What follows belongs to an exercise in optimizing a design on an open flow for small area; a production flow would make more cautious choices. In this exercise RTL edits were held to simulation tests only and were not proved equivalent to the original. Some runs may be left out. An edit can pass the tests and still lose a function that they never use.

==> flow/constraint.sdc <==
create_clock -name core_clock -period 11.0 [get_ports {sCLK}]
set_input_delay 2.2000 -clock core_clock [delete_from_list [all_inputs] [get_ports {sCLK}]]
set_output_delay 2.2000 -clock core_clock [all_outputs]
set_load 0.01 [all_outputs]
==> flow/design.v <==
`timescale 1ns / 1ps
module ADD(
    input [7:0] A,
    input [7:0] B,
    output reg [7:0] Y
    );
	always @(*) begin
		Y <= A + B;
	end
endmodule
`timescale 1ns / 1ps
module ALU(
    input [7:0] A,
    input [7:0] B,
    input ALUOP,
    output [7:0] Y
    );
	assign Y = (ALUOP == 1) ? A + B : 8'b00000000;
endmodule
`timescale 1ns / 1ps
module BCD7(
    input [3:0] A,
    output [6:0] Y
    );
	assign Y = (A == 4'b0000) ? 7'b0111111 :
				  (A == 4'b0001) ? 7'b0000110 :
				  (A == 4'b0010) ? 7'b1011011 :
				  (A == 4'b0011) ? 7'b1001111 :
				  (A == 4'b0100) ? 7'b1100110 :
				  (A == 4'b0101) ? 7'b1101101 :
				  (A == 4'b0110) ? 7'b1111101 :
				  (A == 4'b0111) ? 7'b0000111 :
				  (A == 4'b1000) ? 7'b1111111 :
				  (A == 4'b1001) ? 7'b1101111 :
				  (A == 4'b1010) ? 7'b1110111 :
				  (A == 4'b1011) ? 7'b1111100 :
				  (A == 4'b1100) ? 7'b0111001 :
				  (A == 4'b1101) ? 7'b1011110 :
				  (A == 4'b1110) ? 7'b1111001 : 7'b1110001;
endmodule
`timescale 1ns / 1ps
module CTRL(
    input [1:0] A,
    output RegDst,
    output RegWrite,
    output ALUSrc,
    output Branch,
    output MemRead,
    output MemWrite,
    output MemtoReg,
    output ALUOP
    );
	reg [7:0] out;
	always @(A) begin
		case(A)
			4'b00 : out <= 8'b11000001;
			4'b01 : out <= 8'b01101011;
			4'b10 : out <= 8'b00100101;
			4'b11 : out <= 8'b00010000;
		endcase
	end
	assign RegDst = out[7];
	assign RegWrite = out[6];
   assign ALUSrc = out[5];
   assign Branch = out[4];
   assign MemRead = out[3];
   assign MemWrite = out[2];
   assign MemtoReg = out[1];
	assign ALUOP = out[0];
endmodule
`timescale 1ns / 1ps
module MEM(
    input [7:0] AD,
    input [7:0] WD,
	 input MW,
	 input MR,
	 input RESET,
	 input CLK,
    output [7:0] RD
    );
	reg [7:0] mem [0:31];
	integer i;
	always @(posedge CLK or posedge RESET) begin
		if(RESET == 1) begin
			for(i = 0; i < 32; i = i + 1) begin
				if(i < 16) mem[i] <= i;
				else mem[i] <= 16 - i;
			end
		end
		else if(MW == 1) begin
			mem[AD[4:0]] <= WD;
		end
	end
	assign RD = (MR == 0) ? 8'b00000000 : mem[AD[4:0]];
endmodule
`timescale 1ns / 1ps
module MUX2(
    input [1:0] A,
    input [1:0] B,
    input S,
    output [1:0] Y
    );
	assign Y = (S == 0) ? A : B;
endmodule
`timescale 1ns / 1ps
module MUX8(
    input [7:0] A,
    input [7:0] B,
    input S,
    output [7:0] Y
    );
	assign Y = (S == 0) ? A : B;
endmodule
`timescale 1ns / 1ps
module Output(
    input [7:0] WD,
    input [1:0] Ins,
    output reg [6:0] Seg1,
    output reg [6:0] Seg2,
    output reg [6:0] Seg3,
    output reg [6:0] Seg4,
    output reg [6:0] Seg5
    );
	wire [6:0] tmp1, tmp2;
	BCD7 B1(WD[7:4], tmp1);
	BCD7 B2(WD[3:0], tmp2);
	always @(*) begin
		if(Ins == 2'b10) begin
			Seg1 <= 7'b1101101;
			Seg2 <= 7'b1111000;
			Seg3 <= 7'b0111111;
			Seg4 <= 7'b1110000;
			Seg5 <= 7'b1111001;
		end
		else if(Ins == 2'b11) begin
			Seg1 <= 7'b0001110;
			Seg2 <= 7'b0111110;
			Seg3 <= 7'b0110111;
			Seg4 <= 7'b0110111;
			Seg5 <= 7'b1110011;
		end
		else begin
			Seg1 <= tmp1;
			Seg2 <= tmp2;
			Seg3 <= 7'b0000000;
			Seg4 <= 7'b0000000;
			Seg5 <= 7'b0000000;
		end
	end		  
endmodule
`timescale 1ns / 1ps
module PC(
    input [7:0] A,
	 input RESET,
	 input CLK,
    output reg [7:0] Y
    );
	always @(posedge CLK or posedge RESET) begin
		if(RESET == 1) Y <= 8'b00000000;
		else Y <= A;
	end
endmodule
`timescale 1ns / 1ps
module Register(
    input [1:0] R1,
    input [1:0] R2,
    input [1:0] W,
	 input [7:0] WD,
	 input RW,
    input CLK,
	 input RESET,
    output [7:0] RD1,
    output [7:0] RD2,
    output [7:0] Y
    );
	integer i;
	reg [7:0] mem [0:3];
	always @(posedge CLK or posedge RESET) begin
		if(RESET == 1) begin
			for(i = 0; i < 4; i = i + 1) mem[i] <= 8'b00000000;
		end
		else if(RW == 1) begin
			mem[W] <= WD;
		end
	end
	assign RD1 = mem[R1];
	assign RD2 = mem[R2];
	assign Y = WD;
endmodule
`timescale 1ns / 1ps
module SignEx(
    input [1:0] A,
    output [7:0] Y
    );
	assign Y = {{6{A[1]}}, A};
endmodule
`timescale 1ns / 1ps
module CPU(
    input [7:0] Ins,
	 input RESET,
	 input sCLK,
    output [6:0] SEG1,
    output [6:0] SEG2,
    output [6:0] SEG3,
    output [6:0] SEG4,
    output [6:0] SEG5,
    output [7:0] ADD
    );
	wire CLK;
	wire RegDst, RegWrite, ALUSrc, Branch, MemRead, MemWrite, MemtoReg, ALUOP;
	wire [1:0] WriteReg;
	wire [7:0] ReadData1;
	wire [7:0] ReadData2;
	wire [7:0] WriteData;
	wire [7:0] Data3;
	wire [7:0] Out;
	wire [7:0] SignExtend;
	wire [7:0] ALUResult;
	wire [7:0] MemoryRead;
	wire [7:0] PPC, OPC, JPC, NPC;
	assign ADD = PPC;
	assign CLK = sCLK;
	CTRL C(Ins[7:6], RegDst, RegWrite, ALUSrc, Branch, MemRead, MemWrite, MemtoReg, ALUOP);
	MUX2 M1(Ins[3:2], Ins[1:0], RegDst, WriteReg);
	Register R(Ins[5:4], Ins[3:2], WriteReg, WriteData, RegWrite, CLK, RESET, ReadData1, ReadData2, Out);
	SignEx S(Ins[1:0], SignExtend);
	MUX8 M2(ReadData2, SignExtend, ALUSrc, Data3);
	ALU A1(ReadData1, Data3, ALUOP, ALUResult);
	MEM M3(ALUResult, ReadData2, MemWrite, MemRead, RESET, CLK, MemoryRead);
	MUX8 M4(ALUResult, MemoryRead, MemtoReg, WriteData);
	PC P(NPC, RESET, CLK, PPC);
	ADD A2(PPC, 8'b00000001, OPC);
	ADD A3(OPC, SignExtend, JPC);
	MUX8 M5(OPC, JPC, Branch, NPC);
	Output O(Out, Ins[7:6], SEG1, SEG2, SEG3, SEG4, SEG5);
endmodule
==> flow/run.sh <==
#!/bin/bash
# synth_recipe.tcl (not shown) runs the flow's synth.tcl, then flattens the netlist and writes it again
# the make line also repeats each setting of config.mk as NAME=value (left out here)
make -C /OpenROAD-flow-scripts/flow DESIGN_CONFIG=/design/flow/config.mk WORK_HOME=/design/flow/orfs CLKGATE_MAP_FILE= SYNTH_SCRIPT=/design/flow/synth_recipe.tcl finish
==> flow/config.mk <==
export PLATFORM = sky130hd
export DESIGN_NAME = CPU
export DESIGN_NICKNAME = CPU
export VERILOG_FILES = /design/flow/design.v
export SDC_FILE = /design/flow/constraint.sdc
export NUM_CORES = 4
export LEC_CHECK = 0
export CAP_MARGIN = 20
export CORE_MARGIN = 2
export CORE_UTILIZATION = 40
export SLEW_MARGIN = 20
==> qor.yml, run 1 <==
status: "finished clean"
path_clk_slew_ps: 50
fin_cells: 2248
met1_length_um: 24700
cp-endpoint: "SEG1[0]"
hp-start: "M3.mem[2][4]"
path_class: "primary input to output pin"
area_delta_synth_final_pct: 13.9
finalHoldViolations: 0
synth_simple_gate_area_share_pct: 17.1
rr_startpoint: "R.mem[0][0]"
n_antenna_cell: 0
wirelength_um: 55700
viasPerCell: 5.92
final_cell_mix: "nand2_1 (355), o21ai_0 (292), dfrtp_1 (172)"
dp_hpwl_um: 38400
ys_warn_count: 8
fin_ws_ps: 227
synth_fa_ha_area_share_pct: 1.93
hold_depth: 2
cts_setup_buffers: 0
worst_r2r_endpoint: "R.mem[0][6]"
highest_layer: "met4"
synth_top_family_by_area: "compound AO/OA/AOI/OAI gates"
route.detailed.drc: 0
synth_compound_area_share_pct: 20.9
fin_setup_tns_ps: 0
mostFrequentLayoutCell: "nand2_1"
max_stage_delay_ps: 640
synth_mux_area_share_pct: 4.73
ctsHoldBuffers: 0
slew_headroom_pct: 33.4
required_ps: 8800
die_w_um: 202
==> run 1: worst max-delay path, delay by kind of cell <==
kind	cells	cell delay (ps)
AND/OR/NAND/NOR	5	1340
buffers and inverters	5	1530
AO/OA/AOI/OAI	7	2130
adder cells (fa/ha/maj)	3	1350
==> run 1: cell usage after synthesis, drive strengths merged, types with 12 or more instances <==
| cell | n |
|---|---|
| a211oi | 13 |
| a21oi | 53 |
| a22o | 12 |
| a22oi | 22 |
| a32oi | 20 |
| and3 | 12 |
| buf | 64 |
| clkbuf | 84 |
| dfrtp | 172 |
| dfstp | 124 |
| ha | 21 |
| inv | 22 |
| mux2 | 29 |
| mux2i | 21 |
| nand2 | 358 |
| nand3 | 47 |
| nand4 | 19 |
| nor2 | 58 |
| nor3 | 20 |
| nor4 | 12 |
| o21ai | 305 |
| xnor2 | 19 |
==> run 1: sequential cells by signal, indices dropped and copies added (netlist names) <==
register  cells
R.mem        32
P.Y           8
M3.mem      256
==> run 1: cell type report <==
class | count | area (sq um)
clock buffers | 49 | 988
clock inverters | 14 | 166
fillers | 3731 | 20900
inverters | 22 | 90.1
multi-input cells | 1225 | 7360
flip-flops and latches | 296 | 7560
well taps | 518 | 648
repair buffers | 124 | 1070
Figure 1. PDN straps and rails (run 1).
Scale: 2 px per um. Pins as bars on the die edge.
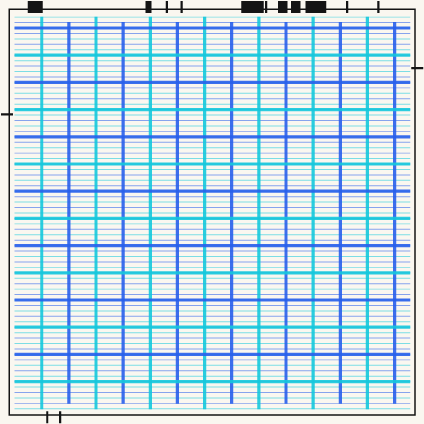
legend:
  blue:
    net: VDD
  cyan:
    net: VSS
rows: 72
met5 straps: 14
signal pins: 53
met1 rails: 73

Figure 2. Cells coloured by class (run 1).
Scale: 2 px per um.
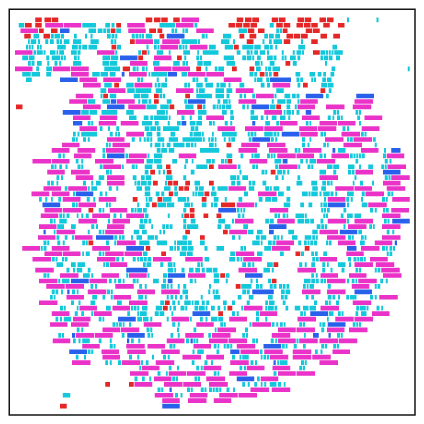
legend:
  cyan:
    class: all other logic
    cells: 1247
  blue:
    class: clock drivers and dummy loads
    cells: 63
  red:
    class: other buffers and delay cells
    cells: 124
  magenta:
    class: flip-flops
    cells: 296
row count: 72
Floorplan Core Area: 38700 sq um
final core utilization: 46.2%
register share of the cell area: 42.3%

Figure 3. Routed clock nets over the placement (run 1).
Scale: 2 px per um.
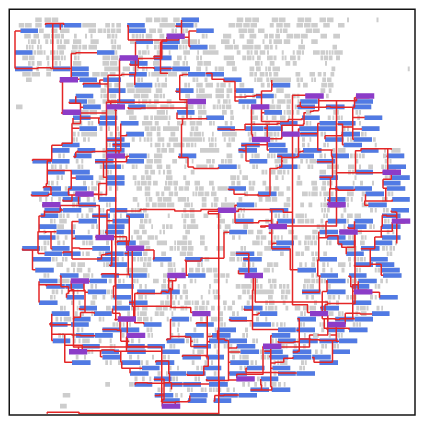
legend:
  blue:
    item: flip-flops
    count: 296
  purple:
    item: cells driving clock nets
    count: 35
  red:
    item: clock wires
    length: 4310 um
flops lie: all over the die
routed clock nets: 36
Layout Skew: 23.2 ps
worst skew pair latency: 570 ps

==> run 2: changes to the inputs <==
==> flow/design.v (replaced) <==
`timescale 1ns / 1ps
module CPU(
    input [7:0] Ins,
    input RESET,
    input sCLK,
    output [6:0] SEG1,
    output [6:0] SEG2,
    output [6:0] SEG3,
    output [6:0] SEG4,
    output [6:0] SEG5,
    output [7:0] ADD
    );
	wire [1:0] op = Ins[7:6];
	wire [1:0] rs = Ins[5:4];
	wire [1:0] rt = Ins[3:2];
	wire [1:0] rd = Ins[1:0];
	wire [7:0] imm = {{6{Ins[1]}}, Ins[1:0]};
	wire is_add   = (op == 2'b00);
	wire is_load  = (op == 2'b01);
	wire is_store = (op == 2'b10);
	wire is_jump  = (op == 2'b11);
	reg [7:0] pc;
	wire [7:0] off = is_jump ? {{6{Ins[1] & ~Ins[0]}}, Ins[1] ^ Ins[0], ~Ins[0]} : 8'd1;
	always @(posedge sCLK or posedge RESET)
		if (RESET) pc <= 8'd0;
		else pc <= pc + off;
	assign ADD = pc;
	reg [7:0] r [0:3];
	wire [7:0] A = r[rs];
	wire [7:0] B = r[rt];
	wire [7:0] sum = A + (is_add ? B : imm);
	wire [4:0] addr = sum[4:0];
	reg [7:0] m [0:31];
	reg [31:0] mv;
	wire [7:0] init = addr[4] ? (8'd0 - {4'd0, addr[3:0]}) : {4'd0, addr[3:0]};
	wire [31:0] dec = 32'd1 << addr;
	wire [31:0] sv = dec & mv;
	wire hit = |sv;
	reg [7:0] md;
	integer k;
	always @(*) begin
		md = 8'd0;
		for (k = 0; k < 32; k = k + 1)
			md = md | ({8{sv[k]}} & m[k]);
	end
	wire [7:0] mrd = hit ? md : init;
	always @(posedge sCLK)
		for (k = 0; k < 32; k = k + 1)
			if (is_store & dec[k]) m[k] <= B;
	integer i;
	always @(posedge sCLK or posedge RESET)
		if (RESET) mv <= 32'd0;
		else if (is_store) mv <= mv | dec;
	wire [7:0] W = is_load ? mrd : sum;
	wire [1:0] wr = is_load ? rt : rd;
	always @(posedge sCLK or posedge RESET)
		if (RESET) begin
			r[0] <= 8'd0; r[1] <= 8'd0; r[2] <= 8'd0; r[3] <= 8'd0;
		end else if (is_add | is_load)
			r[wr] <= W;
	function [6:0] hex7(input [3:0] h);
		case (h)
			4'h0: hex7 = 7'b0111111; 4'h1: hex7 = 7'b0000110;
			4'h2: hex7 = 7'b1011011; 4'h3: hex7 = 7'b1001111;
			4'h4: hex7 = 7'b1100110; 4'h5: hex7 = 7'b1101101;
			4'h6: hex7 = 7'b1111101; 4'h7: hex7 = 7'b0000111;
			4'h8: hex7 = 7'b1111111; 4'h9: hex7 = 7'b1101111;
			4'hA: hex7 = 7'b1110111; 4'hB: hex7 = 7'b1111100;
			4'hC: hex7 = 7'b0111001; 4'hD: hex7 = 7'b1011110;
			4'hE: hex7 = 7'b1111001; default: hex7 = 7'b1110001;
		endcase
	endfunction
	assign SEG1 = is_store ? 7'b1101101 : is_jump ? 7'b0001110 : hex7(W[7:4]);
	assign SEG2 = is_store ? 7'b1111000 : is_jump ? 7'b0111110 : hex7(W[3:0]);
	assign SEG3 = is_store ? 7'b0111111 : is_jump ? 7'b0110111 : 7'b0000000;
	assign SEG4 = is_store ? 7'b1110000 : is_jump ? 7'b0110111 : 7'b0000000;
	assign SEG5 = is_store ? 7'b1111001 : is_jump ? 7'b1110011 : 7'b0000000;
endmodule
Figure 4. Signal routing as the flow saved it (run 2).
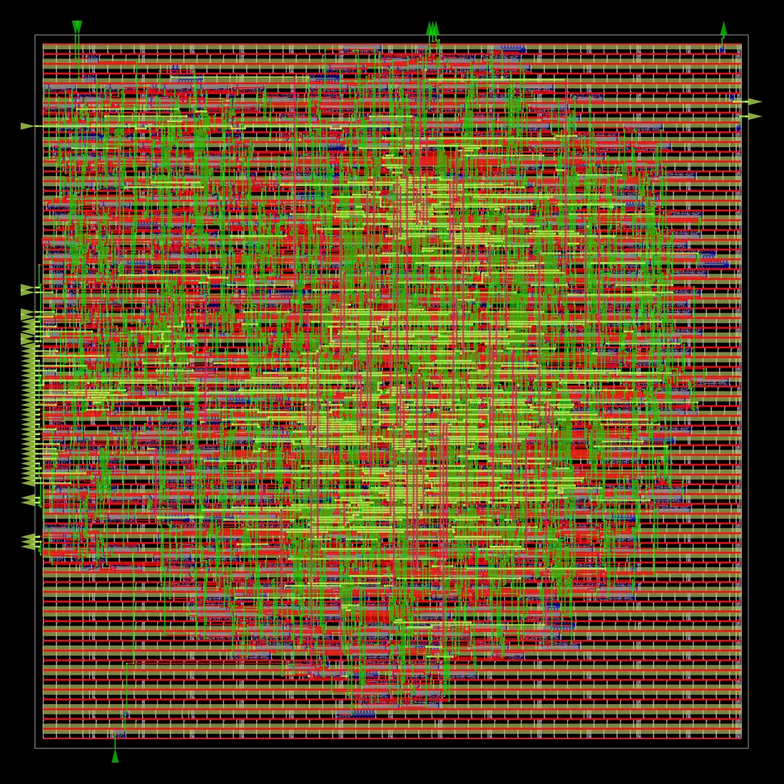
M1 wire length: 20100 um
GRT Util Overall: 25.8%
Highest Signal Layer: met4
DR WL met2: 22200 um

Figure 5. Routed metal, one colour a layer (run 2).
Scale: 2 px per um.
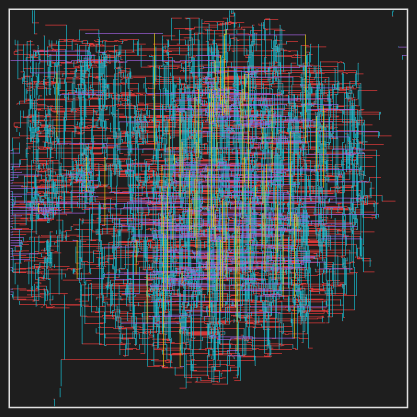
legend:
  purple:
    layer: met3
    wire_length: 5680 um
  yellow:
    layer: met4
    wire_length: 2040 um
  red:
    layer: met1
    wire_length: 20.1 mm
  cyan:
    layer: met2
    wire_length: 22.2 mm
routed wire length: 50000 um
Vias: 11215
drt wl/cell: 27.5 um

==> run 2 against run 1 <==
Synthesized cell count shrank 29%. First-iteration DRC count grew 6.6%. Area after synthesis shrank 3.7%. Fmax grew 0.53%. Global-route usage shrank 1.7 points. Flip-flop and latch count grew 32.
==> qor.yml, run 2 <==
synthTopCellsByCount: "edfxtp_1 (256), nand2_1 (130), dfrtp_1 (72)"
crit_family: "buffers and inverters"
fillers: 3432  # -8.0%
area_delta_synth_final_pct: 17.2
fin_setup_tns_ps: 0  # unchanged
status: "finished clean"
worst_r2r_endpoint: "r[3][7]"
rr_startpoint: "r[3][0]"
largest_reg_flops: 256  # unchanged
hold_depth: 1  # -1
n_antenna_cell: 0  # unchanged
synth.most_common_cell: "edfxtp_1"
path_class: "primary input to output pin"
dp_hpwl_um: 33900  # -12%
hp-start: "mv[29]"
slew_headroom_pct: 21.0  # -12 points
cp-endpoint: "SEG1[4]"
required_ps: 8800  # about the same
mostFrequentLayoutCell: "edfxtp_1"
top_register: "m"
rows: 71  # -1.4%
cts_setup_buffers: 0  # unchanged
fin_util_pct: 47.3  # +1.1 points
final_cell_mix: "edfxtp_1 (256), nand2_1 (129), dfrtp_1 (72)"
clk_latency_ps: 540  # -30 ps
fin_ws_ps: 283  # +56.4 ps
ys_warn_count: 3  # -5
max_stage_delay_ps: 630  # about the same
Figure 6. Cells coloured by class (run 2).
Scale: 2 px per um.
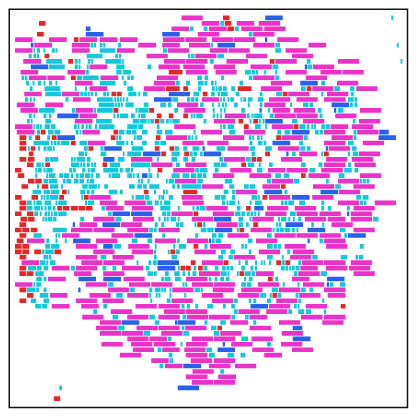
legend:
  cyan:
    class: all other logic
    cells: 786
  blue:
    class: clock drivers and dummy loads
    cells: 66
  red:
    class: other buffers and delay cells
    cells: 124
  magenta:
    class: flip-flops
    cells: 328

Figure 7. PDN straps and rails (run 2).
Scale: 2 px per um. Pins as bars on the die edge.
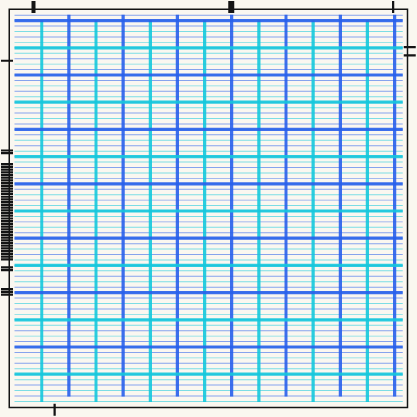
legend:
  blue:
    net: VDD
  cyan:
    net: VSS
rows: 71
met5 straps: 14
DIE HEIGHT: 198 um
Floorplan Core Area: 37500 sq um

[run 2: cell families (layout without fill, tap and decap cells)]
group                    Yosys count  in the layout  synth area share (%)
multiplexers                      25             25                  2.98
AND/OR/NAND/NOR                  398            398                  13.1
flip-flops                       328            328                  62.8
other                              1              3                0.0248
AO/OA/AOI/OAI                    278            278                  13.7
adder cells (fa/ha/maj)           31             31                  2.66
buffers and inverters            123            224                  3.68
XOR/XNOR                          17             17                  1.03
[run 2: area by class of cell]
| type | instances | area [sq um] | area share (%) |
|---|---|---|---|
| Clock buffer | 56 | 1060 | 5.97 |
| Tap cell | 511 | 639 | 3.61 |
| Multi-Input combinational cell | 752 | 5120 | 28.9 |
| Sequential cell | 328 | 9490 | 53.5 |
| Timing Repair Buffer | 124 | 1100 | 6.23 |
| Clock inverter | 10 | 191 | 1.08 |
| Inverter | 34 | 129 | 0.727 |
[run 2: routing by layer]
| metal | wire (um) | vias up | global-route usage [%] |
|---|---|---|---|
| li1 | - | 4727 | - |
| met1 | 20100 | 5596 | 36.0 |
| met2 | 22200 | 742 | 39.3 |
| met3 | 5680 | 150 | 6.27 |
| met4 | 2040 | 0 | 9.62 |
| met5 | 0 | - | 0 |
==> run 3: changes to the inputs <==
--- a/flow/config.mk
+++ b/flow/config.mk
@@ -8,4 +8,5 @@
 export CAP_MARGIN = 20
 export CORE_MARGIN = 2
 export CORE_UTILIZATION = 40
+export CTS_BUF_LIST = sky130_fd_sc_hd__clkbuf_4
 export SLEW_MARGIN = 20
Figure 8. Routed metal, one colour a layer (run 3).
Scale: 2 px per um.
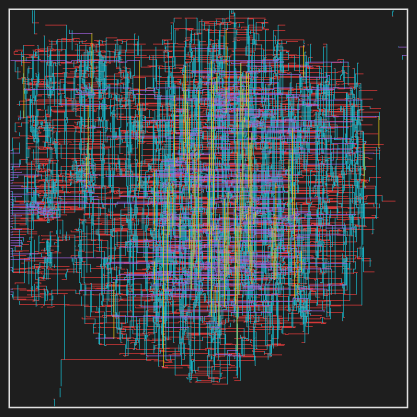
legend:
  purple:
    layer: met3
    wire_length: 5840 um
  cyan:
    layer: met2
    wire_length: 22.5 mm
  yellow:
    layer: met4
    wire_length: 2190 um
  red:
    layer: met1
    wire_length: 19900 um

Figure 9. Cells coloured by class (run 3).
Scale: 2 px per um.
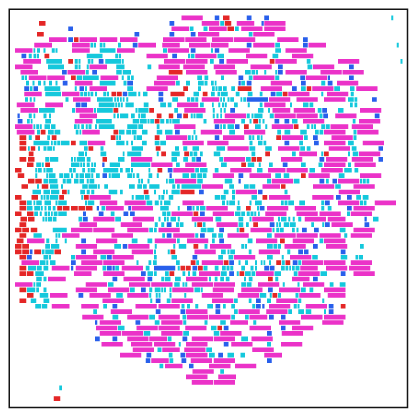
legend:
  blue:
    class: clock drivers and dummy loads
    cells: 162
  red:
    class: other buffers and delay cells
    cells: 124
  magenta:
    class: flip-flops
    cells: 328
  cyan:
    class: all other logic
    cells: 786
cell area after layout: 17700 sq um
final core utilization: 47.2%
register share of the cell area: 53.7%
row count: 71

==> run 3 against run 2 <==
Still clean on timing, DRC and antenna. Non-clock buffer count is the same. Die area is the same. Register-to-register slack lost 90 ps. Global-route usage grew 0.32 points.
==> qor.yml, run 3 <==
setup-violations-final: 0
crit_family: "compound AO/OA/AOI/OAI gates"
worst_clock_skew_ps: 70.9
multiInputGateArea_sq_um: 5110  # about the same
final_cell_mix: "edfxtp_1 (256), clkbuf_4 (141), nand2_1 (129)"
synth_mux_area_share_pct: 2.98  # unchanged
largest_reg_flops: 256  # unchanged
synthTopCellsByCount: "edfxtp_1 (256), nand2_1 (130), dfrtp_1 (72)"
area_delta_synth_final_pct: 17.0
cp_num_buf_inv: 6
met1_usage_pct: 36.1  # +0.087 points
fillers: 3510  # +2.3%
path_clk_slew_ps: 60
synth_compound_area_share_pct: 13.7  # unchanged
met3_usage_pct: 6.60  # +0.32 points
vias: 11582  # +3.3%
status: "finished clean"
slew_headroom_pct: 22.0  # +0.95 points
synth_top_family_by_area: "compound AO/OA/AOI/OAI gates"
hp-start: "mv[29]"
top_register: "m"
grt_use_met2_pct: 39.3  # unchanged
fmax_mhz: 93.3
crit_chain: "clkdlybuf4s50_1, mux4_2, nand2_1, o21ai_0, ha_1, inv_1, fa_1, inv_1, ha_1, buf_4, and2_1, nand2_1, a2111oi_0, buf_4, a31oi_1, o311ai_0, a211oi_1, o211a_1, o221ai_2, nand2_1, a211oi_1, clkdlybuf4s50_1"
required_ps: 8800  # about the same
ys_warn_count: 3  # unchanged
rr_startpoint: "r[0][0]"
synthesis.area_sq_um: 15100
synth_simple_gate_area_share_pct: 13.1  # unchanged
fin_setup_tns_ps: 0  # unchanged
cp-endpoint: "SEG1[4]"
grt-busiest-layer: "met2"
synth_fa_ha_area_share_pct: 2.66  # unchanged
worst_r2r_endpoint: "r[3][7]"
cp-startpoint: "Ins[2]"
synth_xor_area_share_pct: 1.03  # unchanged
mostFrequentLayoutCell: "edfxtp_1"
fp.coreArea_sq_um: 37500  # unchanged
synth.most_common_cell: "edfxtp_1"
die_y_um: 198  # unchanged
max_stage_delay_ps: 640  # about the same
hold_depth: 1  # unchanged
dp_hpwl_um: 33900  # unchanged
post_drt_wl_per_cell_um: 26.4  # -4.1%
clk_latency_ps: 800  # +260 ps
seq_area_sq_um: 9490  # unchanged
initial_core_util_pct: 40.3
Figure 10. Routed clock nets over the placement (run 3).
Scale: 2 px per um.
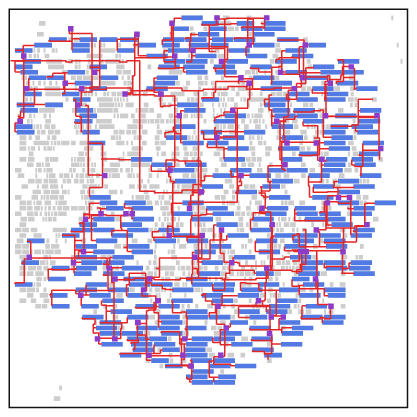
legend:
  blue:
    item: flip-flops
    count: 328
  red:
    item: clock wires
    length: 4690 um
  purple:
    item: cells driving clock nets
    count: 87
routed clock nets: 88

Figure 11. Signal routing as the flow saved it (run 3).
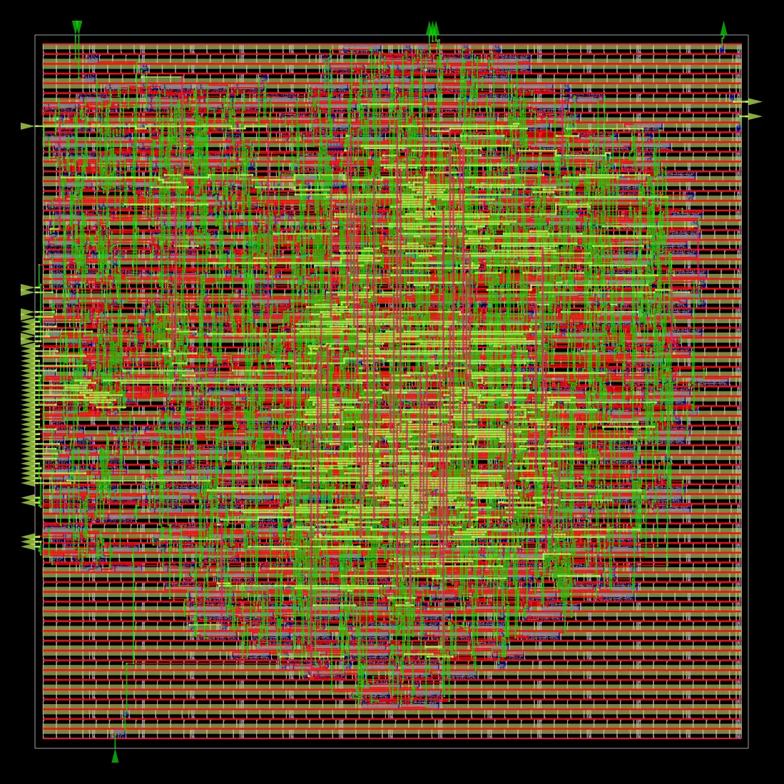
GRT Util Overall: 26.1%
routed wire length: 50500 um

==> run 3: final cells by class <==
| type | count | share of cell area, % |
|---|---|---|
| Antenna cell | 1 | 0.0142 |
| Clock buffer | 141 | 5.99 |
| Clock inverter | 21 | 0.842 |
| Inverter | 34 | 0.729 |
| Multi-Input combinational cell | 752 | 28.9 |
| Sequential cell | 328 | 53.7 |
| Tap cell | 511 | 3.62 |
| Timing Repair Buffer | 124 | 6.24 |
==> run 3: repair_timing <==
item,4_1_cts,5_1_grt
hold buffers,0,0
endpoints found under the hold margin,0,0
endpoints found under the setup margin,0,13
setup buffers,0,5
gates resized for setup,0,3
==> run 3: routing by layer <==
metal,wire length [um],up-vias
li1,-,4893
met1,19900,5711
met2,22500,833
met3,5840,145
met4,2190,0
met5,0,-
==> run 3: through the flow <==
step	std cells	util (%)	worst slack, ps
floorplan	1203	-	987
global placement	1743	43.7	167
detailed placement	1743	43.7	181
CTS	1905	47.0	145
global route	1912	47.2	6.06
finish	1912	47.2	282
==> run 4: changes to the inputs <==
==> flow/flow/run.sh (new file) <==
#!/bin/bash
# Standard ORFS flow with: no CTS dummy loads and smaller clock buffers,
# smallest buffer on the ports, and power (size) recovery after global route.
set -euo pipefail
CTSBUF=${CTSBUF:-sky130_fd_sc_hd__clkbuf_4}
bash standard.sh \
  "CTS_ARGS=-sink_clustering_enable -repair_clock_nets -dont_use_dummy_load -buf_list $CTSBUF" \
  "BUFFER_PORTS_ARGS=-buffer_cell sky130_fd_sc_hd__buf_1" \
  RECOVER_POWER=100 \
  finish > make_finish.log 2>&1
==> flow/standard.sh (new file) <==
#!/bin/bash
# synth_recipe.tcl (not shown) runs the flow's synth.tcl, then flattens the netlist and writes it again
# the make line also repeats each setting of config.mk as NAME=value (left out here)
make -C /OpenROAD-flow-scripts/flow DESIGN_CONFIG=/design/flow/config.mk WORK_HOME=/design/flow/orfs CLKGATE_MAP_FILE= SYNTH_SCRIPT=/design/flow/synth_recipe.tcl "${@:-finish}"
==> flow/config.mk (replaced) <==
export PLATFORM = sky130hd
export DESIGN_NAME = CPU
export DESIGN_NICKNAME = CPU
export VERILOG_FILES = /design/flow/design.v
export SDC_FILE = /design/flow/constraint.sdc
export NUM_CORES = 4
export LEC_CHECK = 0
export CAP_MARGIN = 0
export CORE_MARGIN = 2
export CORE_UTILIZATION = 40
export SLEW_MARGIN = 0
removed: flow/run.sh
Figure 12. Signal routing as the flow saved it (run 4).
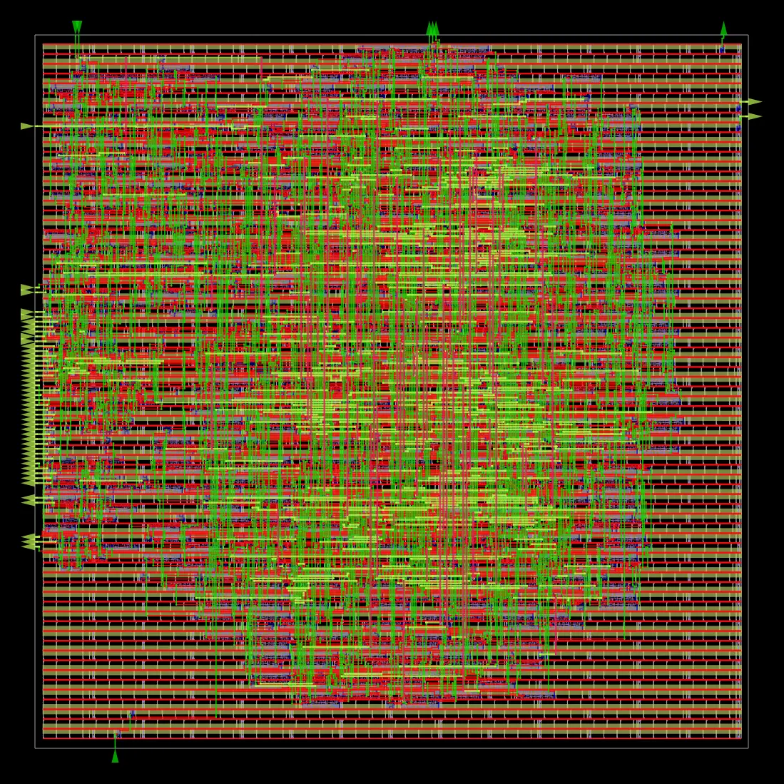
drt wl/cell: 27.4 um
Vias: 11093
Met3 Wirelength: 4850 um
routed wire length: 49700 um
M1 wire length: 20000 um

Figure 13. Cells coloured by class (run 4).
Scale: 2 px per um.
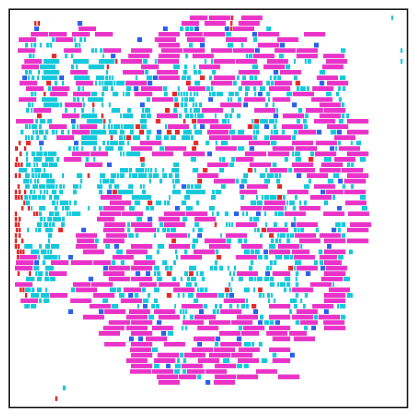
legend:
  cyan:
    class: all other logic
    cells: 786
  magenta:
    class: flip-flops
    cells: 328
  red:
    class: other buffers and delay cells
    cells: 102
  blue:
    class: cells driving clock nets
    cells: 85
cell area after layout: 16500 sq um
final core utilization: 44.0%
register share of the cell area: 57.5%

==> run 4 against run 3 <==
The layout now fails its checks (max-capacitance violations, max-slew violations). Register-to-register slack lost 330 ps. Synthesized cell count is the same. Critical path type unchanged.
==> qor.yml, run 4 <==
status: "failed layout checks"
so_faults: "max-capacitance violations, max-slew violations"
slew_viol_final: 240
nMultiInputCombCells: 752  # unchanged
area_delta_synth_final_pct: 9.18
clock_buffers: 85  # -40%
fillers: 3551  # +1.2%
grt_use_met2_pct: 39.3  # about the same
dp_hpwl_um: 34000  # +0.40%
synthTopCellsByCount: "edfxtp_1 (256), nand2_1 (130), dfrtp_1 (72)"
nNonClkInverters: 34  # unchanged
multi_input_area_share_pct: 30.7  # +1.8 points
met3_usage_pct: 7.07  # +0.47 points
largest_reg_flops: 256  # unchanged
clk_latency_ps: 750  # -50 ps
fp.coreArea_sq_um: 37500  # unchanged
slew_headroom_pct: -98.6  # -120 points
worst_r2r_endpoint: "r[2][7]"
cp-startpoint: "Ins[3]"
crit_chain: "clkbuf_1, clkbuf_1, mux4_2, nand2_1, nand2_1, ha_1, a21oi_1, xnor2_1, nor3_1, a32oi_1, a31oi_1, nor4_1, and4_1, a31oi_4, inv_1, ha_1, inv_1, o21ai_0, o2bb2ai_1, a21oi_1, buf_1"
buf_share_pct: 3.28  # -3.0 points
mostFrequentLayoutCell: "edfxtp_1"
cp_num_buf_inv: 5  # -1
cts_setup_buffers: 0  # unchanged
synth.most_common_cell: "edfxtp_1"
wl_met2_um: 22600  # +0.34%
maxCapViolCount: 7
Figure 14. Routed metal, one colour a layer (run 4).
Scale: 2 px per um.
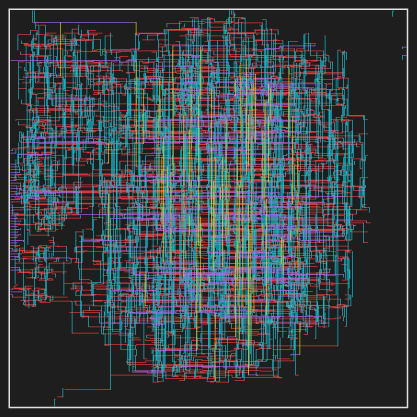
legend:
  purple:
    layer: met3
    wire_length: 4850 um
  yellow:
    layer: met4
    wire_length: 2270 um
  red:
    layer: met1
    wire_length: 20.0 mm
  cyan:
    layer: met2
    wire_length: 22.6 mm

Figure 15. Routed clock nets over the placement (run 4).
Scale: 2 px per um.
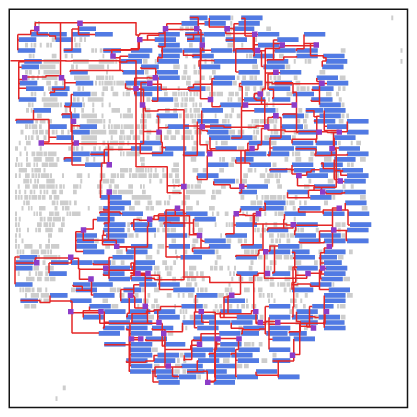
legend:
  purple:
    item: cells driving clock nets
    count: 85
  red:
    item: clock wires
    length: 4340 um
  blue:
    item: flip-flops
    count: 328
flops lie: all over the die

-- run 4: changes by cell type in the layout (fill, tap and decap cells not counted), moves of 3 or more --
cell,change
inv_2,-3
buf_4,-29
buf_1,+47
clkdlybuf4s50_1,-49
buf_12,-4
clkinv_2,-4
clkbuf_4,-56
clkinv_1,-11
clkbuf_1,+12
-- run 4: timing repair --
item / 4_1_cts / 5_1_grt
setup endpoints to repair: 0 / 1
resized for setup: 0 / 1
hold buffers: 0 / 0
-- run 4: cells by family after synthesis --
family	count (synthesis)	synth area share, %
multiplexers	25	2.98
AND/OR/NAND/NOR	398	13.1
other	1	0.0248
XOR/XNOR	17	1.03
AO/OA/AOI/OAI	278	13.7
buffers and inverters	123	3.68
adder cells (fa/ha/maj)	31	2.66
flip-flops	328	62.8
-- run 4: stage by stage --
stage	util, %	cells	instance area (sq um)	worst slack (ps)
3_3_place_gp	42.5	1727	15900	408
3_5_place_dp	42.5	1727	15900	444
2_1_floorplan	-	1203	15100	987
5_1_grt	44.0	1813	16500	93.2
6_report	44.0	1813	16500	362
4_1_cts	44.2	1812	16600	418
==> run 5: changes to the inputs <==
==> flow/flow/run.sh (replaced) <==
#!/bin/bash
# Standard ORFS flow with: no CTS dummy loads and smaller clock buffers,
# smallest buffer on the ports, and power (size) recovery after global route.
set -euo pipefail
CTSBUF=${CTSBUF:-sky130_fd_sc_hd__clkbuf_8}
bash standard.sh \
  "CTS_ARGS=-sink_clustering_enable -repair_clock_nets -dont_use_dummy_load -buf_list $CTSBUF" \
  "BUFFER_PORTS_ARGS=-buffer_cell sky130_fd_sc_hd__buf_1" \
  RECOVER_POWER=100 \
  finish > make_finish.log 2>&1
--- a/flow/config.mk
+++ b/flow/config.mk
@@ -5,7 +5,7 @@
 export SDC_FILE = /design/flow/constraint.sdc
 export NUM_CORES = 4
 export LEC_CHECK = 0
-export CAP_MARGIN = 0
+export CAP_MARGIN = 20
 export CORE_MARGIN = 2
 export CORE_UTILIZATION = 40
-export SLEW_MARGIN = 0
+export SLEW_MARGIN = 20
Figure 16. Cells coloured by class (run 5).
Scale: 2 px per um.
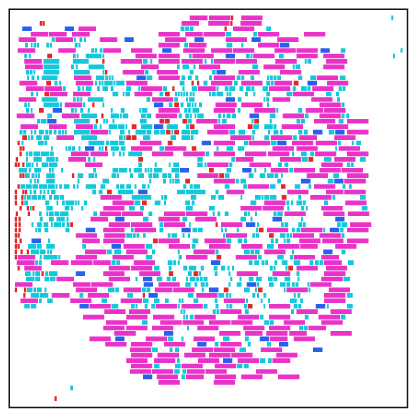
legend:
  cyan:
    class: all other logic
    cells: 786
  blue:
    class: cells driving clock nets
    cells: 55
  red:
    class: other buffers and delay cells
    cells: 103
  magenta:
    class: flip-flops
    cells: 328

Figure 17. Signal routing as the flow saved it (run 5).
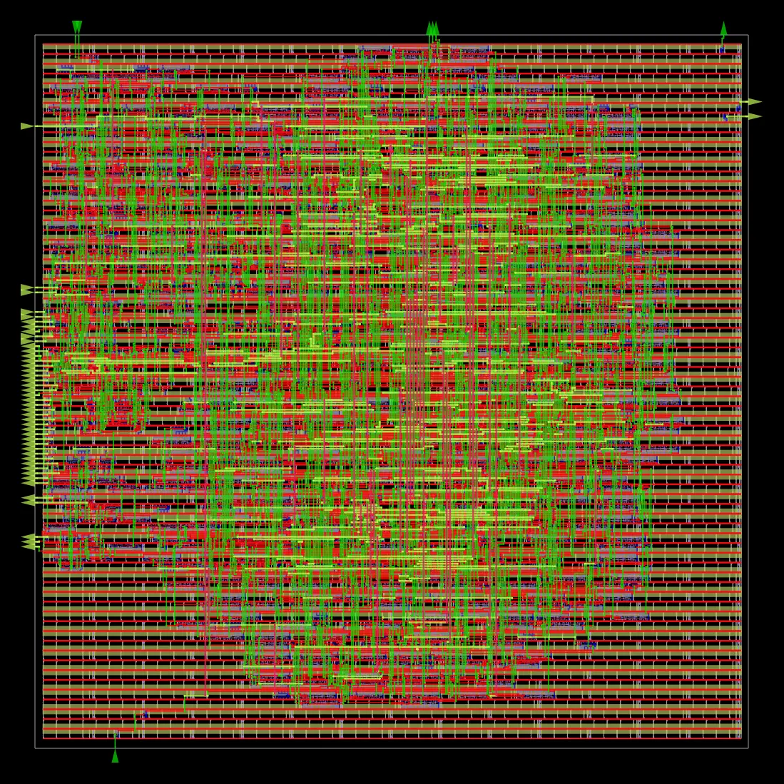
drt wl/cell: 27.8 um
Met3 Wirelength: 4650 um
GRT Util Overall: 25.6%
routed wire length: 49600 um

==> run 5 against run 4 <==
The layout still fails its checks (max-capacitance violations, max-slew violations). Final cell count down 1.7%. Worst setup slack worse by 120 ps.
==> qor.yml, run 5 <==
ctsHoldBuffers: 0  # unchanged
ctsResizeCount: 0  # unchanged
largest_reg_flops: 256  # unchanged
cp_num_buf_inv: 4  # -1
synth_fa_ha_area_share_pct: 2.66  # unchanged
fin_ws_ps: 241  # -122 ps
slew_headroom_pct: -98.9  # -0.34 points
cts_setup_buffers: 0  # unchanged
slew_viol_final: 240  # unchanged
crit_chain: "clkbuf_1, buf_4, mux4_2, nand2_1, nand2_1, ha_1, nor2_1, o21ba_1, nor2_4, o21ai_0, a22o_1, nor4b_1, o211ai_1, a22oi_1, clkbuf_2, a21oi_1, a211oi_1, buf_1"
design_area_sq_um: 16600  # +0.83%
dp_hpwl_um: 34100  # +0.29%
fin_cells: 1783  # -1.7%
fin_util_pct: 44.4  # +0.36 points
post-place-cells: 1728  # +0.058%
synth_xor_area_share_pct: 1.03  # unchanged
status: "failed layout checks"
place_ws_ps: 443  # -1.57 ps
maxCapViolCount: 7  # unchanged
area_delta_synth_final_pct: 10.1
placed_area_sq_um: 16000  # +0.13%
vias: 10933  # -1.4%
so_faults: "max-capacitance violations, max-slew violations"
synthTopCellsByCount: "edfxtp_1 (256), nand2_1 (130), dfrtp_1 (72)"
Figure 18. Routed clock nets over the placement (run 5).
Scale: 2 px per um.
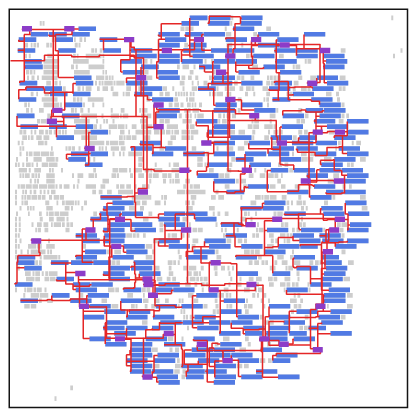
legend:
  purple:
    item: cells driving clock nets
    count: 55
  red:
    item: clock wires
    length: 4210 um
  blue:
    item: flip-flops
    count: 328
routed clock nets: 56

Figure 19. Routed metal, one colour a layer (run 5).
Scale: 2 px per um.
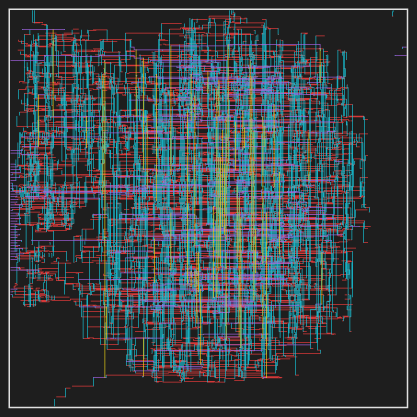
legend:
  yellow:
    layer: met4
    wire_length: 2290 um
  purple:
    layer: met3
    wire_length: 4650 um
  cyan:
    layer: met2
    wire_length: 22.7 mm
  red:
    layer: met1
    wire_length: 20000 um

## run 5: cell counts after synthesis
Identical to the previous run, type by type.
## run 5: layout make-up
type,instances,area (sq um)
timing repair buffer,103,538
fill,3547,20800
inverter,34,129
tap,511,639
sequential,328,9490
clock buffer,55,757
multi-input combinational,752,5090
## run 5: final timing paths
check,start,end,slack (ps)
setup / recovery,Ins[2],SEG1[4],240
hold / removal,mv[9],mv[9],460
setup reg to reg,r[3][0],r[3][7],5260
hold reg to reg,mv[9],mv[9],460
max in group asynchronous,RESET,pc[2],5600
min in group asynchronous,RESET,mv[29],1960
## run 5: metal layers
layer  routed length, um  track usage, %  up-vias  share of wire (%)
met5                   0               0        -                  0
met4                2290            10.3        0                4.6
met3                4650            5.29      118                9.4
met2               22700            40.3      619                 46
met1               20000            34.8     5500                 40
li1                    -               -     4696                  -
## run 5: worst register-to-register path: stages, from the launching register on
cell and delay [ps]:
dfrtp_1 390, mux4_2 480, nand2_1 70, o21ai_0 90, ha_1 260, inv_1 90, fa_1 430, inv_1 110
ha_1 470, clkbuf_1 540, and2_1 530, a221oi_1 300, o311ai_0 490, a211oi_1 190, o211a_1 210, o221ai_2 360
nand2_1 370, o21ai_0 270
==> run 6: changes to the inputs <==
==> flow/flow/run.sh (replaced) <==
#!/bin/bash
# Standard ORFS flow with: no CTS dummy loads and smaller clock buffers,
# smallest buffer on the ports, and power (size) recovery after global route.
set -euo pipefail
EXTRA_ARGS=""
HERE=$(pwd)
CTSBUF=${CTSBUF:-sky130_fd_sc_hd__clkbuf_8}
bash standard.sh \
  "CTS_ARGS=-sink_clustering_enable -repair_clock_nets -dont_use_dummy_load -buf_list $CTSBUF" \
  "PRE_RESIZE_TCL=$HERE/flow/pre_resize.tcl" \
  RECOVER_POWER=100 \
  $EXTRA_ARGS finish > make_finish.log 2>&1
==> flow/flow/pre_resize.tcl (new file) <==
# Shrink the port buffers that buffer_ports inserted to the smallest buffer.
foreach inst [get_cells -quiet {input* output*}] {
  set name [get_full_name $inst]
  set master [get_property $inst ref_name]
  if {[string match "sky130_fd_sc_hd__*buf*" $master] && $master ne "sky130_fd_sc_hd__buf_1"} {
    replace_cell $name sky130_fd_sc_hd__buf_1
  }
}
Figure 20. Cells coloured by class (run 6).
Scale: 2 px per um.
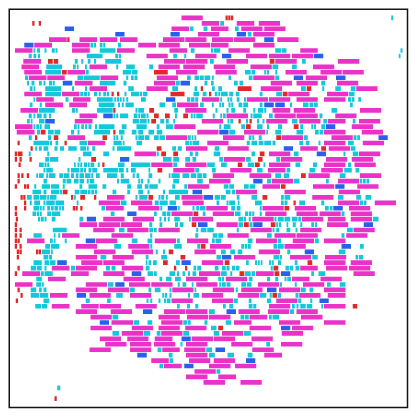
legend:
  magenta:
    class: flip-flops
    cells: 328
  red:
    class: other buffers and delay cells
    cells: 120
  blue:
    class: cells driving clock nets
    cells: 55
  cyan:
    class: all other logic
    cells: 786

Figure 21. Routed clock nets over the placement (run 6).
Scale: 2 px per um.
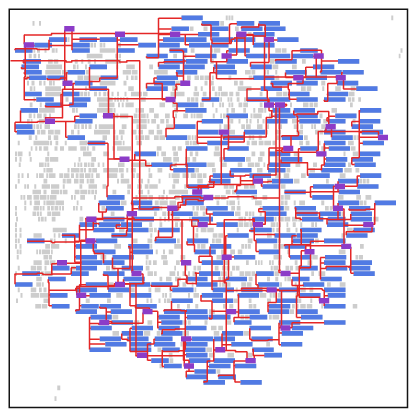
legend:
  purple:
    item: cells driving clock nets
    count: 55
  red:
    item: clock wires
    length: 4280 um
  blue:
    item: flip-flops
    count: 328
routed clock nets: 56
flops lie: all over the die

==> run 6 against run 5 <==
Utilization grew 0.34 points. Final cell count increased by 0.95%. Worst setup slack better by 250 ps. Non-clock buffer count is 17 higher. First-iteration DRC count up 6.2%. Die area unchanged. Hold slack worse by 4.6 ps. Fmax is 2.4% higher. Synthesized cell count unchanged. Count of clock-buffer cells in the layout unchanged. Sequential share of layout area is 0.43 points lower. The layout still fails its checks (max-capacitance violations, max-slew violations).
==> qor.yml, run 6 <==
multiInputGateArea_sq_um: 5070  # -0.52%
seq_area_share_pct: 56.6  # -0.43 points
maxCapViolCount: 7  # unchanged
rr_startpoint: "r[3][0]"
ys_ff_latch: 328
post-place-cells: 1743  # +0.87%
whs_endpoint: "mv[29]"
synth_top_area_cell: "edfxtp_1"
ctsResizeCount: 0  # unchanged
area_delta_synth_final_pct: 10.9
wl_met3_um: 5950  # +28%
cp-startpoint: "Ins[3]"
clock-sinks: 328
grt-busiest-layer: "met2"
worst_r2r_endpoint: "r[2][2]"
crit_chain: "buf_1, clkbuf_1, mux4_2, nand2_1, nand2_1, ha_1, a211oi_1, o21ba_1, nor2_1, buf_4, and3_1, a22o_1, a211oi_1, a41oi_1, a211oi_2, clkbuf_1, or2_2, nor2_1, or3_1, buf_1"
n_tap_cell: 511  # unchanged
status: "failed layout checks"
so_faults: "max-capacitance violations, max-slew violations"
multi_input_area_share_pct: 30.2  # -0.39 points
post_drt_wl_per_cell_um: 27.8  # about the same
clock_buffers: 55  # unchanged
cts_setup_buffers: 0  # unchanged
dp_hpwl_um: 33800  # -0.83%
slew_headroom_pct: -90.1  # +8.8 points
largest_reg_flops: 256  # unchanged
signal_buffers: 120  # +17%
ff2ff_setup_slack_ps: 5300  # +40 ps
nNonClkInverters: 34  # unchanged
die_w_um: 198
nMultiInputCombCells: 752  # unchanged
cp-endpoint: "SEG2[2]"
clk_share_pct: 4.51  # -0.034 points
slew_viol_final: 240  # unchanged
design_area_sq_um: 16800  # +0.76%
vias: 11208  # +2.5%
cp_num_buf_inv: 5  # +1
hp-start: "mv[29]"
fin_util_pct: 44.7  # +0.34 points
ctsHoldBuffers: 0  # unchanged
synthTopCellsByCount: "edfxtp_1 (256), nand2_1 (130), dfrtp_1 (72)"
seq_area_sq_um: 9490  # unchanged
grt_use_met2_pct: 39.0  # -1.3 points
highest_layer: "met5"
met1_usage_pct: 35.3  # +0.55 points
Figure 22. Routed metal, one colour a layer (run 6).
Scale: 2 px per um.
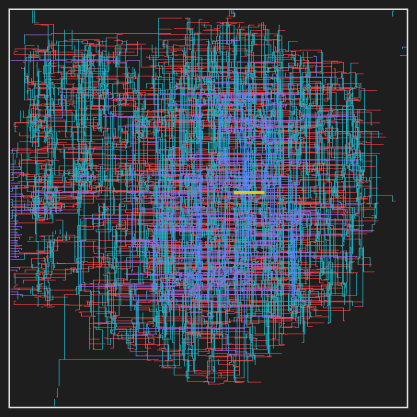
legend:
  yellow:
    layer: met5
    wire_length: 13.8 um
  red:
    layer: met1
    wire_length: 19900 um
  cyan:
    layer: met2
    wire_length: 22.0 mm
  blue:
    layer: met4
    wire_length: 2180 um
  purple:
    layer: met3
    wire_length: 5950 um

Figure 23. Signal routing as the flow saved it (run 6).
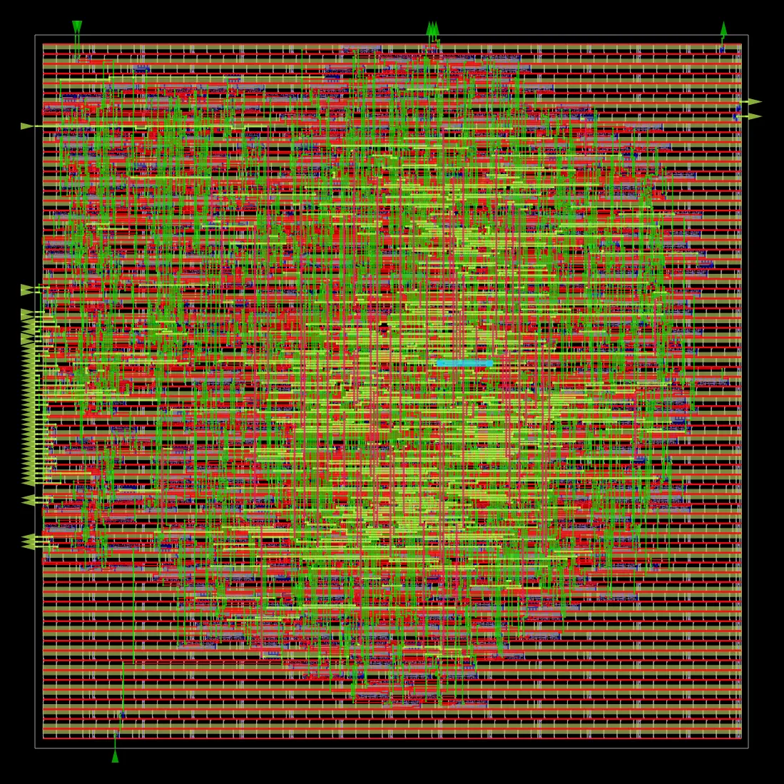
GRT Util Overall: 25.9%
M1 wire length: 19900 um
DR WL met2: 22000 um
routed wire length: 50100 um

run 6: cell count changes in the layout (fill, tap and decap cells not counted), moves of 2 or more:
cell and change:
buf_4 +11, buf_12 +3, buf_1 +2, clkbuf_1 +2
run 6: kinds of logic after synthesis:
| logic type | after synthesis | synth area share (%) |
|---|---|---|
| mux | 25 | 2.98 |
| simple gates | 398 | 13.1 |
| compound gates | 278 | 13.7 |
| fa+ha+maj | 31 | 2.66 |
| flops | 328 | 62.8 |
| buf+inv | 123 | 3.68 |
| other cells | 1 | 0.0248 |
| xor+xnor | 17 | 1.03 |
run 6: metrics by stage:
stage | setup slack [ps] | hold slack, ps
after floorplan | 987 | 430
after global placement | 167 | 444
after detailed placement | 913 | 445
after CTS | 894 | 458
after global routing | 258 | 465
final | 489 | 456
==> run 7: changes to the inputs <==
==> flow/flow/run.sh (replaced) <==
#!/bin/bash
# Own layout flow: the standard synthesis, then the logic between the
# flip-flops re-mapped for area (flow/resynth.tcl, flip-flops untouched), then
# the standard ORFS flow with smaller port and clock buffers.
# Each tool's output goes to a log file of its own in this folder.
set -euo pipefail
HERE=$(pwd)
R=$HERE/orfs/results/sky130hd/CPU/base
CTSBUF=${CTSBUF:-sky130_fd_sc_hd__clkbuf_8}
CTSCL=${CTSCL:--sink_clustering_max_diameter 80 -sink_clustering_size 15}
VARS=(
  "CTS_ARGS=-sink_clustering_enable -repair_clock_nets -dont_use_dummy_load -buf_list $CTSBUF $CTSCL"
  "PRE_RESIZE_TCL=$HERE/flow/pre_resize.tcl"
)
bash standard.sh "${VARS[@]}" synth > make_synth.log 2>&1
cp $R/1_2_yosys.v $HERE/standard_synth.v
printf 'set_driving_cell sky130_fd_sc_hd__buf_1\nset_load 5\n' > $HERE/abc.constr
LIB=$FLOW_HOME/platforms/sky130hd/lib/sky130_fd_sc_hd__tt_025C_1v80.lib \
IN=$HERE/standard_synth.v OUT=$R/1_2_yosys.v TOP=$FLOW_TOP \
ABC_SCRIPT=$HERE/flow/area.abc ABC_CONSTR=$HERE/abc.constr STAT=$HERE/resynth_stat.txt \
  yosys -c $HERE/flow/resynth.tcl > resynth.log 2>&1
rm -f $R/1_synth.odb $R/1_synth.sdc
bash standard.sh "${VARS[@]}" finish > make_finish.log 2>&1
==> flow/flow/area.abc (new file) <==
strash
dch
&get -n
&st
&dch
&nf -R 1000 -p
&st
&syn2
&dch
&nf -R 1000 -p
&put
topo
stime -c
==> flow/flow/resynth.tcl (new file) <==
# Re-map the combinational logic of the standard synthesis netlist for area.
# The flip-flops (and their instance names) are kept as they are: every
# sequential cell is a black box here, so only the logic between them changes.
yosys -import
set lib $::env(LIB)
read_liberty -ignore_miss_func $lib
read_verilog $::env(IN)
hierarchy -top $::env(TOP)
set f [open $lib r]; set txt [read $f]; close $f
foreach {- m} [regexp -all -inline {cell\s*\(\s*"?(sky130_fd_sc_hd__\w+)"?\s*\)} $txt] {
  if {[regexp {__(s?e?df|dl|sdl)} $m]} { blackbox $m }
}
flatten
opt_clean -purge
techmap
opt -fast
set dont_use {}
foreach c {sky130_fd_sc_hd__lpflow_bleeder_1 sky130_fd_sc_hd__lpflow_clkbufkapwr_1 sky130_fd_sc_hd__lpflow_clkbufkapwr_16 sky130_fd_sc_hd__lpflow_clkbufkapwr_2 sky130_fd_sc_hd__lpflow_clkbufkapwr_4 sky130_fd_sc_hd__lpflow_clkbufkapwr_8 sky130_fd_sc_hd__lpflow_clkinvkapwr_1 sky130_fd_sc_hd__lpflow_clkinvkapwr_16 sky130_fd_sc_hd__lpflow_clkinvkapwr_2 sky130_fd_sc_hd__lpflow_clkinvkapwr_4 sky130_fd_sc_hd__lpflow_clkinvkapwr_8 sky130_fd_sc_hd__lpflow_decapkapwr_12 sky130_fd_sc_hd__lpflow_decapkapwr_3 sky130_fd_sc_hd__lpflow_decapkapwr_4 sky130_fd_sc_hd__lpflow_decapkapwr_6 sky130_fd_sc_hd__lpflow_decapkapwr_8 sky130_fd_sc_hd__lpflow_inputiso0n_1 sky130_fd_sc_hd__lpflow_inputiso0p_1 sky130_fd_sc_hd__lpflow_inputiso1n_1 sky130_fd_sc_hd__lpflow_inputiso1p_1 sky130_fd_sc_hd__lpflow_inputisolatch_1 sky130_fd_sc_hd__lpflow_isobufsrc_1 sky130_fd_sc_hd__lpflow_isobufsrc_16 sky130_fd_sc_hd__lpflow_isobufsrc_2 sky130_fd_sc_hd__lpflow_isobufsrc_4 sky130_fd_sc_hd__lpflow_isobufsrc_8 sky130_fd_sc_hd__lpflow_isobufsrckapwr_16 sky130_fd_sc_hd__lpflow_lsbuf_lh_hl_isowell_tap_1 sky130_fd_sc_hd__lpflow_lsbuf_lh_hl_isowell_tap_2 sky130_fd_sc_hd__lpflow_lsbuf_lh_hl_isowell_tap_4 sky130_fd_sc_hd__lpflow_lsbuf_lh_isowell_4 sky130_fd_sc_hd__lpflow_lsbuf_lh_isowell_tap_1 sky130_fd_sc_hd__lpflow_lsbuf_lh_isowell_tap_2 sky130_fd_sc_hd__lpflow_lsbuf_lh_isowell_tap_4 sky130_fd_sc_hd__probe_p_8 sky130_fd_sc_hd__probec_p_8} { lappend dont_use -dont_use $c }
abc -liberty $lib {*}$dont_use -script $::env(ABC_SCRIPT) -constr $::env(ABC_CONSTR)
read_liberty -lib -overwrite $lib
opt_clean -purge
hilomap -singleton -hicell sky130_fd_sc_hd__conb_1 HI -locell sky130_fd_sc_hd__conb_1 LO
insbuf -buf sky130_fd_sc_hd__buf_1 A X
opt_clean -purge
check -assert
tee -o $::env(STAT) stat -liberty $lib
write_verilog -noattr -nohex -nodec $::env(OUT)
--- a/flow/config.mk
+++ b/flow/config.mk
@@ -7,5 +7,7 @@
 export LEC_CHECK = 0
 export CAP_MARGIN = 20
 export CORE_MARGIN = 2
-export CORE_UTILIZATION = 40
+export CORE_UTILIZATION = 55
+export GPL_TIMING_DRIVEN = 0
+export PLACE_DENSITY = 0.7
 export SLEW_MARGIN = 20
Figure 24. Signal routing as the flow saved it (run 7).
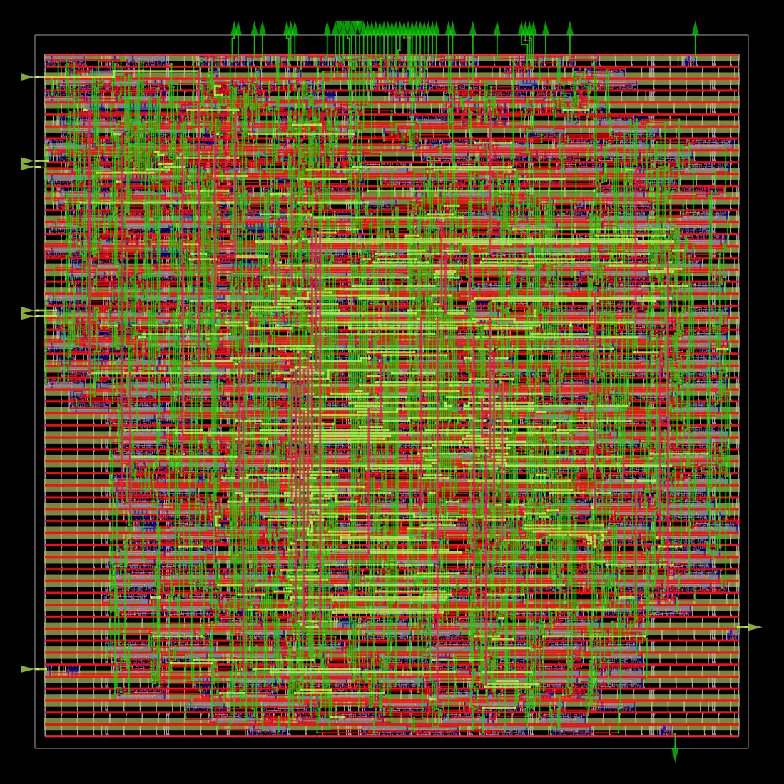
Vias: 9666
drt wl/cell: 26.4 um
routed wire length: 39100 um
DR WL met2: 18300 um

Figure 25. PDN straps and rails (run 7).
Scale: 2 px per um. Pins as bars on the die edge.
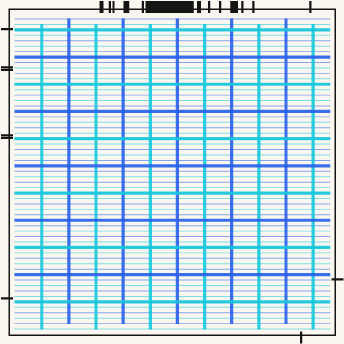
legend:
  cyan:
    net: VSS
  blue:
    net: VDD
met5 straps: 11
signal pins: 53
rows: 57
met4 straps: 11
met1 rails: 58

==> run 7 against run 6 <==
Final cell count is 18% lower. Via count decreased by 14%. Worst setup slack got worse by 240 ps. Die area fell by 33%. Hold slack gained 24 ps. Largest cell class unchanged. Fmax shrank 2.3%. Area after synthesis decreased by 8.9%. Now clean on timing, DRC and antenna. Register-to-register slack got worse by 20 ps. Flip-flop and latch count unchanged.
==> qor.yml, run 7 <==
status: "finished clean"
fin_ws_ps: 245  # -244 ps
met1_usage_pct: 42.4  # +7.1 points
design_area_sq_um: 15400  # -8.2%
rr_startpoint: "r[1][2]"
dp_hpwl_um: 26000  # -23%
highest_layer: "met4"
place_ws_ps: -1650  # -2560 ps
track_usage_pct: 30.0  # +4.1 points
ctsHoldBuffers: 0  # unchanged
hp-start: "mv[18]"
ant_nets: 0
die_w_um: 162  # -18%
grt_use_met2_pct: 48.4  # +9.3 points
rows: 57
area_delta_synth_final_pct: 11.8
clock-sinks: 328  # unchanged
fin_util_pct: 63.0  # +18 points
largest_reg_flops: 256  # unchanged
wl_met3_um: 3880  # -35%
hold_slack_ps: 480  # +24.4 ps
met1_length_um: 15200  # -24%
slew_headroom_pct: 21.9  # +110 points
cp-startpoint: "Ins[3]"
grt-busiest-layer: "met2"
Figure 26. Cells coloured by class (run 7).
Scale: 2 px per um.
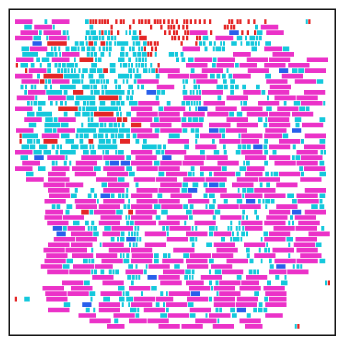
legend:
  cyan:
    class: all other logic
    cells: 690
  red:
    class: other buffers and delay cells
    cells: 112
  magenta:
    class: flip-flops
    cells: 328
  blue:
    class: cells driving clock nets
    cells: 25

Figure 27. Routed clock nets over the placement (run 7).
Scale: 3 px per um.
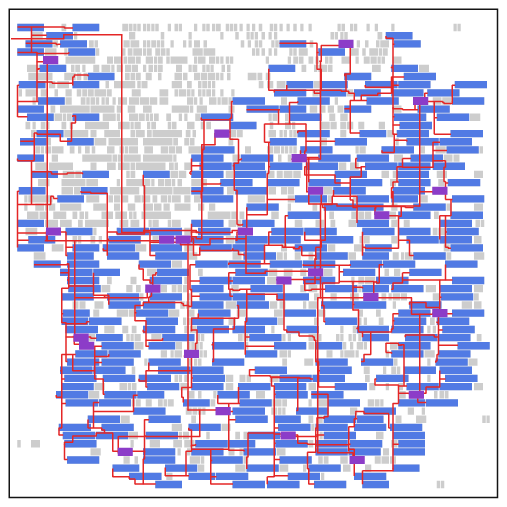
legend:
  purple:
    item: cells driving clock nets
    count: 25
  blue:
    item: flip-flops
    count: 328
  red:
    item: clock wires
    length: 3490 um
routed clock nets: 26
flops lie: all over the die

[run 7: repair_timing]
item,in CTS,in global routing
endpoints found under the setup margin,14,14
cloned,2,0
resized for setup,25,19
pin swaps,3,2
setup buffers,6,1
[run 7: layout make-up]
cell class              instances  area [sq um]
plain buffers                  43           161
clock buffers                  25           344
fillers                      1806          9060
inverters                      13          53.8
multi-input cells             677          4460
flip-flops and latches        328          9490
well taps                     324           405
repair buffers                 69           490
[run 7: worst paths after layout]
path | to | slack [ps]
min in group asynchronous | mv[6] | 1730
worst min register to register | mv[18] | 480
max in group asynchronous | r[2][5] | 8780
worst min-delay path | mv[18] | 480
worst max register to register | r[3][7] | 5280
worst max-delay path | SEG2[3] | 240
[run 7: critical path: stages]
cell and delay [ps]:
buf_1 150, or2_1 390, o22ai_1 190, nor2_4 240, buf_16 210, a22oi_1 110, o41ai_2 460, nand2b_1 280
xnor2_4 210, nor2_2 210, and3_1 270, and2_0 360, or3_1 440, nor3_1 180, o2111ai_1 140, nor2_1 180
nand2_1 200, nor4_4 470, nand2b_1 240, o31a_1 600, a21oi_1 100, nor2b_1 160, or3_1 330, buf_1 90
buf_1 110
==> run 8: changes to the inputs <==
--- a/flow/flow/run.sh
+++ b/flow/flow/run.sh
@@ -7,9 +7,8 @@
 HERE=$(pwd)
 R=$HERE/orfs/results/sky130hd/CPU/base
 CTSBUF=${CTSBUF:-sky130_fd_sc_hd__clkbuf_8}
-CTSCL=${CTSCL:--sink_clustering_max_diameter 80 -sink_clustering_size 15}
 VARS=(
-  "CTS_ARGS=-sink_clustering_enable -repair_clock_nets -dont_use_dummy_load -buf_list $CTSBUF $CTSCL"
+  "CTS_ARGS=-sink_clustering_enable -repair_clock_nets -dont_use_dummy_load -buf_list $CTSBUF"
   "PRE_RESIZE_TCL=$HERE/flow/pre_resize.tcl"
 )
 bash standard.sh "${VARS[@]}" synth > make_synth.log 2>&1
--- a/flow/config.mk
+++ b/flow/config.mk
@@ -7,7 +7,5 @@
 export LEC_CHECK = 0
 export CAP_MARGIN = 20
 export CORE_MARGIN = 2
-export CORE_UTILIZATION = 55
-export GPL_TIMING_DRIVEN = 0
-export PLACE_DENSITY = 0.7
+export CORE_UTILIZATION = 40
 export SLEW_MARGIN = 20
Figure 28. PDN straps and rails (run 8).
Scale: 2 px per um. Pins as bars on the die edge.
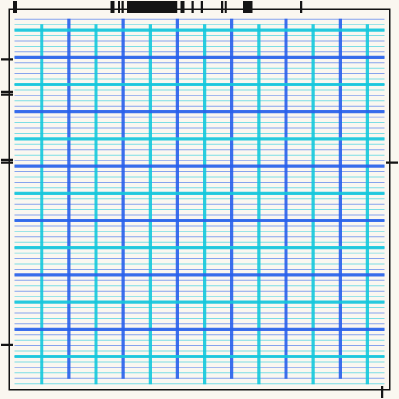
legend:
  cyan:
    net: VSS
  blue:
    net: VDD
rows: 67
met1 rails: 68
met5 straps: 13
Floorplan Core Area: 33700 sq um
DIE HEIGHT: 190 um
Die Wd: 190 um

Figure 29. Routed metal, one colour a layer (run 8).
Scale: 2 px per um.
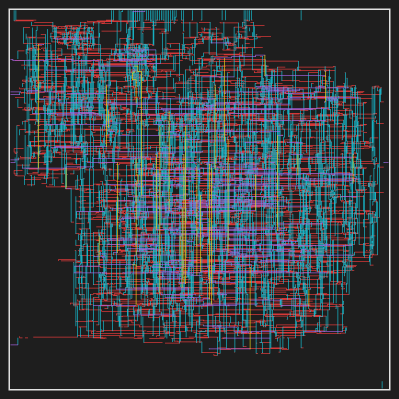
legend:
  cyan:
    layer: met2
    wire_length: 18900 um
  red:
    layer: met1
    wire_length: 17100 um
  yellow:
    layer: met4
    wire_length: 1220 um
  purple:
    layer: met3
    wire_length: 4450 um

==> run 8 against run 7 <==
Fmax up 5.8%. Register-to-register slack improved by 350 ps. Flip-flop and latch count did not move. Worst setup slack gained 590 ps. Hold slack got worse by 11 ps. Non-clock buffer count down 1. Die area increased by 37%. Highest routed layer unchanged.
==> qor.yml, run 8 <==
cp-startpoint: "Ins[2]"
ff2ff_setup_slack_ps: 5630  # +350 ps
multi_input_area_share_pct: 26.4  # -2.5 points
dominant_cells: "sequential cells"
seq_area_sq_um: 9490  # unchanged
nets: 1191
clock_buffers: 52  # +110%
dp_hpwl_um: 28400  # +9.3%
area_delta_synth_final_pct: 13.2
worst_r2r_endpoint: "r[3][0]"
multiInputGateArea_sq_um: 4120  # -7.5%
grt_pass1_vias: 9476
largest_reg_flops: 256  # unchanged
slew_headroom_pct: 27.2  # +5.3 points
fin_crit_sh_pct: 92.4
fillers: 3043  # +68%
cts_setup_buffers: 0  # -6
firstDrtPassIters: 5
ant_nets: 0  # unchanged
worst_clock_skew_ps: 77.6
nMultiInputCombCells: 675  # -0.30%
highest_layer: "met4"
ios: 53
whs_endpoint: "mv[25]"
wl_met2_um: 18900  # +3.0%
mostFrequentLayoutCell: "edfxtp_1"
n_tap_cell: 448  # +38%
status: "finished clean"
clk_share_pct: 4.59  # +2.4 points
rr_startpoint: "r[1][0]"
hold_slack_ps: 469  # -11.1 ps
nNonClkInverters: 13  # unchanged
hp-start: "mv[25]"
seq_cells: 328  # unchanged
ctsHoldBuffers: 0  # unchanged
buf_share_pct: 4.21  # -0.020 points
track_usage_pct: 23.2  # -6.7 points
ctsResizeCount: 0  # -100%
fin_crit_ps: 10170
path_class: "primary input to output pin"
Figure 30. Signal routing as the flow saved it (run 8).
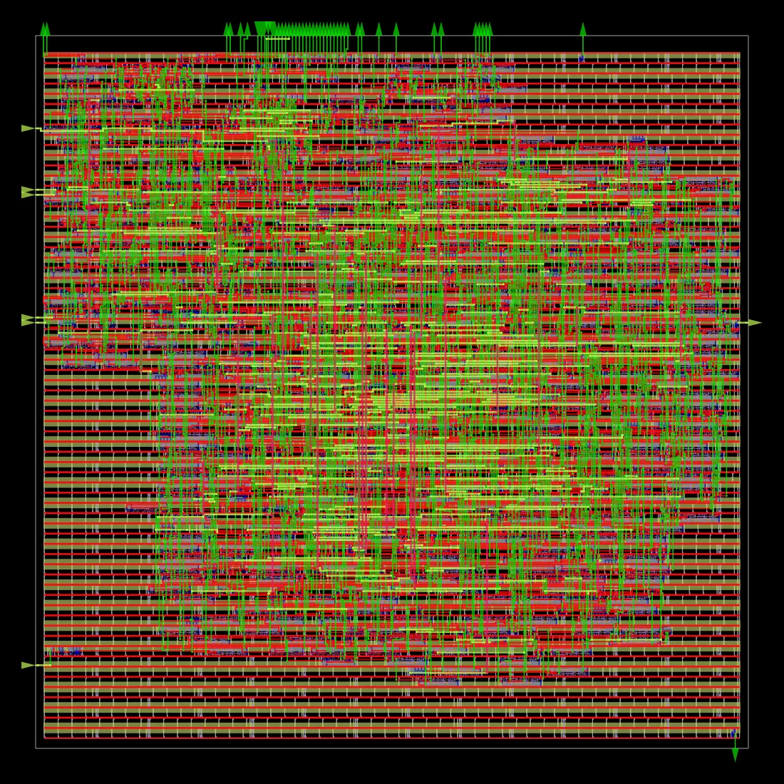
M1 wire length: 17100 um
routed wire length: 41600 um
Met3 Wirelength: 4450 um
drt wl/cell: 25.6 um
Vias: 9759

Figure 31. Cells coloured by class (run 8).
Scale: 2 px per um.
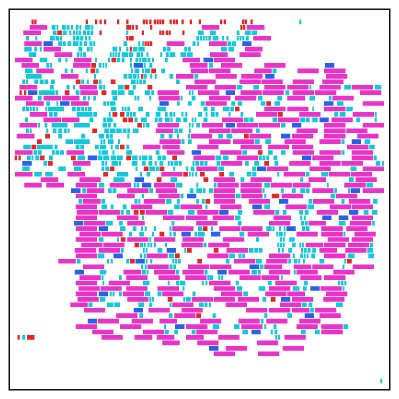
legend:
  blue:
    class: cells driving clock nets
    cells: 52
  magenta:
    class: flip-flops
    cells: 328
  red:
    class: other buffers and delay cells
    cells: 111
  cyan:
    class: all other logic
    cells: 688
row count: 67
register share of the cell area: 60.9%
final core utilization: 46.3%
cell area after layout: 15600 sq um

-- run 8: metrics by stage --
stage | worst slack (ps) | area (sq um) | std cells
finish | 832 | 15600 | 1627
global route | 424 | 15600 | 1627
CTS | 908 | 15600 | 1627
detailed placement | 961 | 14900 | 1575
global placement | 335 | 15200 | 1574
floorplan | 221 | 13800 | 1059
-- run 8: routing by layer --
| layer | up-vias | global-route usage, % |
|---|---|---|
| li1 | 4278 | - |
| met1 | 4863 | 32.4 |
| met2 | 541 | 36.0 |
| met3 | 77 | 5.77 |
| met4 | 0 | 7.45 |
| met5 | - | 0 |
-- run 8: worst max-delay path: stages --
cell       delay (ps)
buf_1             100
or2_0             260
o22ai_1           230
o21ai_0           100
o21ai_0           120
nand2b_1          240
clkinv_1          120
maj3_1            440
xnor2_1           390
nor2_1            110
and3_1            290
and2_0            390
or3_1             450
nor3_1            140
o2111ai_1         120
nor2_1            120
nand2_1           100
nor4_1            290
buf_4             210
o311ai_0          150
a32oi_1           280
buf_4             250
nand2_1            80
clkinv_1           80
a21oi_1            70
nor2b_1           150
or3_1             350
buf_1             140
==> run 9: changes to the inputs <==
--- a/flow/flow/run.sh
+++ b/flow/flow/run.sh
@@ -7,9 +7,11 @@
 HERE=$(pwd)
 R=$HERE/orfs/results/sky130hd/CPU/base
 CTSBUF=${CTSBUF:-sky130_fd_sc_hd__clkbuf_8}
+CTSCL=${CTSCL:--sink_clustering_max_diameter 80 -sink_clustering_size 15}
 VARS=(
-  "CTS_ARGS=-sink_clustering_enable -repair_clock_nets -dont_use_dummy_load -buf_list $CTSBUF"
+  "CTS_ARGS=-sink_clustering_enable -repair_clock_nets -dont_use_dummy_load -buf_list $CTSBUF $CTSCL"
   "PRE_RESIZE_TCL=$HERE/flow/pre_resize.tcl"
+  "PRE_GLOBAL_PLACE_TCL=$HERE/flow/pre_gpl.tcl"
 )
 bash standard.sh "${VARS[@]}" synth > make_synth.log 2>&1
 cp $R/1_2_yosys.v $HERE/standard_synth.v
==> flow/flow/pre_gpl.tcl (new file) <==
# Remove the buffers synthesis put on pass-through and port nets; buffer_ports
# then gives every port its own buffer, as in the standard flow.
remove_buffers
--- a/flow/flow/pre_resize.tcl
+++ b/flow/flow/pre_resize.tcl
@@ -6,3 +6,5 @@
     replace_cell $name sky130_fd_sc_hd__buf_1
   }
 }
+# Keep repair_design from reaching for the largest buffers.
+set_dont_use {sky130_fd_sc_hd__buf_16 sky130_fd_sc_hd__buf_12 sky130_fd_sc_hd__bufbuf_16 sky130_fd_sc_hd__bufbuf_8 sky130_fd_sc_hd__bufinv_16 sky130_fd_sc_hd__bufinv_8}
--- a/flow/config.mk
+++ b/flow/config.mk
@@ -7,5 +7,7 @@
 export LEC_CHECK = 0
 export CAP_MARGIN = 20
 export CORE_MARGIN = 2
-export CORE_UTILIZATION = 40
+export CORE_UTILIZATION = 55
+export GPL_TIMING_DRIVEN = 1
+export PLACE_DENSITY = 0.7
 export SLEW_MARGIN = 20
Figure 32. Signal routing as the flow saved it (run 9).
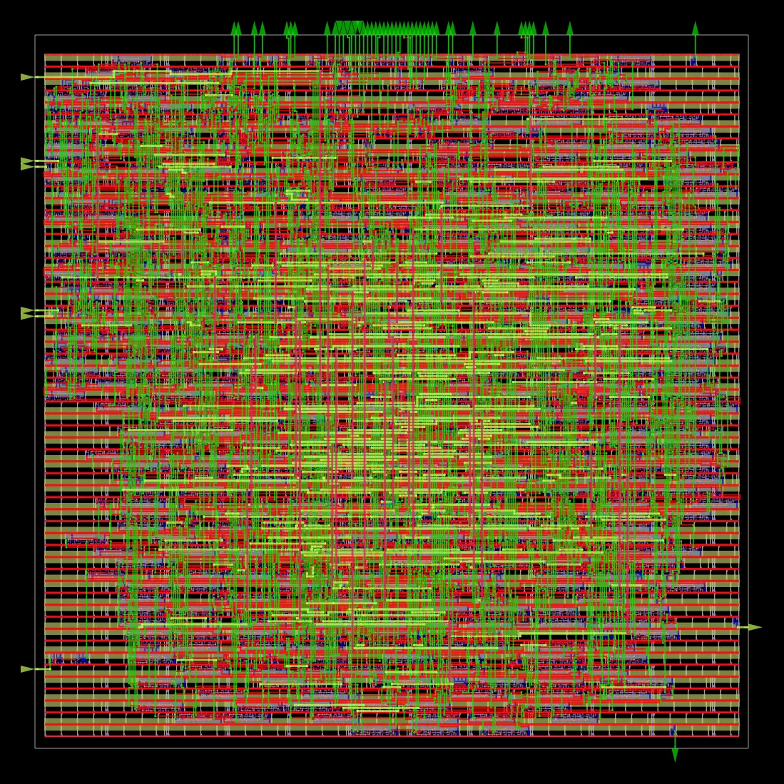
Met3 Wirelength: 4390 um
routed wire length: 39800 um
GRT Util Overall: 30.6%

Figure 33. Routed metal, one colour a layer (run 9).
Scale: 3 px per um.
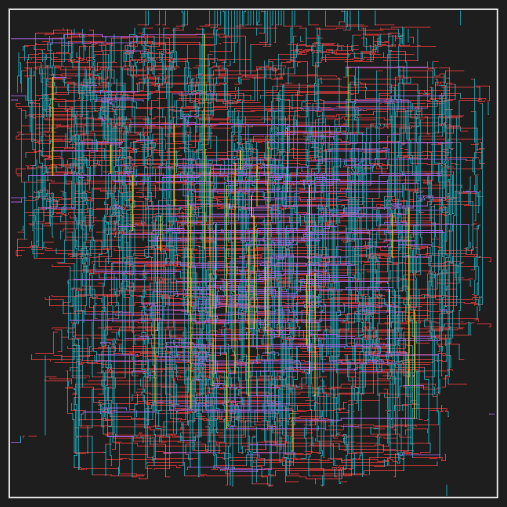
legend:
  purple:
    layer: met3
    wire_length: 4390 um
  red:
    layer: met1
    wire_length: 15700 um
  yellow:
    layer: met4
    wire_length: 1140 um
  cyan:
    layer: met2
    wire_length: 18600 um

==> run 9 against run 8 <==
Routed wire length fell by 4.4%. Clock skew fell by 50 ps. Fmax down 1.0%. Non-clock buffer count is 9 higher. Hold slack better by 5.4 ps. Critical endpoint is now SEG1[3].
==> qor.yml, run 9 <==
post-place-cells: 1459  # -7.4%
firstDrtPassIters: 5  # unchanged
fin_cells: 1485  # -8.7%
post_drt_wl_per_cell_um: 26.8  # +4.7%
cts_inserted_buffers: 25
highest_layer: "met4"
status: "finished clean"
fin_crit_ps: 10270  # +105 ps
fp.coreArea_sq_um: 24500  # -27%
worst_r2r_endpoint: "r[3][7]"
rows: 57  # -15%
syn_inst: 1057
fin_crit_sh_pct: 93.4  # +0.95 points
cp-startpoint: "Ins[2]"
ctsResizeCount: 0  # unchanged
nets: 1173  # -1.5%
rr_startpoint: "r[1][0]"
slew_headroom_pct: 27.2  # +0.070 points
ff2ff_setup_slack_ps: 5520  # -110 ps
path_class: "primary input to output pin"
hp-start: "mv[10]"
die_y_um: 162  # -14%
fin_ws_ps: 728  # -105 ps
cts_setup_buffers: 0  # unchanged
ctsHoldBuffers: 0  # unchanged
dp_hpwl_um: 27400  # -3.8%
place_ws_ps: 911  # -50.8 ps
die_w_um: 162  # -14%
whs_endpoint: "mv[10]"
grt_pass1_vias: 9223  # -2.7%
ios: 53  # unchanged
clockBufferDepth: 3
wl_met2_um: 18600  # -1.7%
cp_max_fo: 8
met1_length_um: 15700  # -8.0%
area_delta_synth_final_pct: 9.86
hold_depth: 1
largest_reg_flops: 256  # unchanged
fillers: 1893  # -38%
mostFrequentLayoutCell: "edfxtp_1"
placed_area_sq_um: 14800  # -0.68%
Figure 34. Cells coloured by class (run 9).
Scale: 2 px per um.
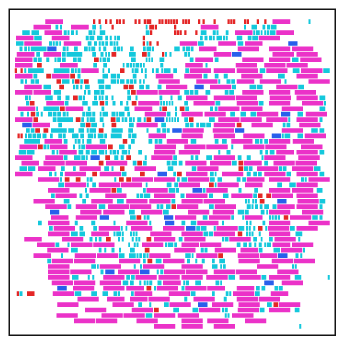
legend:
  red:
    class: other buffers and delay cells
    cells: 120
  cyan:
    class: all other logic
    cells: 688
  magenta:
    class: flip-flops
    cells: 328
  blue:
    class: cells driving clock nets
    cells: 25
final core utilization: 61.9%
cell area after layout: 15100 sq um
register share of the cell area: 62.7%

Figure 35. Routed clock nets over the placement (run 9).
Scale: 3 px per um.
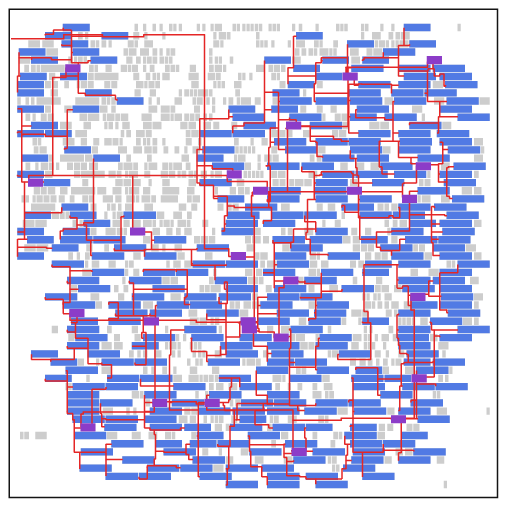
legend:
  purple:
    item: cells driving clock nets
    count: 25
  blue:
    item: flip-flops
    count: 328
  red:
    item: clock wires
    length: 3430 um
flops lie: all over the die

run 9: layout make-up:
type | instances | area, sq um | share of cell area, %
sequential | 328 | 9490 | 62.7
timing repair buffer | 120 | 721 | 4.76
clock buffer | 25 | 344 | 2.27
inverter | 13 | 50.0 | 0.331
tap | 324 | 405 | 2.68
multi-input combinational | 675 | 4120 | 27.2
run 9: critical path, stage by stage:
cell       delay, ps
buf_1            100
or2_0            240
o22ai_1          220
o21ai_0          110
o21ai_0          130
nand2b_1         210
clkinv_1         100
maj3_1           440
xnor2_1          230
buf_4            160
nand2b_1          70
nand2b_1         260
nor2b_1          890
o21ai_0          170
o2111ai_1        170
nor2_1            80
nand2_1          110
nor4_1            80
buf_4            220
nand2b_1         170
o21ai_0          720
nor2b_1          340
a22oi_1          130
a221o_1          370
buf_1            130
run 9: layer usage:
metal / vias up / GRT usage, %
li1: 4238 / -
met4: 0 / 8.21
met5: - / 0
met3: 72 / 5.23
met1: 4880 / 45.0
met2: 599 / 48.0
==> run 10: changes to the inputs <==
--- a/flow/config.mk
+++ b/flow/config.mk
@@ -8,6 +8,6 @@
 export CAP_MARGIN = 20
 export CORE_MARGIN = 2
 export CORE_UTILIZATION = 55
-export GPL_TIMING_DRIVEN = 1
+export GPL_TIMING_DRIVEN = 0
 export PLACE_DENSITY = 0.7
 export SLEW_MARGIN = 20
Figure 36. Signal routing as the flow saved it (run 10).
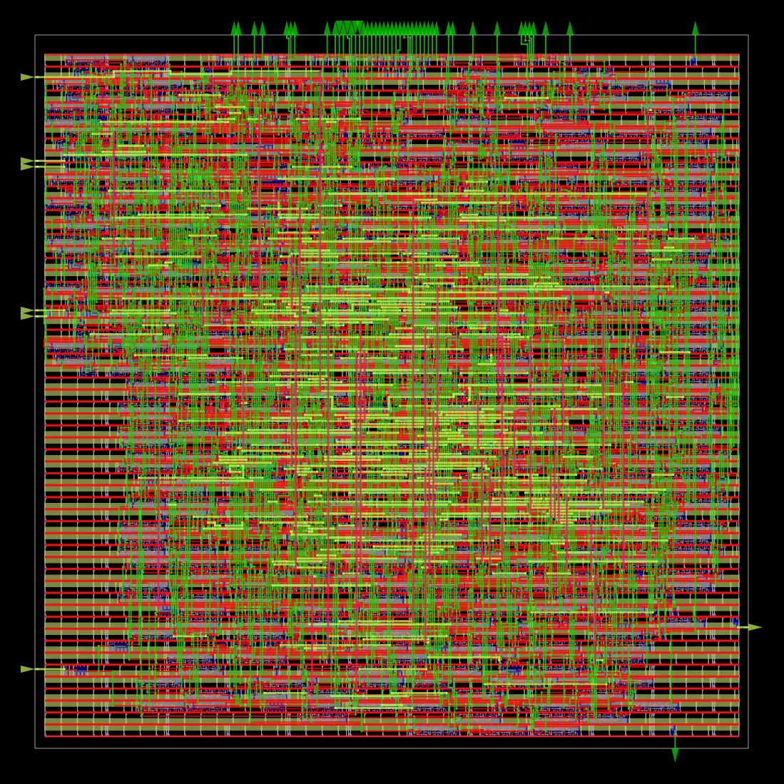
GRT Util Overall: 29.2%
Vias: 9515
routed wire length: 38500 um
Met3 Wirelength: 3940 um

Figure 37. Cells coloured by class (run 10).
Scale: 2 px per um.
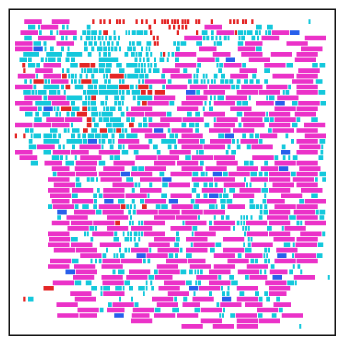
legend:
  blue:
    class: cells driving clock nets
    cells: 25
  cyan:
    class: all other logic
    cells: 690
  red:
    class: other buffers and delay cells
    cells: 77
  magenta:
    class: flip-flops
    cells: 328

==> run 10 against run 9 <==
Flip-flop and latch count unchanged. Sequential share of layout area decreased by 0.067 points. Final cell count decreased by 2.8%. Highest routed layer unchanged. Critical path type unchanged. Clock skew increased by 31 ps. Critical endpoint is now SEG2[3].
==> qor.yml, run 10 <==
mostFrequentLayoutCell: "edfxtp_1"
rows: 57  # unchanged
cts_inserted_buffers: 25  # unchanged
slew_headroom_pct: 24.0  # -3.3 points
met3_usage_pct: 4.11  # -1.1 points
nets: 1132  # -3.5%
fin_util_pct: 61.9  # +0.067 points
fin_crit_ps: 10810  # +534 ps
wl_met2_um: 18200  # -2.1%
highest_layer: "met4"
post-place-cells: 1400  # -4.0%
grt_use_met2_pct: 46.2  # -1.9 points
fp.coreArea_sq_um: 24500  # unchanged
hold_depth: 1  # unchanged
fin_crit_sh_pct: 98.2  # +4.9 points
firstDrtPassIters: 6  # +1
status: "finished clean"
die_y_um: 162  # unchanged
place_ws_ps: -1710  # -2620 ps
area_delta_synth_final_pct: 9.97
fin_ws_ps: 193  # -534 ps
ctsResizeCount: 21  # +21
ios: 53  # unchanged
syn_inst: 1057  # unchanged
cp_max_fo: 10  # +2
met1_usage_pct: 42.7  # -2.3 points
Figure 38. Routed clock nets over the placement (run 10).
Scale: 3 px per um.
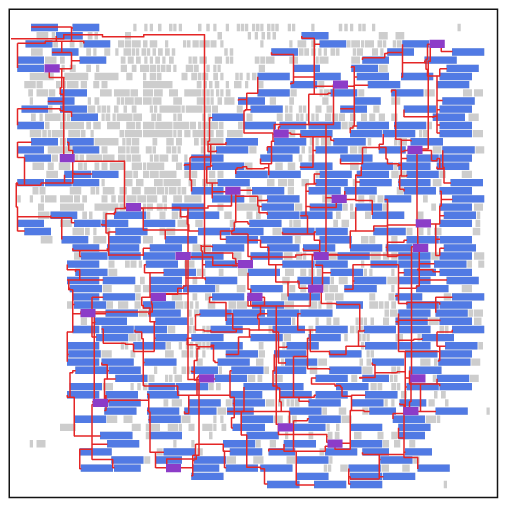
legend:
  blue:
    item: flip-flops
    count: 328
  red:
    item: clock wires
    length: 3450 um
  purple:
    item: cells driving clock nets
    count: 25
flops lie: all over the die
worst skew pair latency: 600 ps

Figure 39. Routed metal, one colour a layer (run 10).
Scale: 3 px per um.
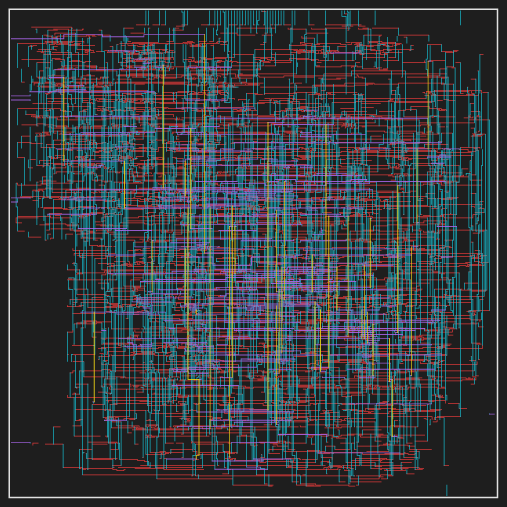
legend:
  cyan:
    layer: met2
    wire_length: 18200 um
  red:
    layer: met1
    wire_length: 15100 um
  yellow:
    layer: met4
    wire_length: 1300 um
  purple:
    layer: met3
    wire_length: 3940 um

## run 10: final timing paths
| path | slack, ps | start | endpoint |
|---|---|---|---|
| min in group asynchronous | 1530 | RESET | mv[5] |
| hold reg to reg | 480 | mv[9] | mv[9] |
| setup reg to reg | 5100 | r[0][0] | r[3][7] |
| hold / removal | 480 | mv[9] | mv[9] |
| max in group asynchronous | 8750 | RESET | r[0][4] |
| setup / recovery | 190 | Ins[2] | SEG2[3] |
## run 10: final cells by class
type                    instances  area [sq um]
repair buffers                 77           480
flip-flops and latches        328          9490
inverters                      13          53.8
well taps                     324           405
fillers                      1858          9320
clock buffers                  25           344
multi-input cells             677          4370
## run 10: worst max-delay path, cell delays in order
cell	delay (ps)
buf_1	100
or2_1	390
o22ai_1	700
nor2_4	70
a22oi_1	260
o41ai_2	140
nand2b_1	220
xnor2_2	450
nor2_2	250
and3_1	300
and2_0	360
or3_1	440
nor3_1	170
o2111ai_1	140
nor2_1	190
nand2_1	200
nor4_4	470
o311ai_0	260
a32oi_2	250
buf_4	190
nand2_1	70
clkinv_1	80
a21oi_1	70
nor2b_1	140
or3_1	340
buf_1	130
==> run 11: changes to the inputs <==
--- a/flow/design.v
+++ b/flow/design.v
@@ -33,24 +33,13 @@
 	reg [7:0] m [0:31];
 	reg [31:0] mv;
 	wire [7:0] init = addr[4] ? (8'd0 - {4'd0, addr[3:0]}) : {4'd0, addr[3:0]};
-	wire [31:0] dec = 32'd1 << addr;
-	wire [31:0] sv = dec & mv;
-	wire hit = |sv;
-	reg [7:0] md;
-	integer k;
-	always @(*) begin
-		md = 8'd0;
-		for (k = 0; k < 32; k = k + 1)
-			md = md | ({8{sv[k]}} & m[k]);
-	end
-	wire [7:0] mrd = hit ? md : init;
+	wire [7:0] mrd = mv[addr] ? m[addr] : init;
 	always @(posedge sCLK)
-		for (k = 0; k < 32; k = k + 1)
-			if (is_store & dec[k]) m[k] <= B;
+		if (is_store) m[addr] <= B;
 	integer i;
 	always @(posedge sCLK or posedge RESET)
 		if (RESET) mv <= 32'd0;
-		else if (is_store) mv <= mv | dec;
+		else if (is_store) mv[addr] <= 1'b1;
 	wire [7:0] W = is_load ? mrd : sum;
 	wire [1:0] wr = is_load ? rt : rd;
 	always @(posedge sCLK or posedge RESET)
==> flow/flow/area.abc (replaced) <==
strash
dch
&get -n
&st
&dch
&nf -R 1000 -p
&put
mfs2 -a
strash
&get -n
&st
&dch
&nf -R 1000 -p
&put
topo
stime -c
--- a/flow/config.mk
+++ b/flow/config.mk
@@ -8,6 +8,6 @@
 export CAP_MARGIN = 20
 export CORE_MARGIN = 2
 export CORE_UTILIZATION = 55
-export GPL_TIMING_DRIVEN = 0
+export GPL_TIMING_DRIVEN = 1
 export PLACE_DENSITY = 0.7
 export SLEW_MARGIN = 20
Figure 40. PDN straps and rails (run 11).
Scale: 2 px per um. Pins as bars on the die edge.
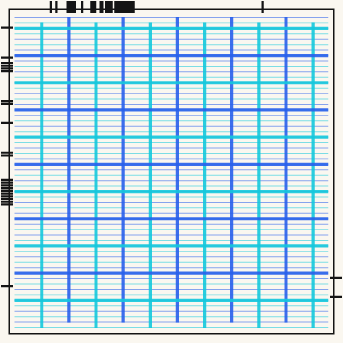
legend:
  cyan:
    net: VSS
  blue:
    net: VDD
rows: 57
met4 straps: 11
met5 straps: 11
met1 rails: 58

Figure 41. Cells coloured by class (run 11).
Scale: 2 px per um.
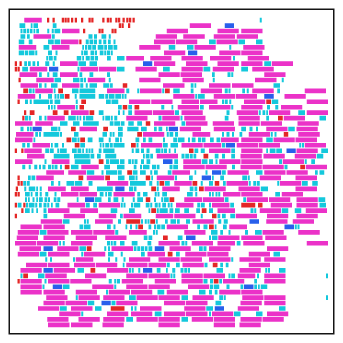
legend:
  blue:
    class: cells driving clock nets
    cells: 25
  red:
    class: other buffers and delay cells
    cells: 106
  cyan:
    class: all other logic
    cells: 663
  magenta:
    class: flip-flops
    cells: 328

==> run 11 against run 10 <==
Global-route usage down 1.1 points. Area after synthesis down 0.96%. Register-to-register slack better by 810 ps. Sequential share of layout area up 0.77 points.
==> qor.yml, run 11 <==
post_drt_wl_per_cell_um: 24.9
mostFrequentLayoutCell: "edfxtp_1"
grt_max_degree: 73
track_usage_pct: 28.1  # -1.1 points
cp_max_fo: 24  # +14
firstDrtPassIters: 6  # unchanged
n_antenna_cell: 0
nets: 1134  # +0.18%
post-place-cells: 1421  # +1.5%
cts_tree: "done"
reg_top3: "m: 256 flops, mv: 32 flops, r: 32 flops"
cts_inserted_buffers: 25  # unchanged
ctsResizeCount: 0  # -100%
wirelength_um: 36000  # -6.5%
cp_num_buf_inv: 5  # +1
viasPerCell: 6.48
clockBufferDepth: 3
clock-sinks: 328
fmax_mhz: 95.8
status: "finished clean"
syn_area_per_cell_sq_um: 13.2
critPathLaunchType: "primary input"
syn_inst: 1032  # -2.4%
ys_warn_count: 2
clock-root-buffer: "clkbuf_8"
area_delta_synth_final_pct: 9.70
die_y_um: 161  # -0.47%
fin_crit_ps: 10440  # -369 ps
cp_slowest_cell: "mux2i_1"
crit_chain: "buf_1, nor2_1, a22oi_1, a31oi_1, nand2_1, a21oi_1, clkinv_1, a21oi_1, clkinv_1, a21o_1, xnor2_2, buf_4, nand2_1, a21oi_1, nor3_1, a31oi_1, o21ai_0, mux2i_1, a21oi_1, nor2b_1, a21oi_1, or3_1, buf_1"
clk_latency_ps: 590  # about the same
finalHoldViolations: 0
design_area_sq_um: 15000
slew_headroom_pct: 28.2  # +4.2 points
ios: 53  # unchanged
ant_nets: 0
rsz0062_at_grt: "false"
antenna_found_initial: 0
rows: 57  # unchanged
setup-violations-final: 0
fp.coreArea_sq_um: 24300  # -0.58%
vias: 9366  # -1.6%
path_common_cell: "a21oi_1"
max_stage_delay_ps: 670  # -30 ps
placed_area_sq_um: 14600
required_ps: 8800
critPathArrivalTime_ps: 8240
crit_family: "compound AO/OA/AOI/OAI gates"
top_register: "m"
cts_setup_buffers: 0
fin_cells: 1446
fin_crit_sh_pct: 94.9  # -3.4 points
Figure 42. Routed metal, one colour a layer (run 11).
Scale: 3 px per um.
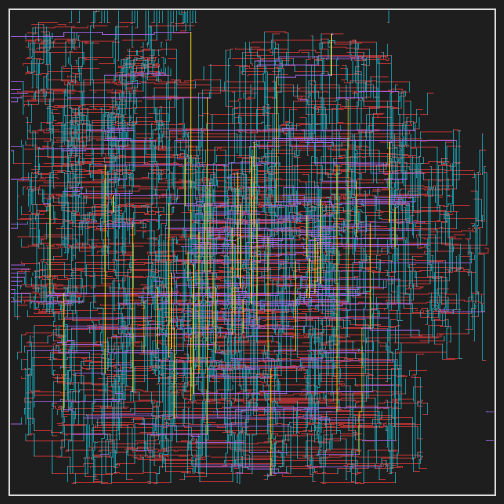
legend:
  purple:
    layer: met3
    wire_length: 3940 um
  yellow:
    layer: met4
    wire_length: 1510 um
  red:
    layer: met1
    wire_length: 14400 um
  cyan:
    layer: met2
    wire_length: 16100 um

Figure 43. Routed clock nets over the placement (run 11).
Scale: 3 px per um.
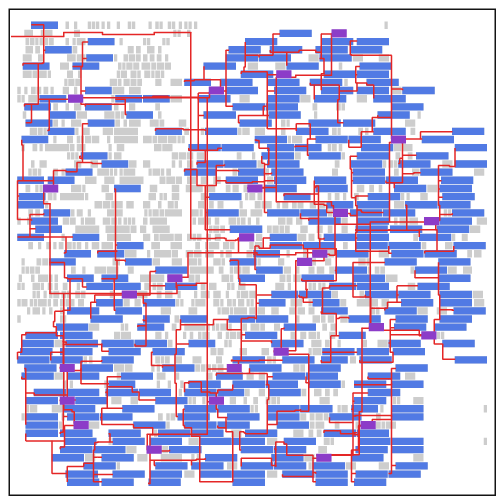
legend:
  red:
    item: clock wires
    length: 3530 um
  purple:
    item: cells driving clock nets
    count: 25
  blue:
    item: flip-flops
    count: 328
flops lie: all over the die
routed clock nets: 26
Layout Skew: 24.6 ps

==> run 11: path summary, 6_finish.rpt <==
check / startpoint / endpoint / slack (ps) / depth (start not counted)
worst min register to register: pc[7] / pc[7] / 480 / 1
worst max-delay path: Ins[3] / SEG2[5] / 560 / 23
max in group asynchronous: RESET / r[1][4] / 8450 / 3
worst min-delay path: pc[7] / pc[7] / 480 / 1
worst max register to register: r[2][0] / r[1][0] / 5910 / 17
min in group asynchronous: RESET / mv[20] / 1910 / 3
==> run 11: per-layer routing <==
layer  routed length [um]  global-route usage [%]  up-vias
met5                    0                       0        -
met4                 1510                    10.4        0
met3                 3940                    6.03      104
met2                16100                    42.2      548
met1                14400                    40.9     4578
li1                     -                       -     4136
==> run 11: area by class of cell <==
cell class                      instances  area (sq um)
Clock buffer                           25           344
Fill cell                            1928          9360
Inverter                               13          48.8
Multi-Input combinational cell        650          4030
Sequential cell                       328          9490
Tap cell                              324           405
Timing Repair Buffer                  106           649
==> run 11: stage by stage <==
stage | util, % | setup slack, ps
3_3_place_gp | 61.3 | 184
2_1_floorplan | - | 782
6_report | 61.5 | 562
4_1_cts | 61.5 | 738
5_1_grt | 61.5 | 121
3_5_place_dp | 60.1 | 753
==> run 12: changes to the inputs <==
--- a/flow/config.mk
+++ b/flow/config.mk
@@ -7,7 +7,7 @@
 export LEC_CHECK = 0
 export CAP_MARGIN = 20
 export CORE_MARGIN = 2
-export CORE_UTILIZATION = 55
+export CORE_UTILIZATION = 80
 export GPL_TIMING_DRIVEN = 1
-export PLACE_DENSITY = 0.7
+export PLACE_DENSITY = 0.88
 export SLEW_MARGIN = 20
Figure 44. PDN straps and rails (run 12).
Scale: 3 px per um. Pins as bars on the die edge.
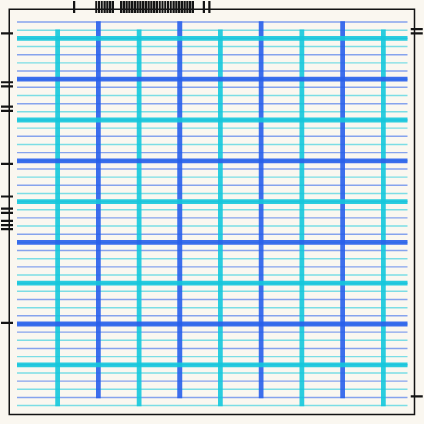
legend:
  cyan:
    net: VSS
  blue:
    net: VDD
met4 straps: 9
met1 rails: 48

Figure 45. Routed clock nets over the placement (run 12).
Scale: 4 px per um.
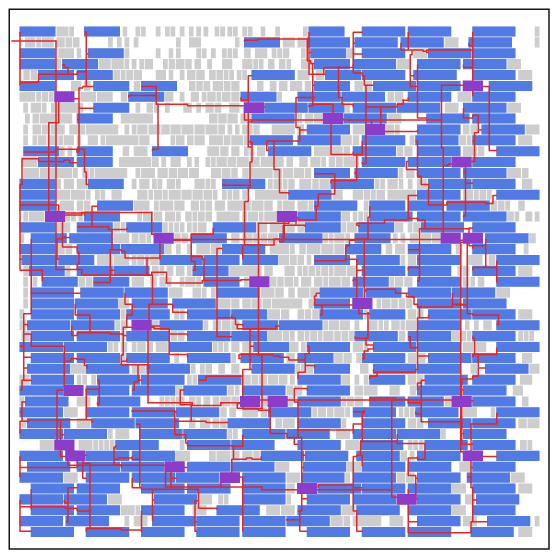
legend:
  blue:
    item: flip-flops
    count: 328
  purple:
    item: cells driving clock nets
    count: 25
  red:
    item: clock wires
    length: 3030 um
flops lie: all over the die
Layout Skew: 33.5 ps

==> run 12 against run 11 <==
Die area down 31%. Routed wire length up 7.9%. Final cell count down 7.7%. Global-route usage up 16 points. Largest cell class unchanged.
==> qor.yml, run 12 <==
area_delta_synth_final_pct: 8.37
worst_r2r_endpoint: "m[24][6]"
clockBufferDepth: 3  # unchanged
worstRegToRegCells: 14  # -3
n_antenna_cell: 0  # unchanged
top_register: "m"
hold_depth: 1  # unchanged
critPathLaunchType: "primary input"
fp.coreArea_sq_um: 16600  # -32%
finalHoldViolations: 0  # unchanged
hp-start: "pc[7]"
ctsResizeCount: 0  # unchanged
critPathArrivalTime_ps: 8370  # +130 ps
die_y_um: 135  # -17%
cp_max_fo: 12  # -50%
status: "finished clean"
ff2ff_setup_slack_ps: 5650  # -260 ps
fmax_mhz: 94.6  # -1.3%
clock-sinks: 328  # unchanged
rr_startpoint: "r[2][0]"
cts_setup_buffers: 0  # unchanged
fin_crit_ps: 10570  # +135 ps
slew_headroom_pct: 24.7  # -3.5 points
nets: 1127  # -0.62%
vias: 10221  # +9.1%
ios: 53  # unchanged
io_buffers: 49
whs_endpoint: "pc[7]"
ys_warn_count: 2  # unchanged
mostFrequentLayoutCell: "edfxtp_1"
path_clk_slew_ps: 90
grt_max_degree: 73  # unchanged
cp-startpoint: "Ins[3]"
cp-endpoint: "SEG2[6]"
ant_nets: 0  # unchanged
cts_inserted_buffers: 25  # unchanged
setup-violations-final: 0  # unchanged
syn_area_per_cell_sq_um: 13.2  # unchanged
syn_inst: 1032  # unchanged
fin_crit_sh_pct: 96.1  # +1.2 points
rsz0062_at_grt: "false"
antenna_found_initial: 1  # +1
firstDrtPassIters: 11  # +5
reg_top3: "m: 256 flops, mv: 32 flops, r: 32 flops"
clk_latency_ps: 580  # about the same
viasPerCell: 7.66  # +18%
Figure 46. Cells coloured by class (run 12).
Scale: 3 px per um.
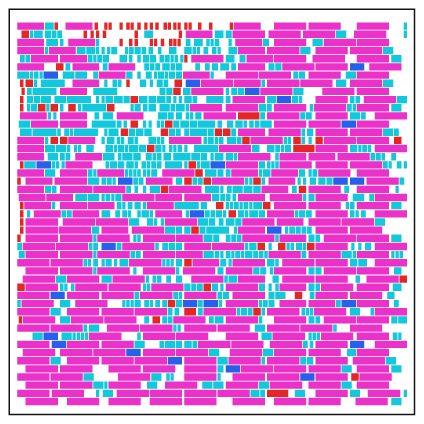
legend:
  cyan:
    class: all other logic
    cells: 663
  magenta:
    class: flip-flops
    cells: 328
  blue:
    class: cells driving clock nets
    cells: 25
  red:
    class: other buffers and delay cells
    cells: 99
cell area after layout: 14800 sq um
final core utilization: 88.8%
row count: 47
register share of the cell area: 64.2%

Figure 47. Signal routing as the flow saved it (run 12).
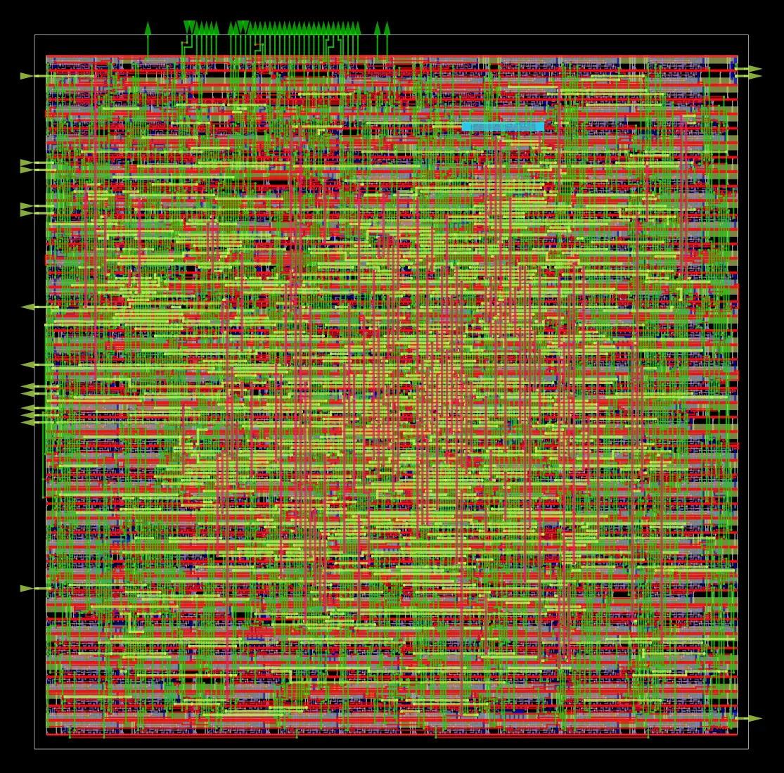
M1 wire length: 12300 um
drt wl/cell: 29.1 um

==> run 12: routing by layer <==
metal,wire (um),GRT usage [%]
met2,17600,67.2
met3,6430,12.9
met4,2500,19.7
met1,12300,60.7
met5,13,0
==> run 12: critical path, stage by stage <==
cell and delay, ps:
buf_1 120, nor2b_1 610, a22oi_1 230, a31oi_1 240, nand2_1 210, a21oi_1 500, clkinv_1 130, a21oi_1 360
clkinv_1 120, a21o_1 260, xnor2_2 230, buf_4 250, nand2_1 340, a21oi_1 350, or4_1 200, a21oi_1 100
a31oi_1 470, o21ai_0 230, buf_4 240, a21boi_0 320, clkinv_1 100, o21ai_0 320, nand2_1 100, buf_1 150
==> run 12: per-stage QoR <==
step           hold slack (ps)  std cells  setup slack (ps)  utilization, %
3_3_place_gp               440       1308               433            88.4
6_report                   491       1335               427            88.8
3_5_place_dp               467       1309               869            86.7
4_1_cts                    486       1334               834            88.8
5_1_grt                    507       1335               142            88.8
2_1_floorplan              429       1034               782               -
==> run 12: cell type report <==
cell class,instances,area (sq um)
multi-input combinational,650,4030
fill,633,1860
clock buffer,25,344
sequential,328,9490
inverter,13,48.8
timing repair buffer,99,601
tap,220,275
==> run 13: changes to the inputs <==
--- a/flow/config.mk
+++ b/flow/config.mk
@@ -7,7 +7,7 @@
 export LEC_CHECK = 0
 export CAP_MARGIN = 20
 export CORE_MARGIN = 2
-export CORE_UTILIZATION = 80
+export CORE_UTILIZATION = 70
 export GPL_TIMING_DRIVEN = 1
-export PLACE_DENSITY = 0.88
+export PLACE_DENSITY = 0.8
 export SLEW_MARGIN = 20
Figure 48. Cells coloured by class (run 13).
Scale: 2 px per um.
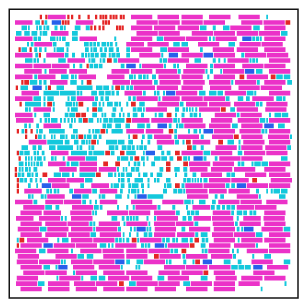
legend:
  red:
    class: other buffers and delay cells
    cells: 99
  cyan:
    class: all other logic
    cells: 663
  blue:
    class: cells driving clock nets
    cells: 25
  magenta:
    class: flip-flops
    cells: 328
final core utilization: 76.8%
row count: 51

Figure 49. Signal routing as the flow saved it (run 13).
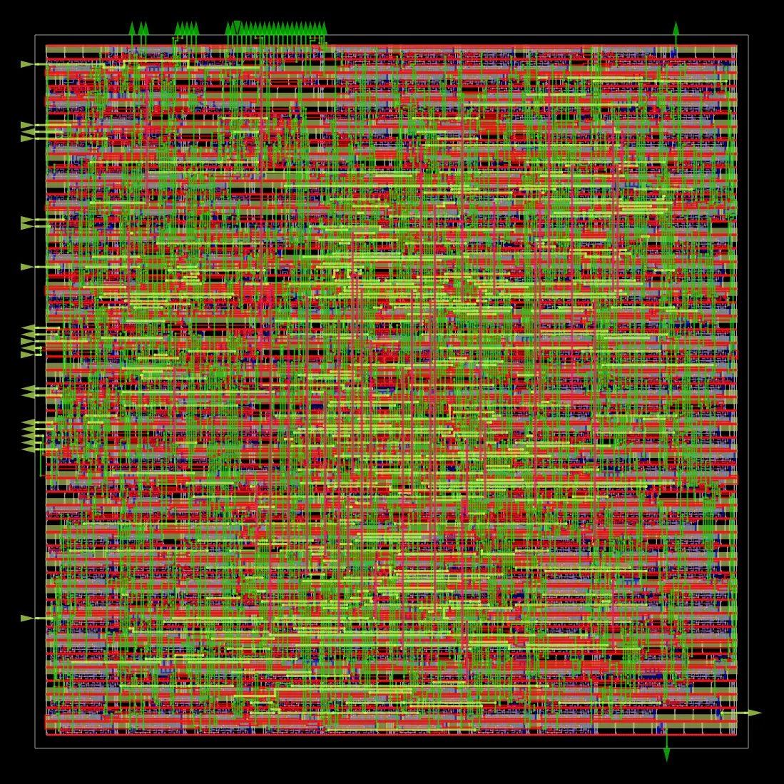
GRT Util Overall: 34.8%
Vias: 9371
DR WL met2: 16000 um
M1 wire length: 13300 um

==> run 13 against run 12 <==
Still clean on timing, DRC and antenna. Fmax grew 6.0%. Clock skew grew 13 ps. Synthesized cell count is the same. Flip-flop and latch count is the same. Sequential share of layout area is essentially flat. Non-clock buffer count is the same. Count of clock-buffer cells in the layout is the same. Die area grew 14%. Cell area is essentially flat. Highest routed layer is now met4.
==> qor.yml, run 13 <==
rsz0062_at_grt: "false"
ctsResizeCount: 0  # unchanged
grt_use_met2_pct: 54.0  # -13 points
mostFrequentLayoutCell: "edfxtp_1"
grt-busiest-layer: "met2"
cp_num_buf_inv: 4  # -3
viasPerCell: 6.79  # -11%
cts_setup_buffers: 0  # unchanged
wl_met3_um: 4020  # -37%
ys_warn_count: 2  # unchanged
fin_crit_sh_pct: 90.7  # -5.5 points
design_area_sq_um: 14800  # about the same
ant_nets: 0  # unchanged
clk_latency_ps: 570  # about the same
io_buffers: 49  # unchanged
highest_layer: "met4"
area_delta_synth_final_pct: 8.44  # about the same
path_common_cell: "a21oi_1"
cp-endpoint: "SEG2[5]"
cp-startpoint: "Ins[3]"
n_antenna_cell: 0  # unchanged
fmax_mhz: 100  # +6.0%
clockBufferDepth: 3  # unchanged
antenna_found_initial: 0  # -1
worst_r2r_endpoint: "m[24][1]"
reg_top3: "m: 256 flops, mv: 32 flops, r: 32 flops"
post_drt_wl_per_cell_um: 25.1  # -14%
clock-sinks: 328  # unchanged
status: "finished clean"
ios: 53  # unchanged
fin_setup_tns_ps: 0
nets: 1127  # unchanged
crit_cells: 20  # -17%
max_stage_delay_ps: 670  # +60 ps
cts_inserted_buffers: 25  # unchanged
crit_chain: "buf_1, nor2b_1, a22oi_1, a31oi_1, or2_0, nand2_1, buf_4, nor2_4, buf_4, a222oi_1, a21oi_1, nor3_1, a31oi_1, o21ai_0, mux2i_1, a21oi_1, nor2b_1, a21oi_1, or3_1, buf_1"
worst_clock_skew_ps: 46.7  # +13.2 ps
cp_max_fo: 24  # +12
path_clk_slew_ps: 90  # about the same
rr_startpoint: "r[1][0]"
critPathArrivalTime_ps: 7770  # -600 ps
worstRegToRegCells: 14  # unchanged
Figure 50. PDN straps and rails (run 13).
Scale: 2 px per um. Pins as bars on the die edge.
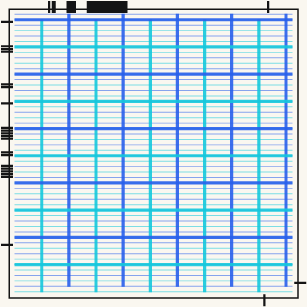
legend:
  blue:
    net: VDD
  cyan:
    net: VSS
met4 straps: 10
signal pins: 53
rows: 51
met1 rails: 52
met5 straps: 10
Floorplan Core Area: 19300 sq um
Die Wd: 144 um
DIE HEIGHT: 144 um

Figure 51. Routed metal, one colour a layer (run 13).
Scale: 3 px per um.
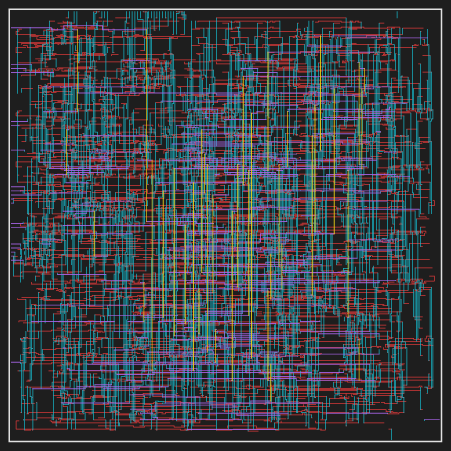
legend:
  purple:
    layer: met3
    wire_length: 4020 um
  cyan:
    layer: met2
    wire_length: 16000 um
  yellow:
    layer: met4
    wire_length: 1320 um
  red:
    layer: met1
    wire_length: 13300 um

==> run 13: cell type report <==
| cell class | instances | area (sq um) |
|---|---|---|
| Clock buffer | 25 | 344 |
| Inverter | 13 | 48.8 |
| Tap cell | 265 | 332 |
| Timing Repair Buffer | 99 | 557 |
| Sequential cell | 328 | 9490 |
| Fill cell | 1291 | 4480 |
| Multi-Input combinational cell | 650 | 4020 |
==> run 13: how the worst min path moves through the flow <==
stage,start,to,slack [ps],cells past startpoint
after floorplan,mv[8],mv[8],430,1
after global placement,mv[20],mv[20],450,1
after detailed placement,mv[20],mv[20],460,1
after CTS,mv[20],mv[20],480,1
after global routing,mv[0],mv[0],500,1
final,mv[20],mv[20],480,1
==> run 13: metrics by stage <==
step                utilization [%]  hold slack, ps  worst slack (ps)  instances
floorplan                         -             429               782       1034
global placement               76.5             451               648       1354
detailed placement             74.9             460              1200       1354
CTS                            76.7             481              1200       1379
global route                   76.8             497               560       1380
finish                         76.8             480              1030       1380
==> run 14: changes to the inputs <==
==> flow/flow/pre_gpl.tcl (replaced) <==
# Remove the buffers synthesis put on pass-through and port nets; buffer_ports
# then gives every port its own buffer, as in the standard flow.
remove_buffers
# Let the timing-driven placement's repairs use only the small buffers.
set_dont_use {sky130_fd_sc_hd__buf_4 sky130_fd_sc_hd__buf_6 sky130_fd_sc_hd__buf_8 sky130_fd_sc_hd__buf_12 sky130_fd_sc_hd__buf_16 sky130_fd_sc_hd__bufbuf_8 sky130_fd_sc_hd__bufbuf_16 sky130_fd_sc_hd__clkbuf_4 sky130_fd_sc_hd__clkbuf_8 sky130_fd_sc_hd__clkbuf_16}
Figure 52. Signal routing as the flow saved it (run 14).
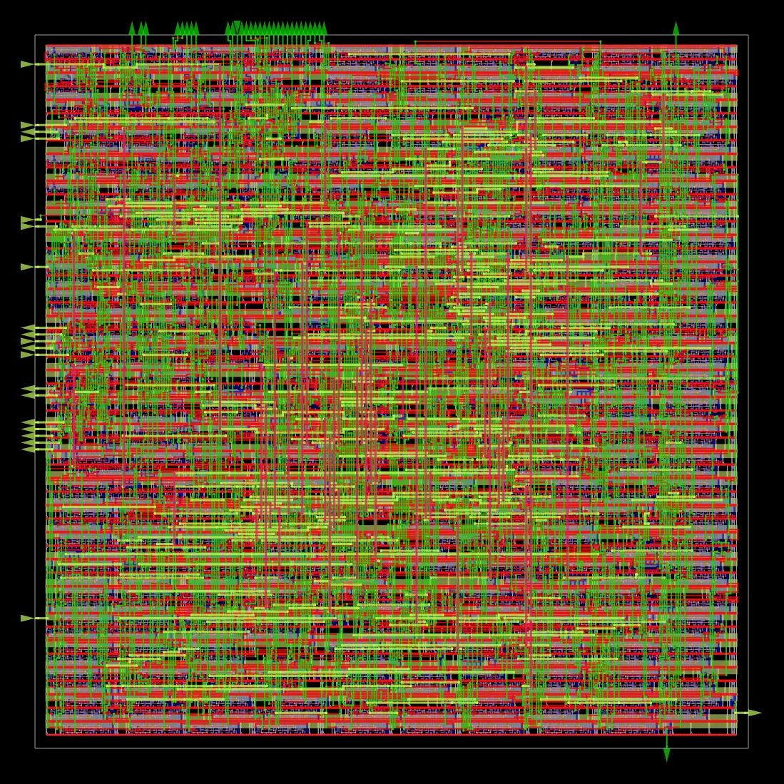
Met3 Wirelength: 4410 um
Vias: 9639
DR WL met2: 17100 um
M1 wire length: 13800 um

Figure 53. Routed clock nets over the placement (run 14).
Scale: 3 px per um.
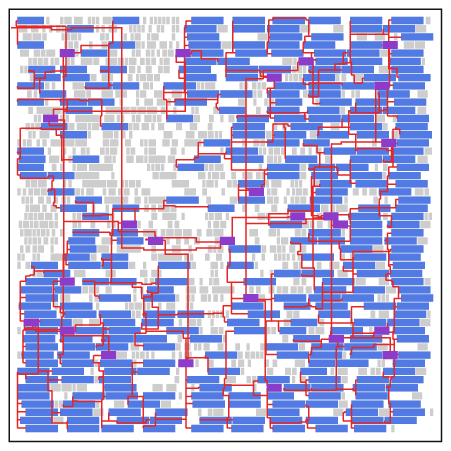
legend:
  blue:
    item: flip-flops
    count: 328
  purple:
    item: cells driving clock nets
    count: 25
  red:
    item: clock wires
    length: 3260 um
routed clock nets: 26
flops lie: all over the die

==> run 14 against run 13 <==
Via count up 2.9%. Synthesized cell count did not move. Global-route usage is 1.8 points higher. Utilization shrank 0.77 points. Worst setup slack got worse by 420 ps. Hold slack gained 2.3 ps. First-iteration DRC count up 18%. Final cell count stayed put.
==> qor.yml, run 14 <==
status: "finished clean"
critPathArrivalTime_ps: 8190  # +420 ps
cp_max_fo: 11  # -54%
fp.coreArea_sq_um: 19300  # unchanged
crit_cells: 22  # +10%
cts_setup_buffers: 0  # unchanged
rr_startpoint: "r[0][3]"
die_y_um: 144  # unchanged
ff2ff_setup_slack_ps: 5200
mostFrequentLayoutCell: "edfxtp_1"
fin_cells: 1380  # unchanged
die_w_um: 144  # unchanged
area_delta_synth_final_pct: 7.35
wirelength_um: 36900
rsz0062_at_grt: "false"
ant_nets: 0  # unchanged
grt_use_met2_pct: 56.8  # +2.8 points
fmax_mhz: 96.3  # -4.0%
crit_chain: "buf_1, and2_0, a22oi_1, a31oi_1, nand2_1, a21oi_1, clkinv_1, a21oi_1, clkinv_1, a21o_1, xnor2_2, nand2_1, a21oi_1, nor3_1, a31oi_1, o21ai_0, mux2i_2, a21oi_1, nor2b_1, a21oi_1, or3_1, buf_1"
cp_num_buf_inv: 4  # unchanged
path_clk_slew_ps: 100  # about the same
track_usage_pct: 36.6  # +1.8 points
ys_warn_count: 2  # unchanged
fillers: 1305  # +1.1%
multiInputGateArea_sq_um: 4040  # +0.56%
clock-sinks: 328  # unchanged
worstRegToRegCells: 13  # -1
antenna_found_initial: 1  # +1
hold_depth: 1  # unchanged
rows: 51  # unchanged
ctsResizeCount: 0  # unchanged
whs_endpoint: "pc[7]"
post-place-cells: 1353  # -0.074%
cp-startpoint: "Ins[2]"
fin_crit_sh_pct: 94.4  # +3.8 points
cp-endpoint: "SEG2[5]"
nets: 1126  # -0.089%
design_area_sq_um: 14600  # -1.0%
clk_latency_ps: 600  # +30 ps
max_stage_delay_ps: 600  # -70 ps
path_common_cell: "a21oi_1"
seq_area_sq_um: 9490  # unchanged
io_buffers: 49  # unchanged
hp-start: "pc[7]"
cts_inserted_buffers: 25  # unchanged
viasPerCell: 6.98  # +2.9%
reg_top3: "m: 256 flops, mv: 32 flops, r: 32 flops"
clockBufferDepth: 3  # unchanged
Figure 54. Routed metal, one colour a layer (run 14).
Scale: 3 px per um.
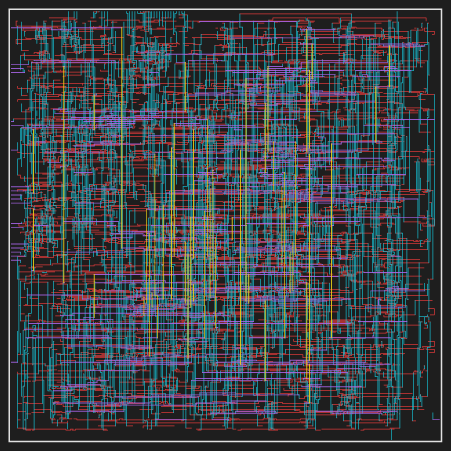
legend:
  cyan:
    layer: met2
    wire_length: 17100 um
  purple:
    layer: met3
    wire_length: 4410 um
  red:
    layer: met1
    wire_length: 13800 um
  yellow:
    layer: met4
    wire_length: 1520 um

Figure 55. Cells coloured by class (run 14).
Scale: 2 px per um.
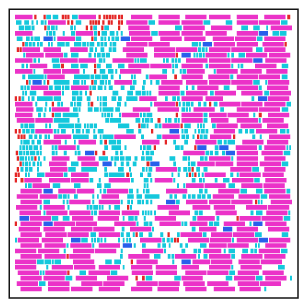
legend:
  cyan:
    class: all other logic
    cells: 663
  magenta:
    class: flip-flops
    cells: 328
  red:
    class: other buffers and delay cells
    cells: 98
  blue:
    class: cells driving clock nets
    cells: 25

run 14: final cells by class:
type / count / share of cell area (%)
antenna: 1 / 0.0171
timing repair buffer: 98 / 2.61
inverter: 13 / 0.333
sequential: 328 / 64.8
clock buffer: 25 / 2.35
multi-input combinational: 650 / 27.6
tap: 265 / 2.26
run 14: worst reg2reg max path, cell delays in order, from the launching register on:
cell and delay, ps:
dfrtp_1 420, a222oi_1 320, nand2_1 490, a21o_1 340
nor2_1 150, nor2b_1 90, xnor2_2 470, buf_1 760
and2_0 470, nand2_1 200, o21ai_0 510, and2_0 280
nand2_1 180, nor2_1 750
run 14: through the flow:
step	hold slack (ps)	setup slack, ps	utilization, %
after floorplan	429	782	-
after global placement	462	178	74.0
after detailed placement	464	352	74.0
after CTS	486	293	75.8
after global routing	509	102	76.0
final	482	612	76.0

## what the ideal ports hide
The flow's constraints put no driver on any port. The routed layouts listed below were extracted and timed again, unchanged, in two steps.
Step 1, drivers: a clkbuf_16 drives sCLK and a buf_2 each remaining input, both assumed.
Step 2 also shifts input and output timing later by t, the mid clock arrival at the registers, as if the neighbouring blocks saw the same clock.
Slacks: ideal ports / drivers / drivers and shift; pairs: ideal ports / drivers.
run	shift t [ns]	slack for setup (ns)	worst setup path at the end	worst register clock-pin slew, ns
run 1	0.607	0.227 / 0.198 / 0.198	input to output	0.06 / 0.06
run 2	0.584	0.283 / 0.258 / 0.258	input to output	0.07 / 0.07
run 3	0.808	0.282 / 0.257 / 0.257	input to output	0.08 / 0.08
run 4	0.750	0.362 / 0.337 / 0.337	input to output	0.07 / 0.07
run 5	0.629	0.241 / 0.214 / 0.214	input to output	0.07 / 0.07
run 6	0.640	0.489 / 0.465 / 0.465	input to output	0.06 / 0.06
run 7	0.621	0.245 / 0.222 / 0.222	input to output	0.11 / 0.11
run 8	0.635	0.832 / 0.812 / 0.812	input to output	0.07 / 0.07
run 9	0.607	0.728 / 0.707 / 0.707	input to output	0.10 / 0.10
run 10	0.613	0.193 / 0.174 / 0.174	input to output	0.11 / 0.11
run 11	0.613	0.562 / 0.541 / 0.541	input to output	0.11 / 0.11
run 12	0.609	0.427 / 0.404 / 0.404	input to output	0.11 / 0.11
run 13	0.591	1.028 / 1.000 / 1.000	input to output	0.10 / 0.10
run 14	0.617	0.612 / 0.588 / 0.588	input to output	0.11 / 0.11
The setup slack of run 1, which loses most, moves by -0.029 ns with the drivers and by -0.029 ns with both steps.
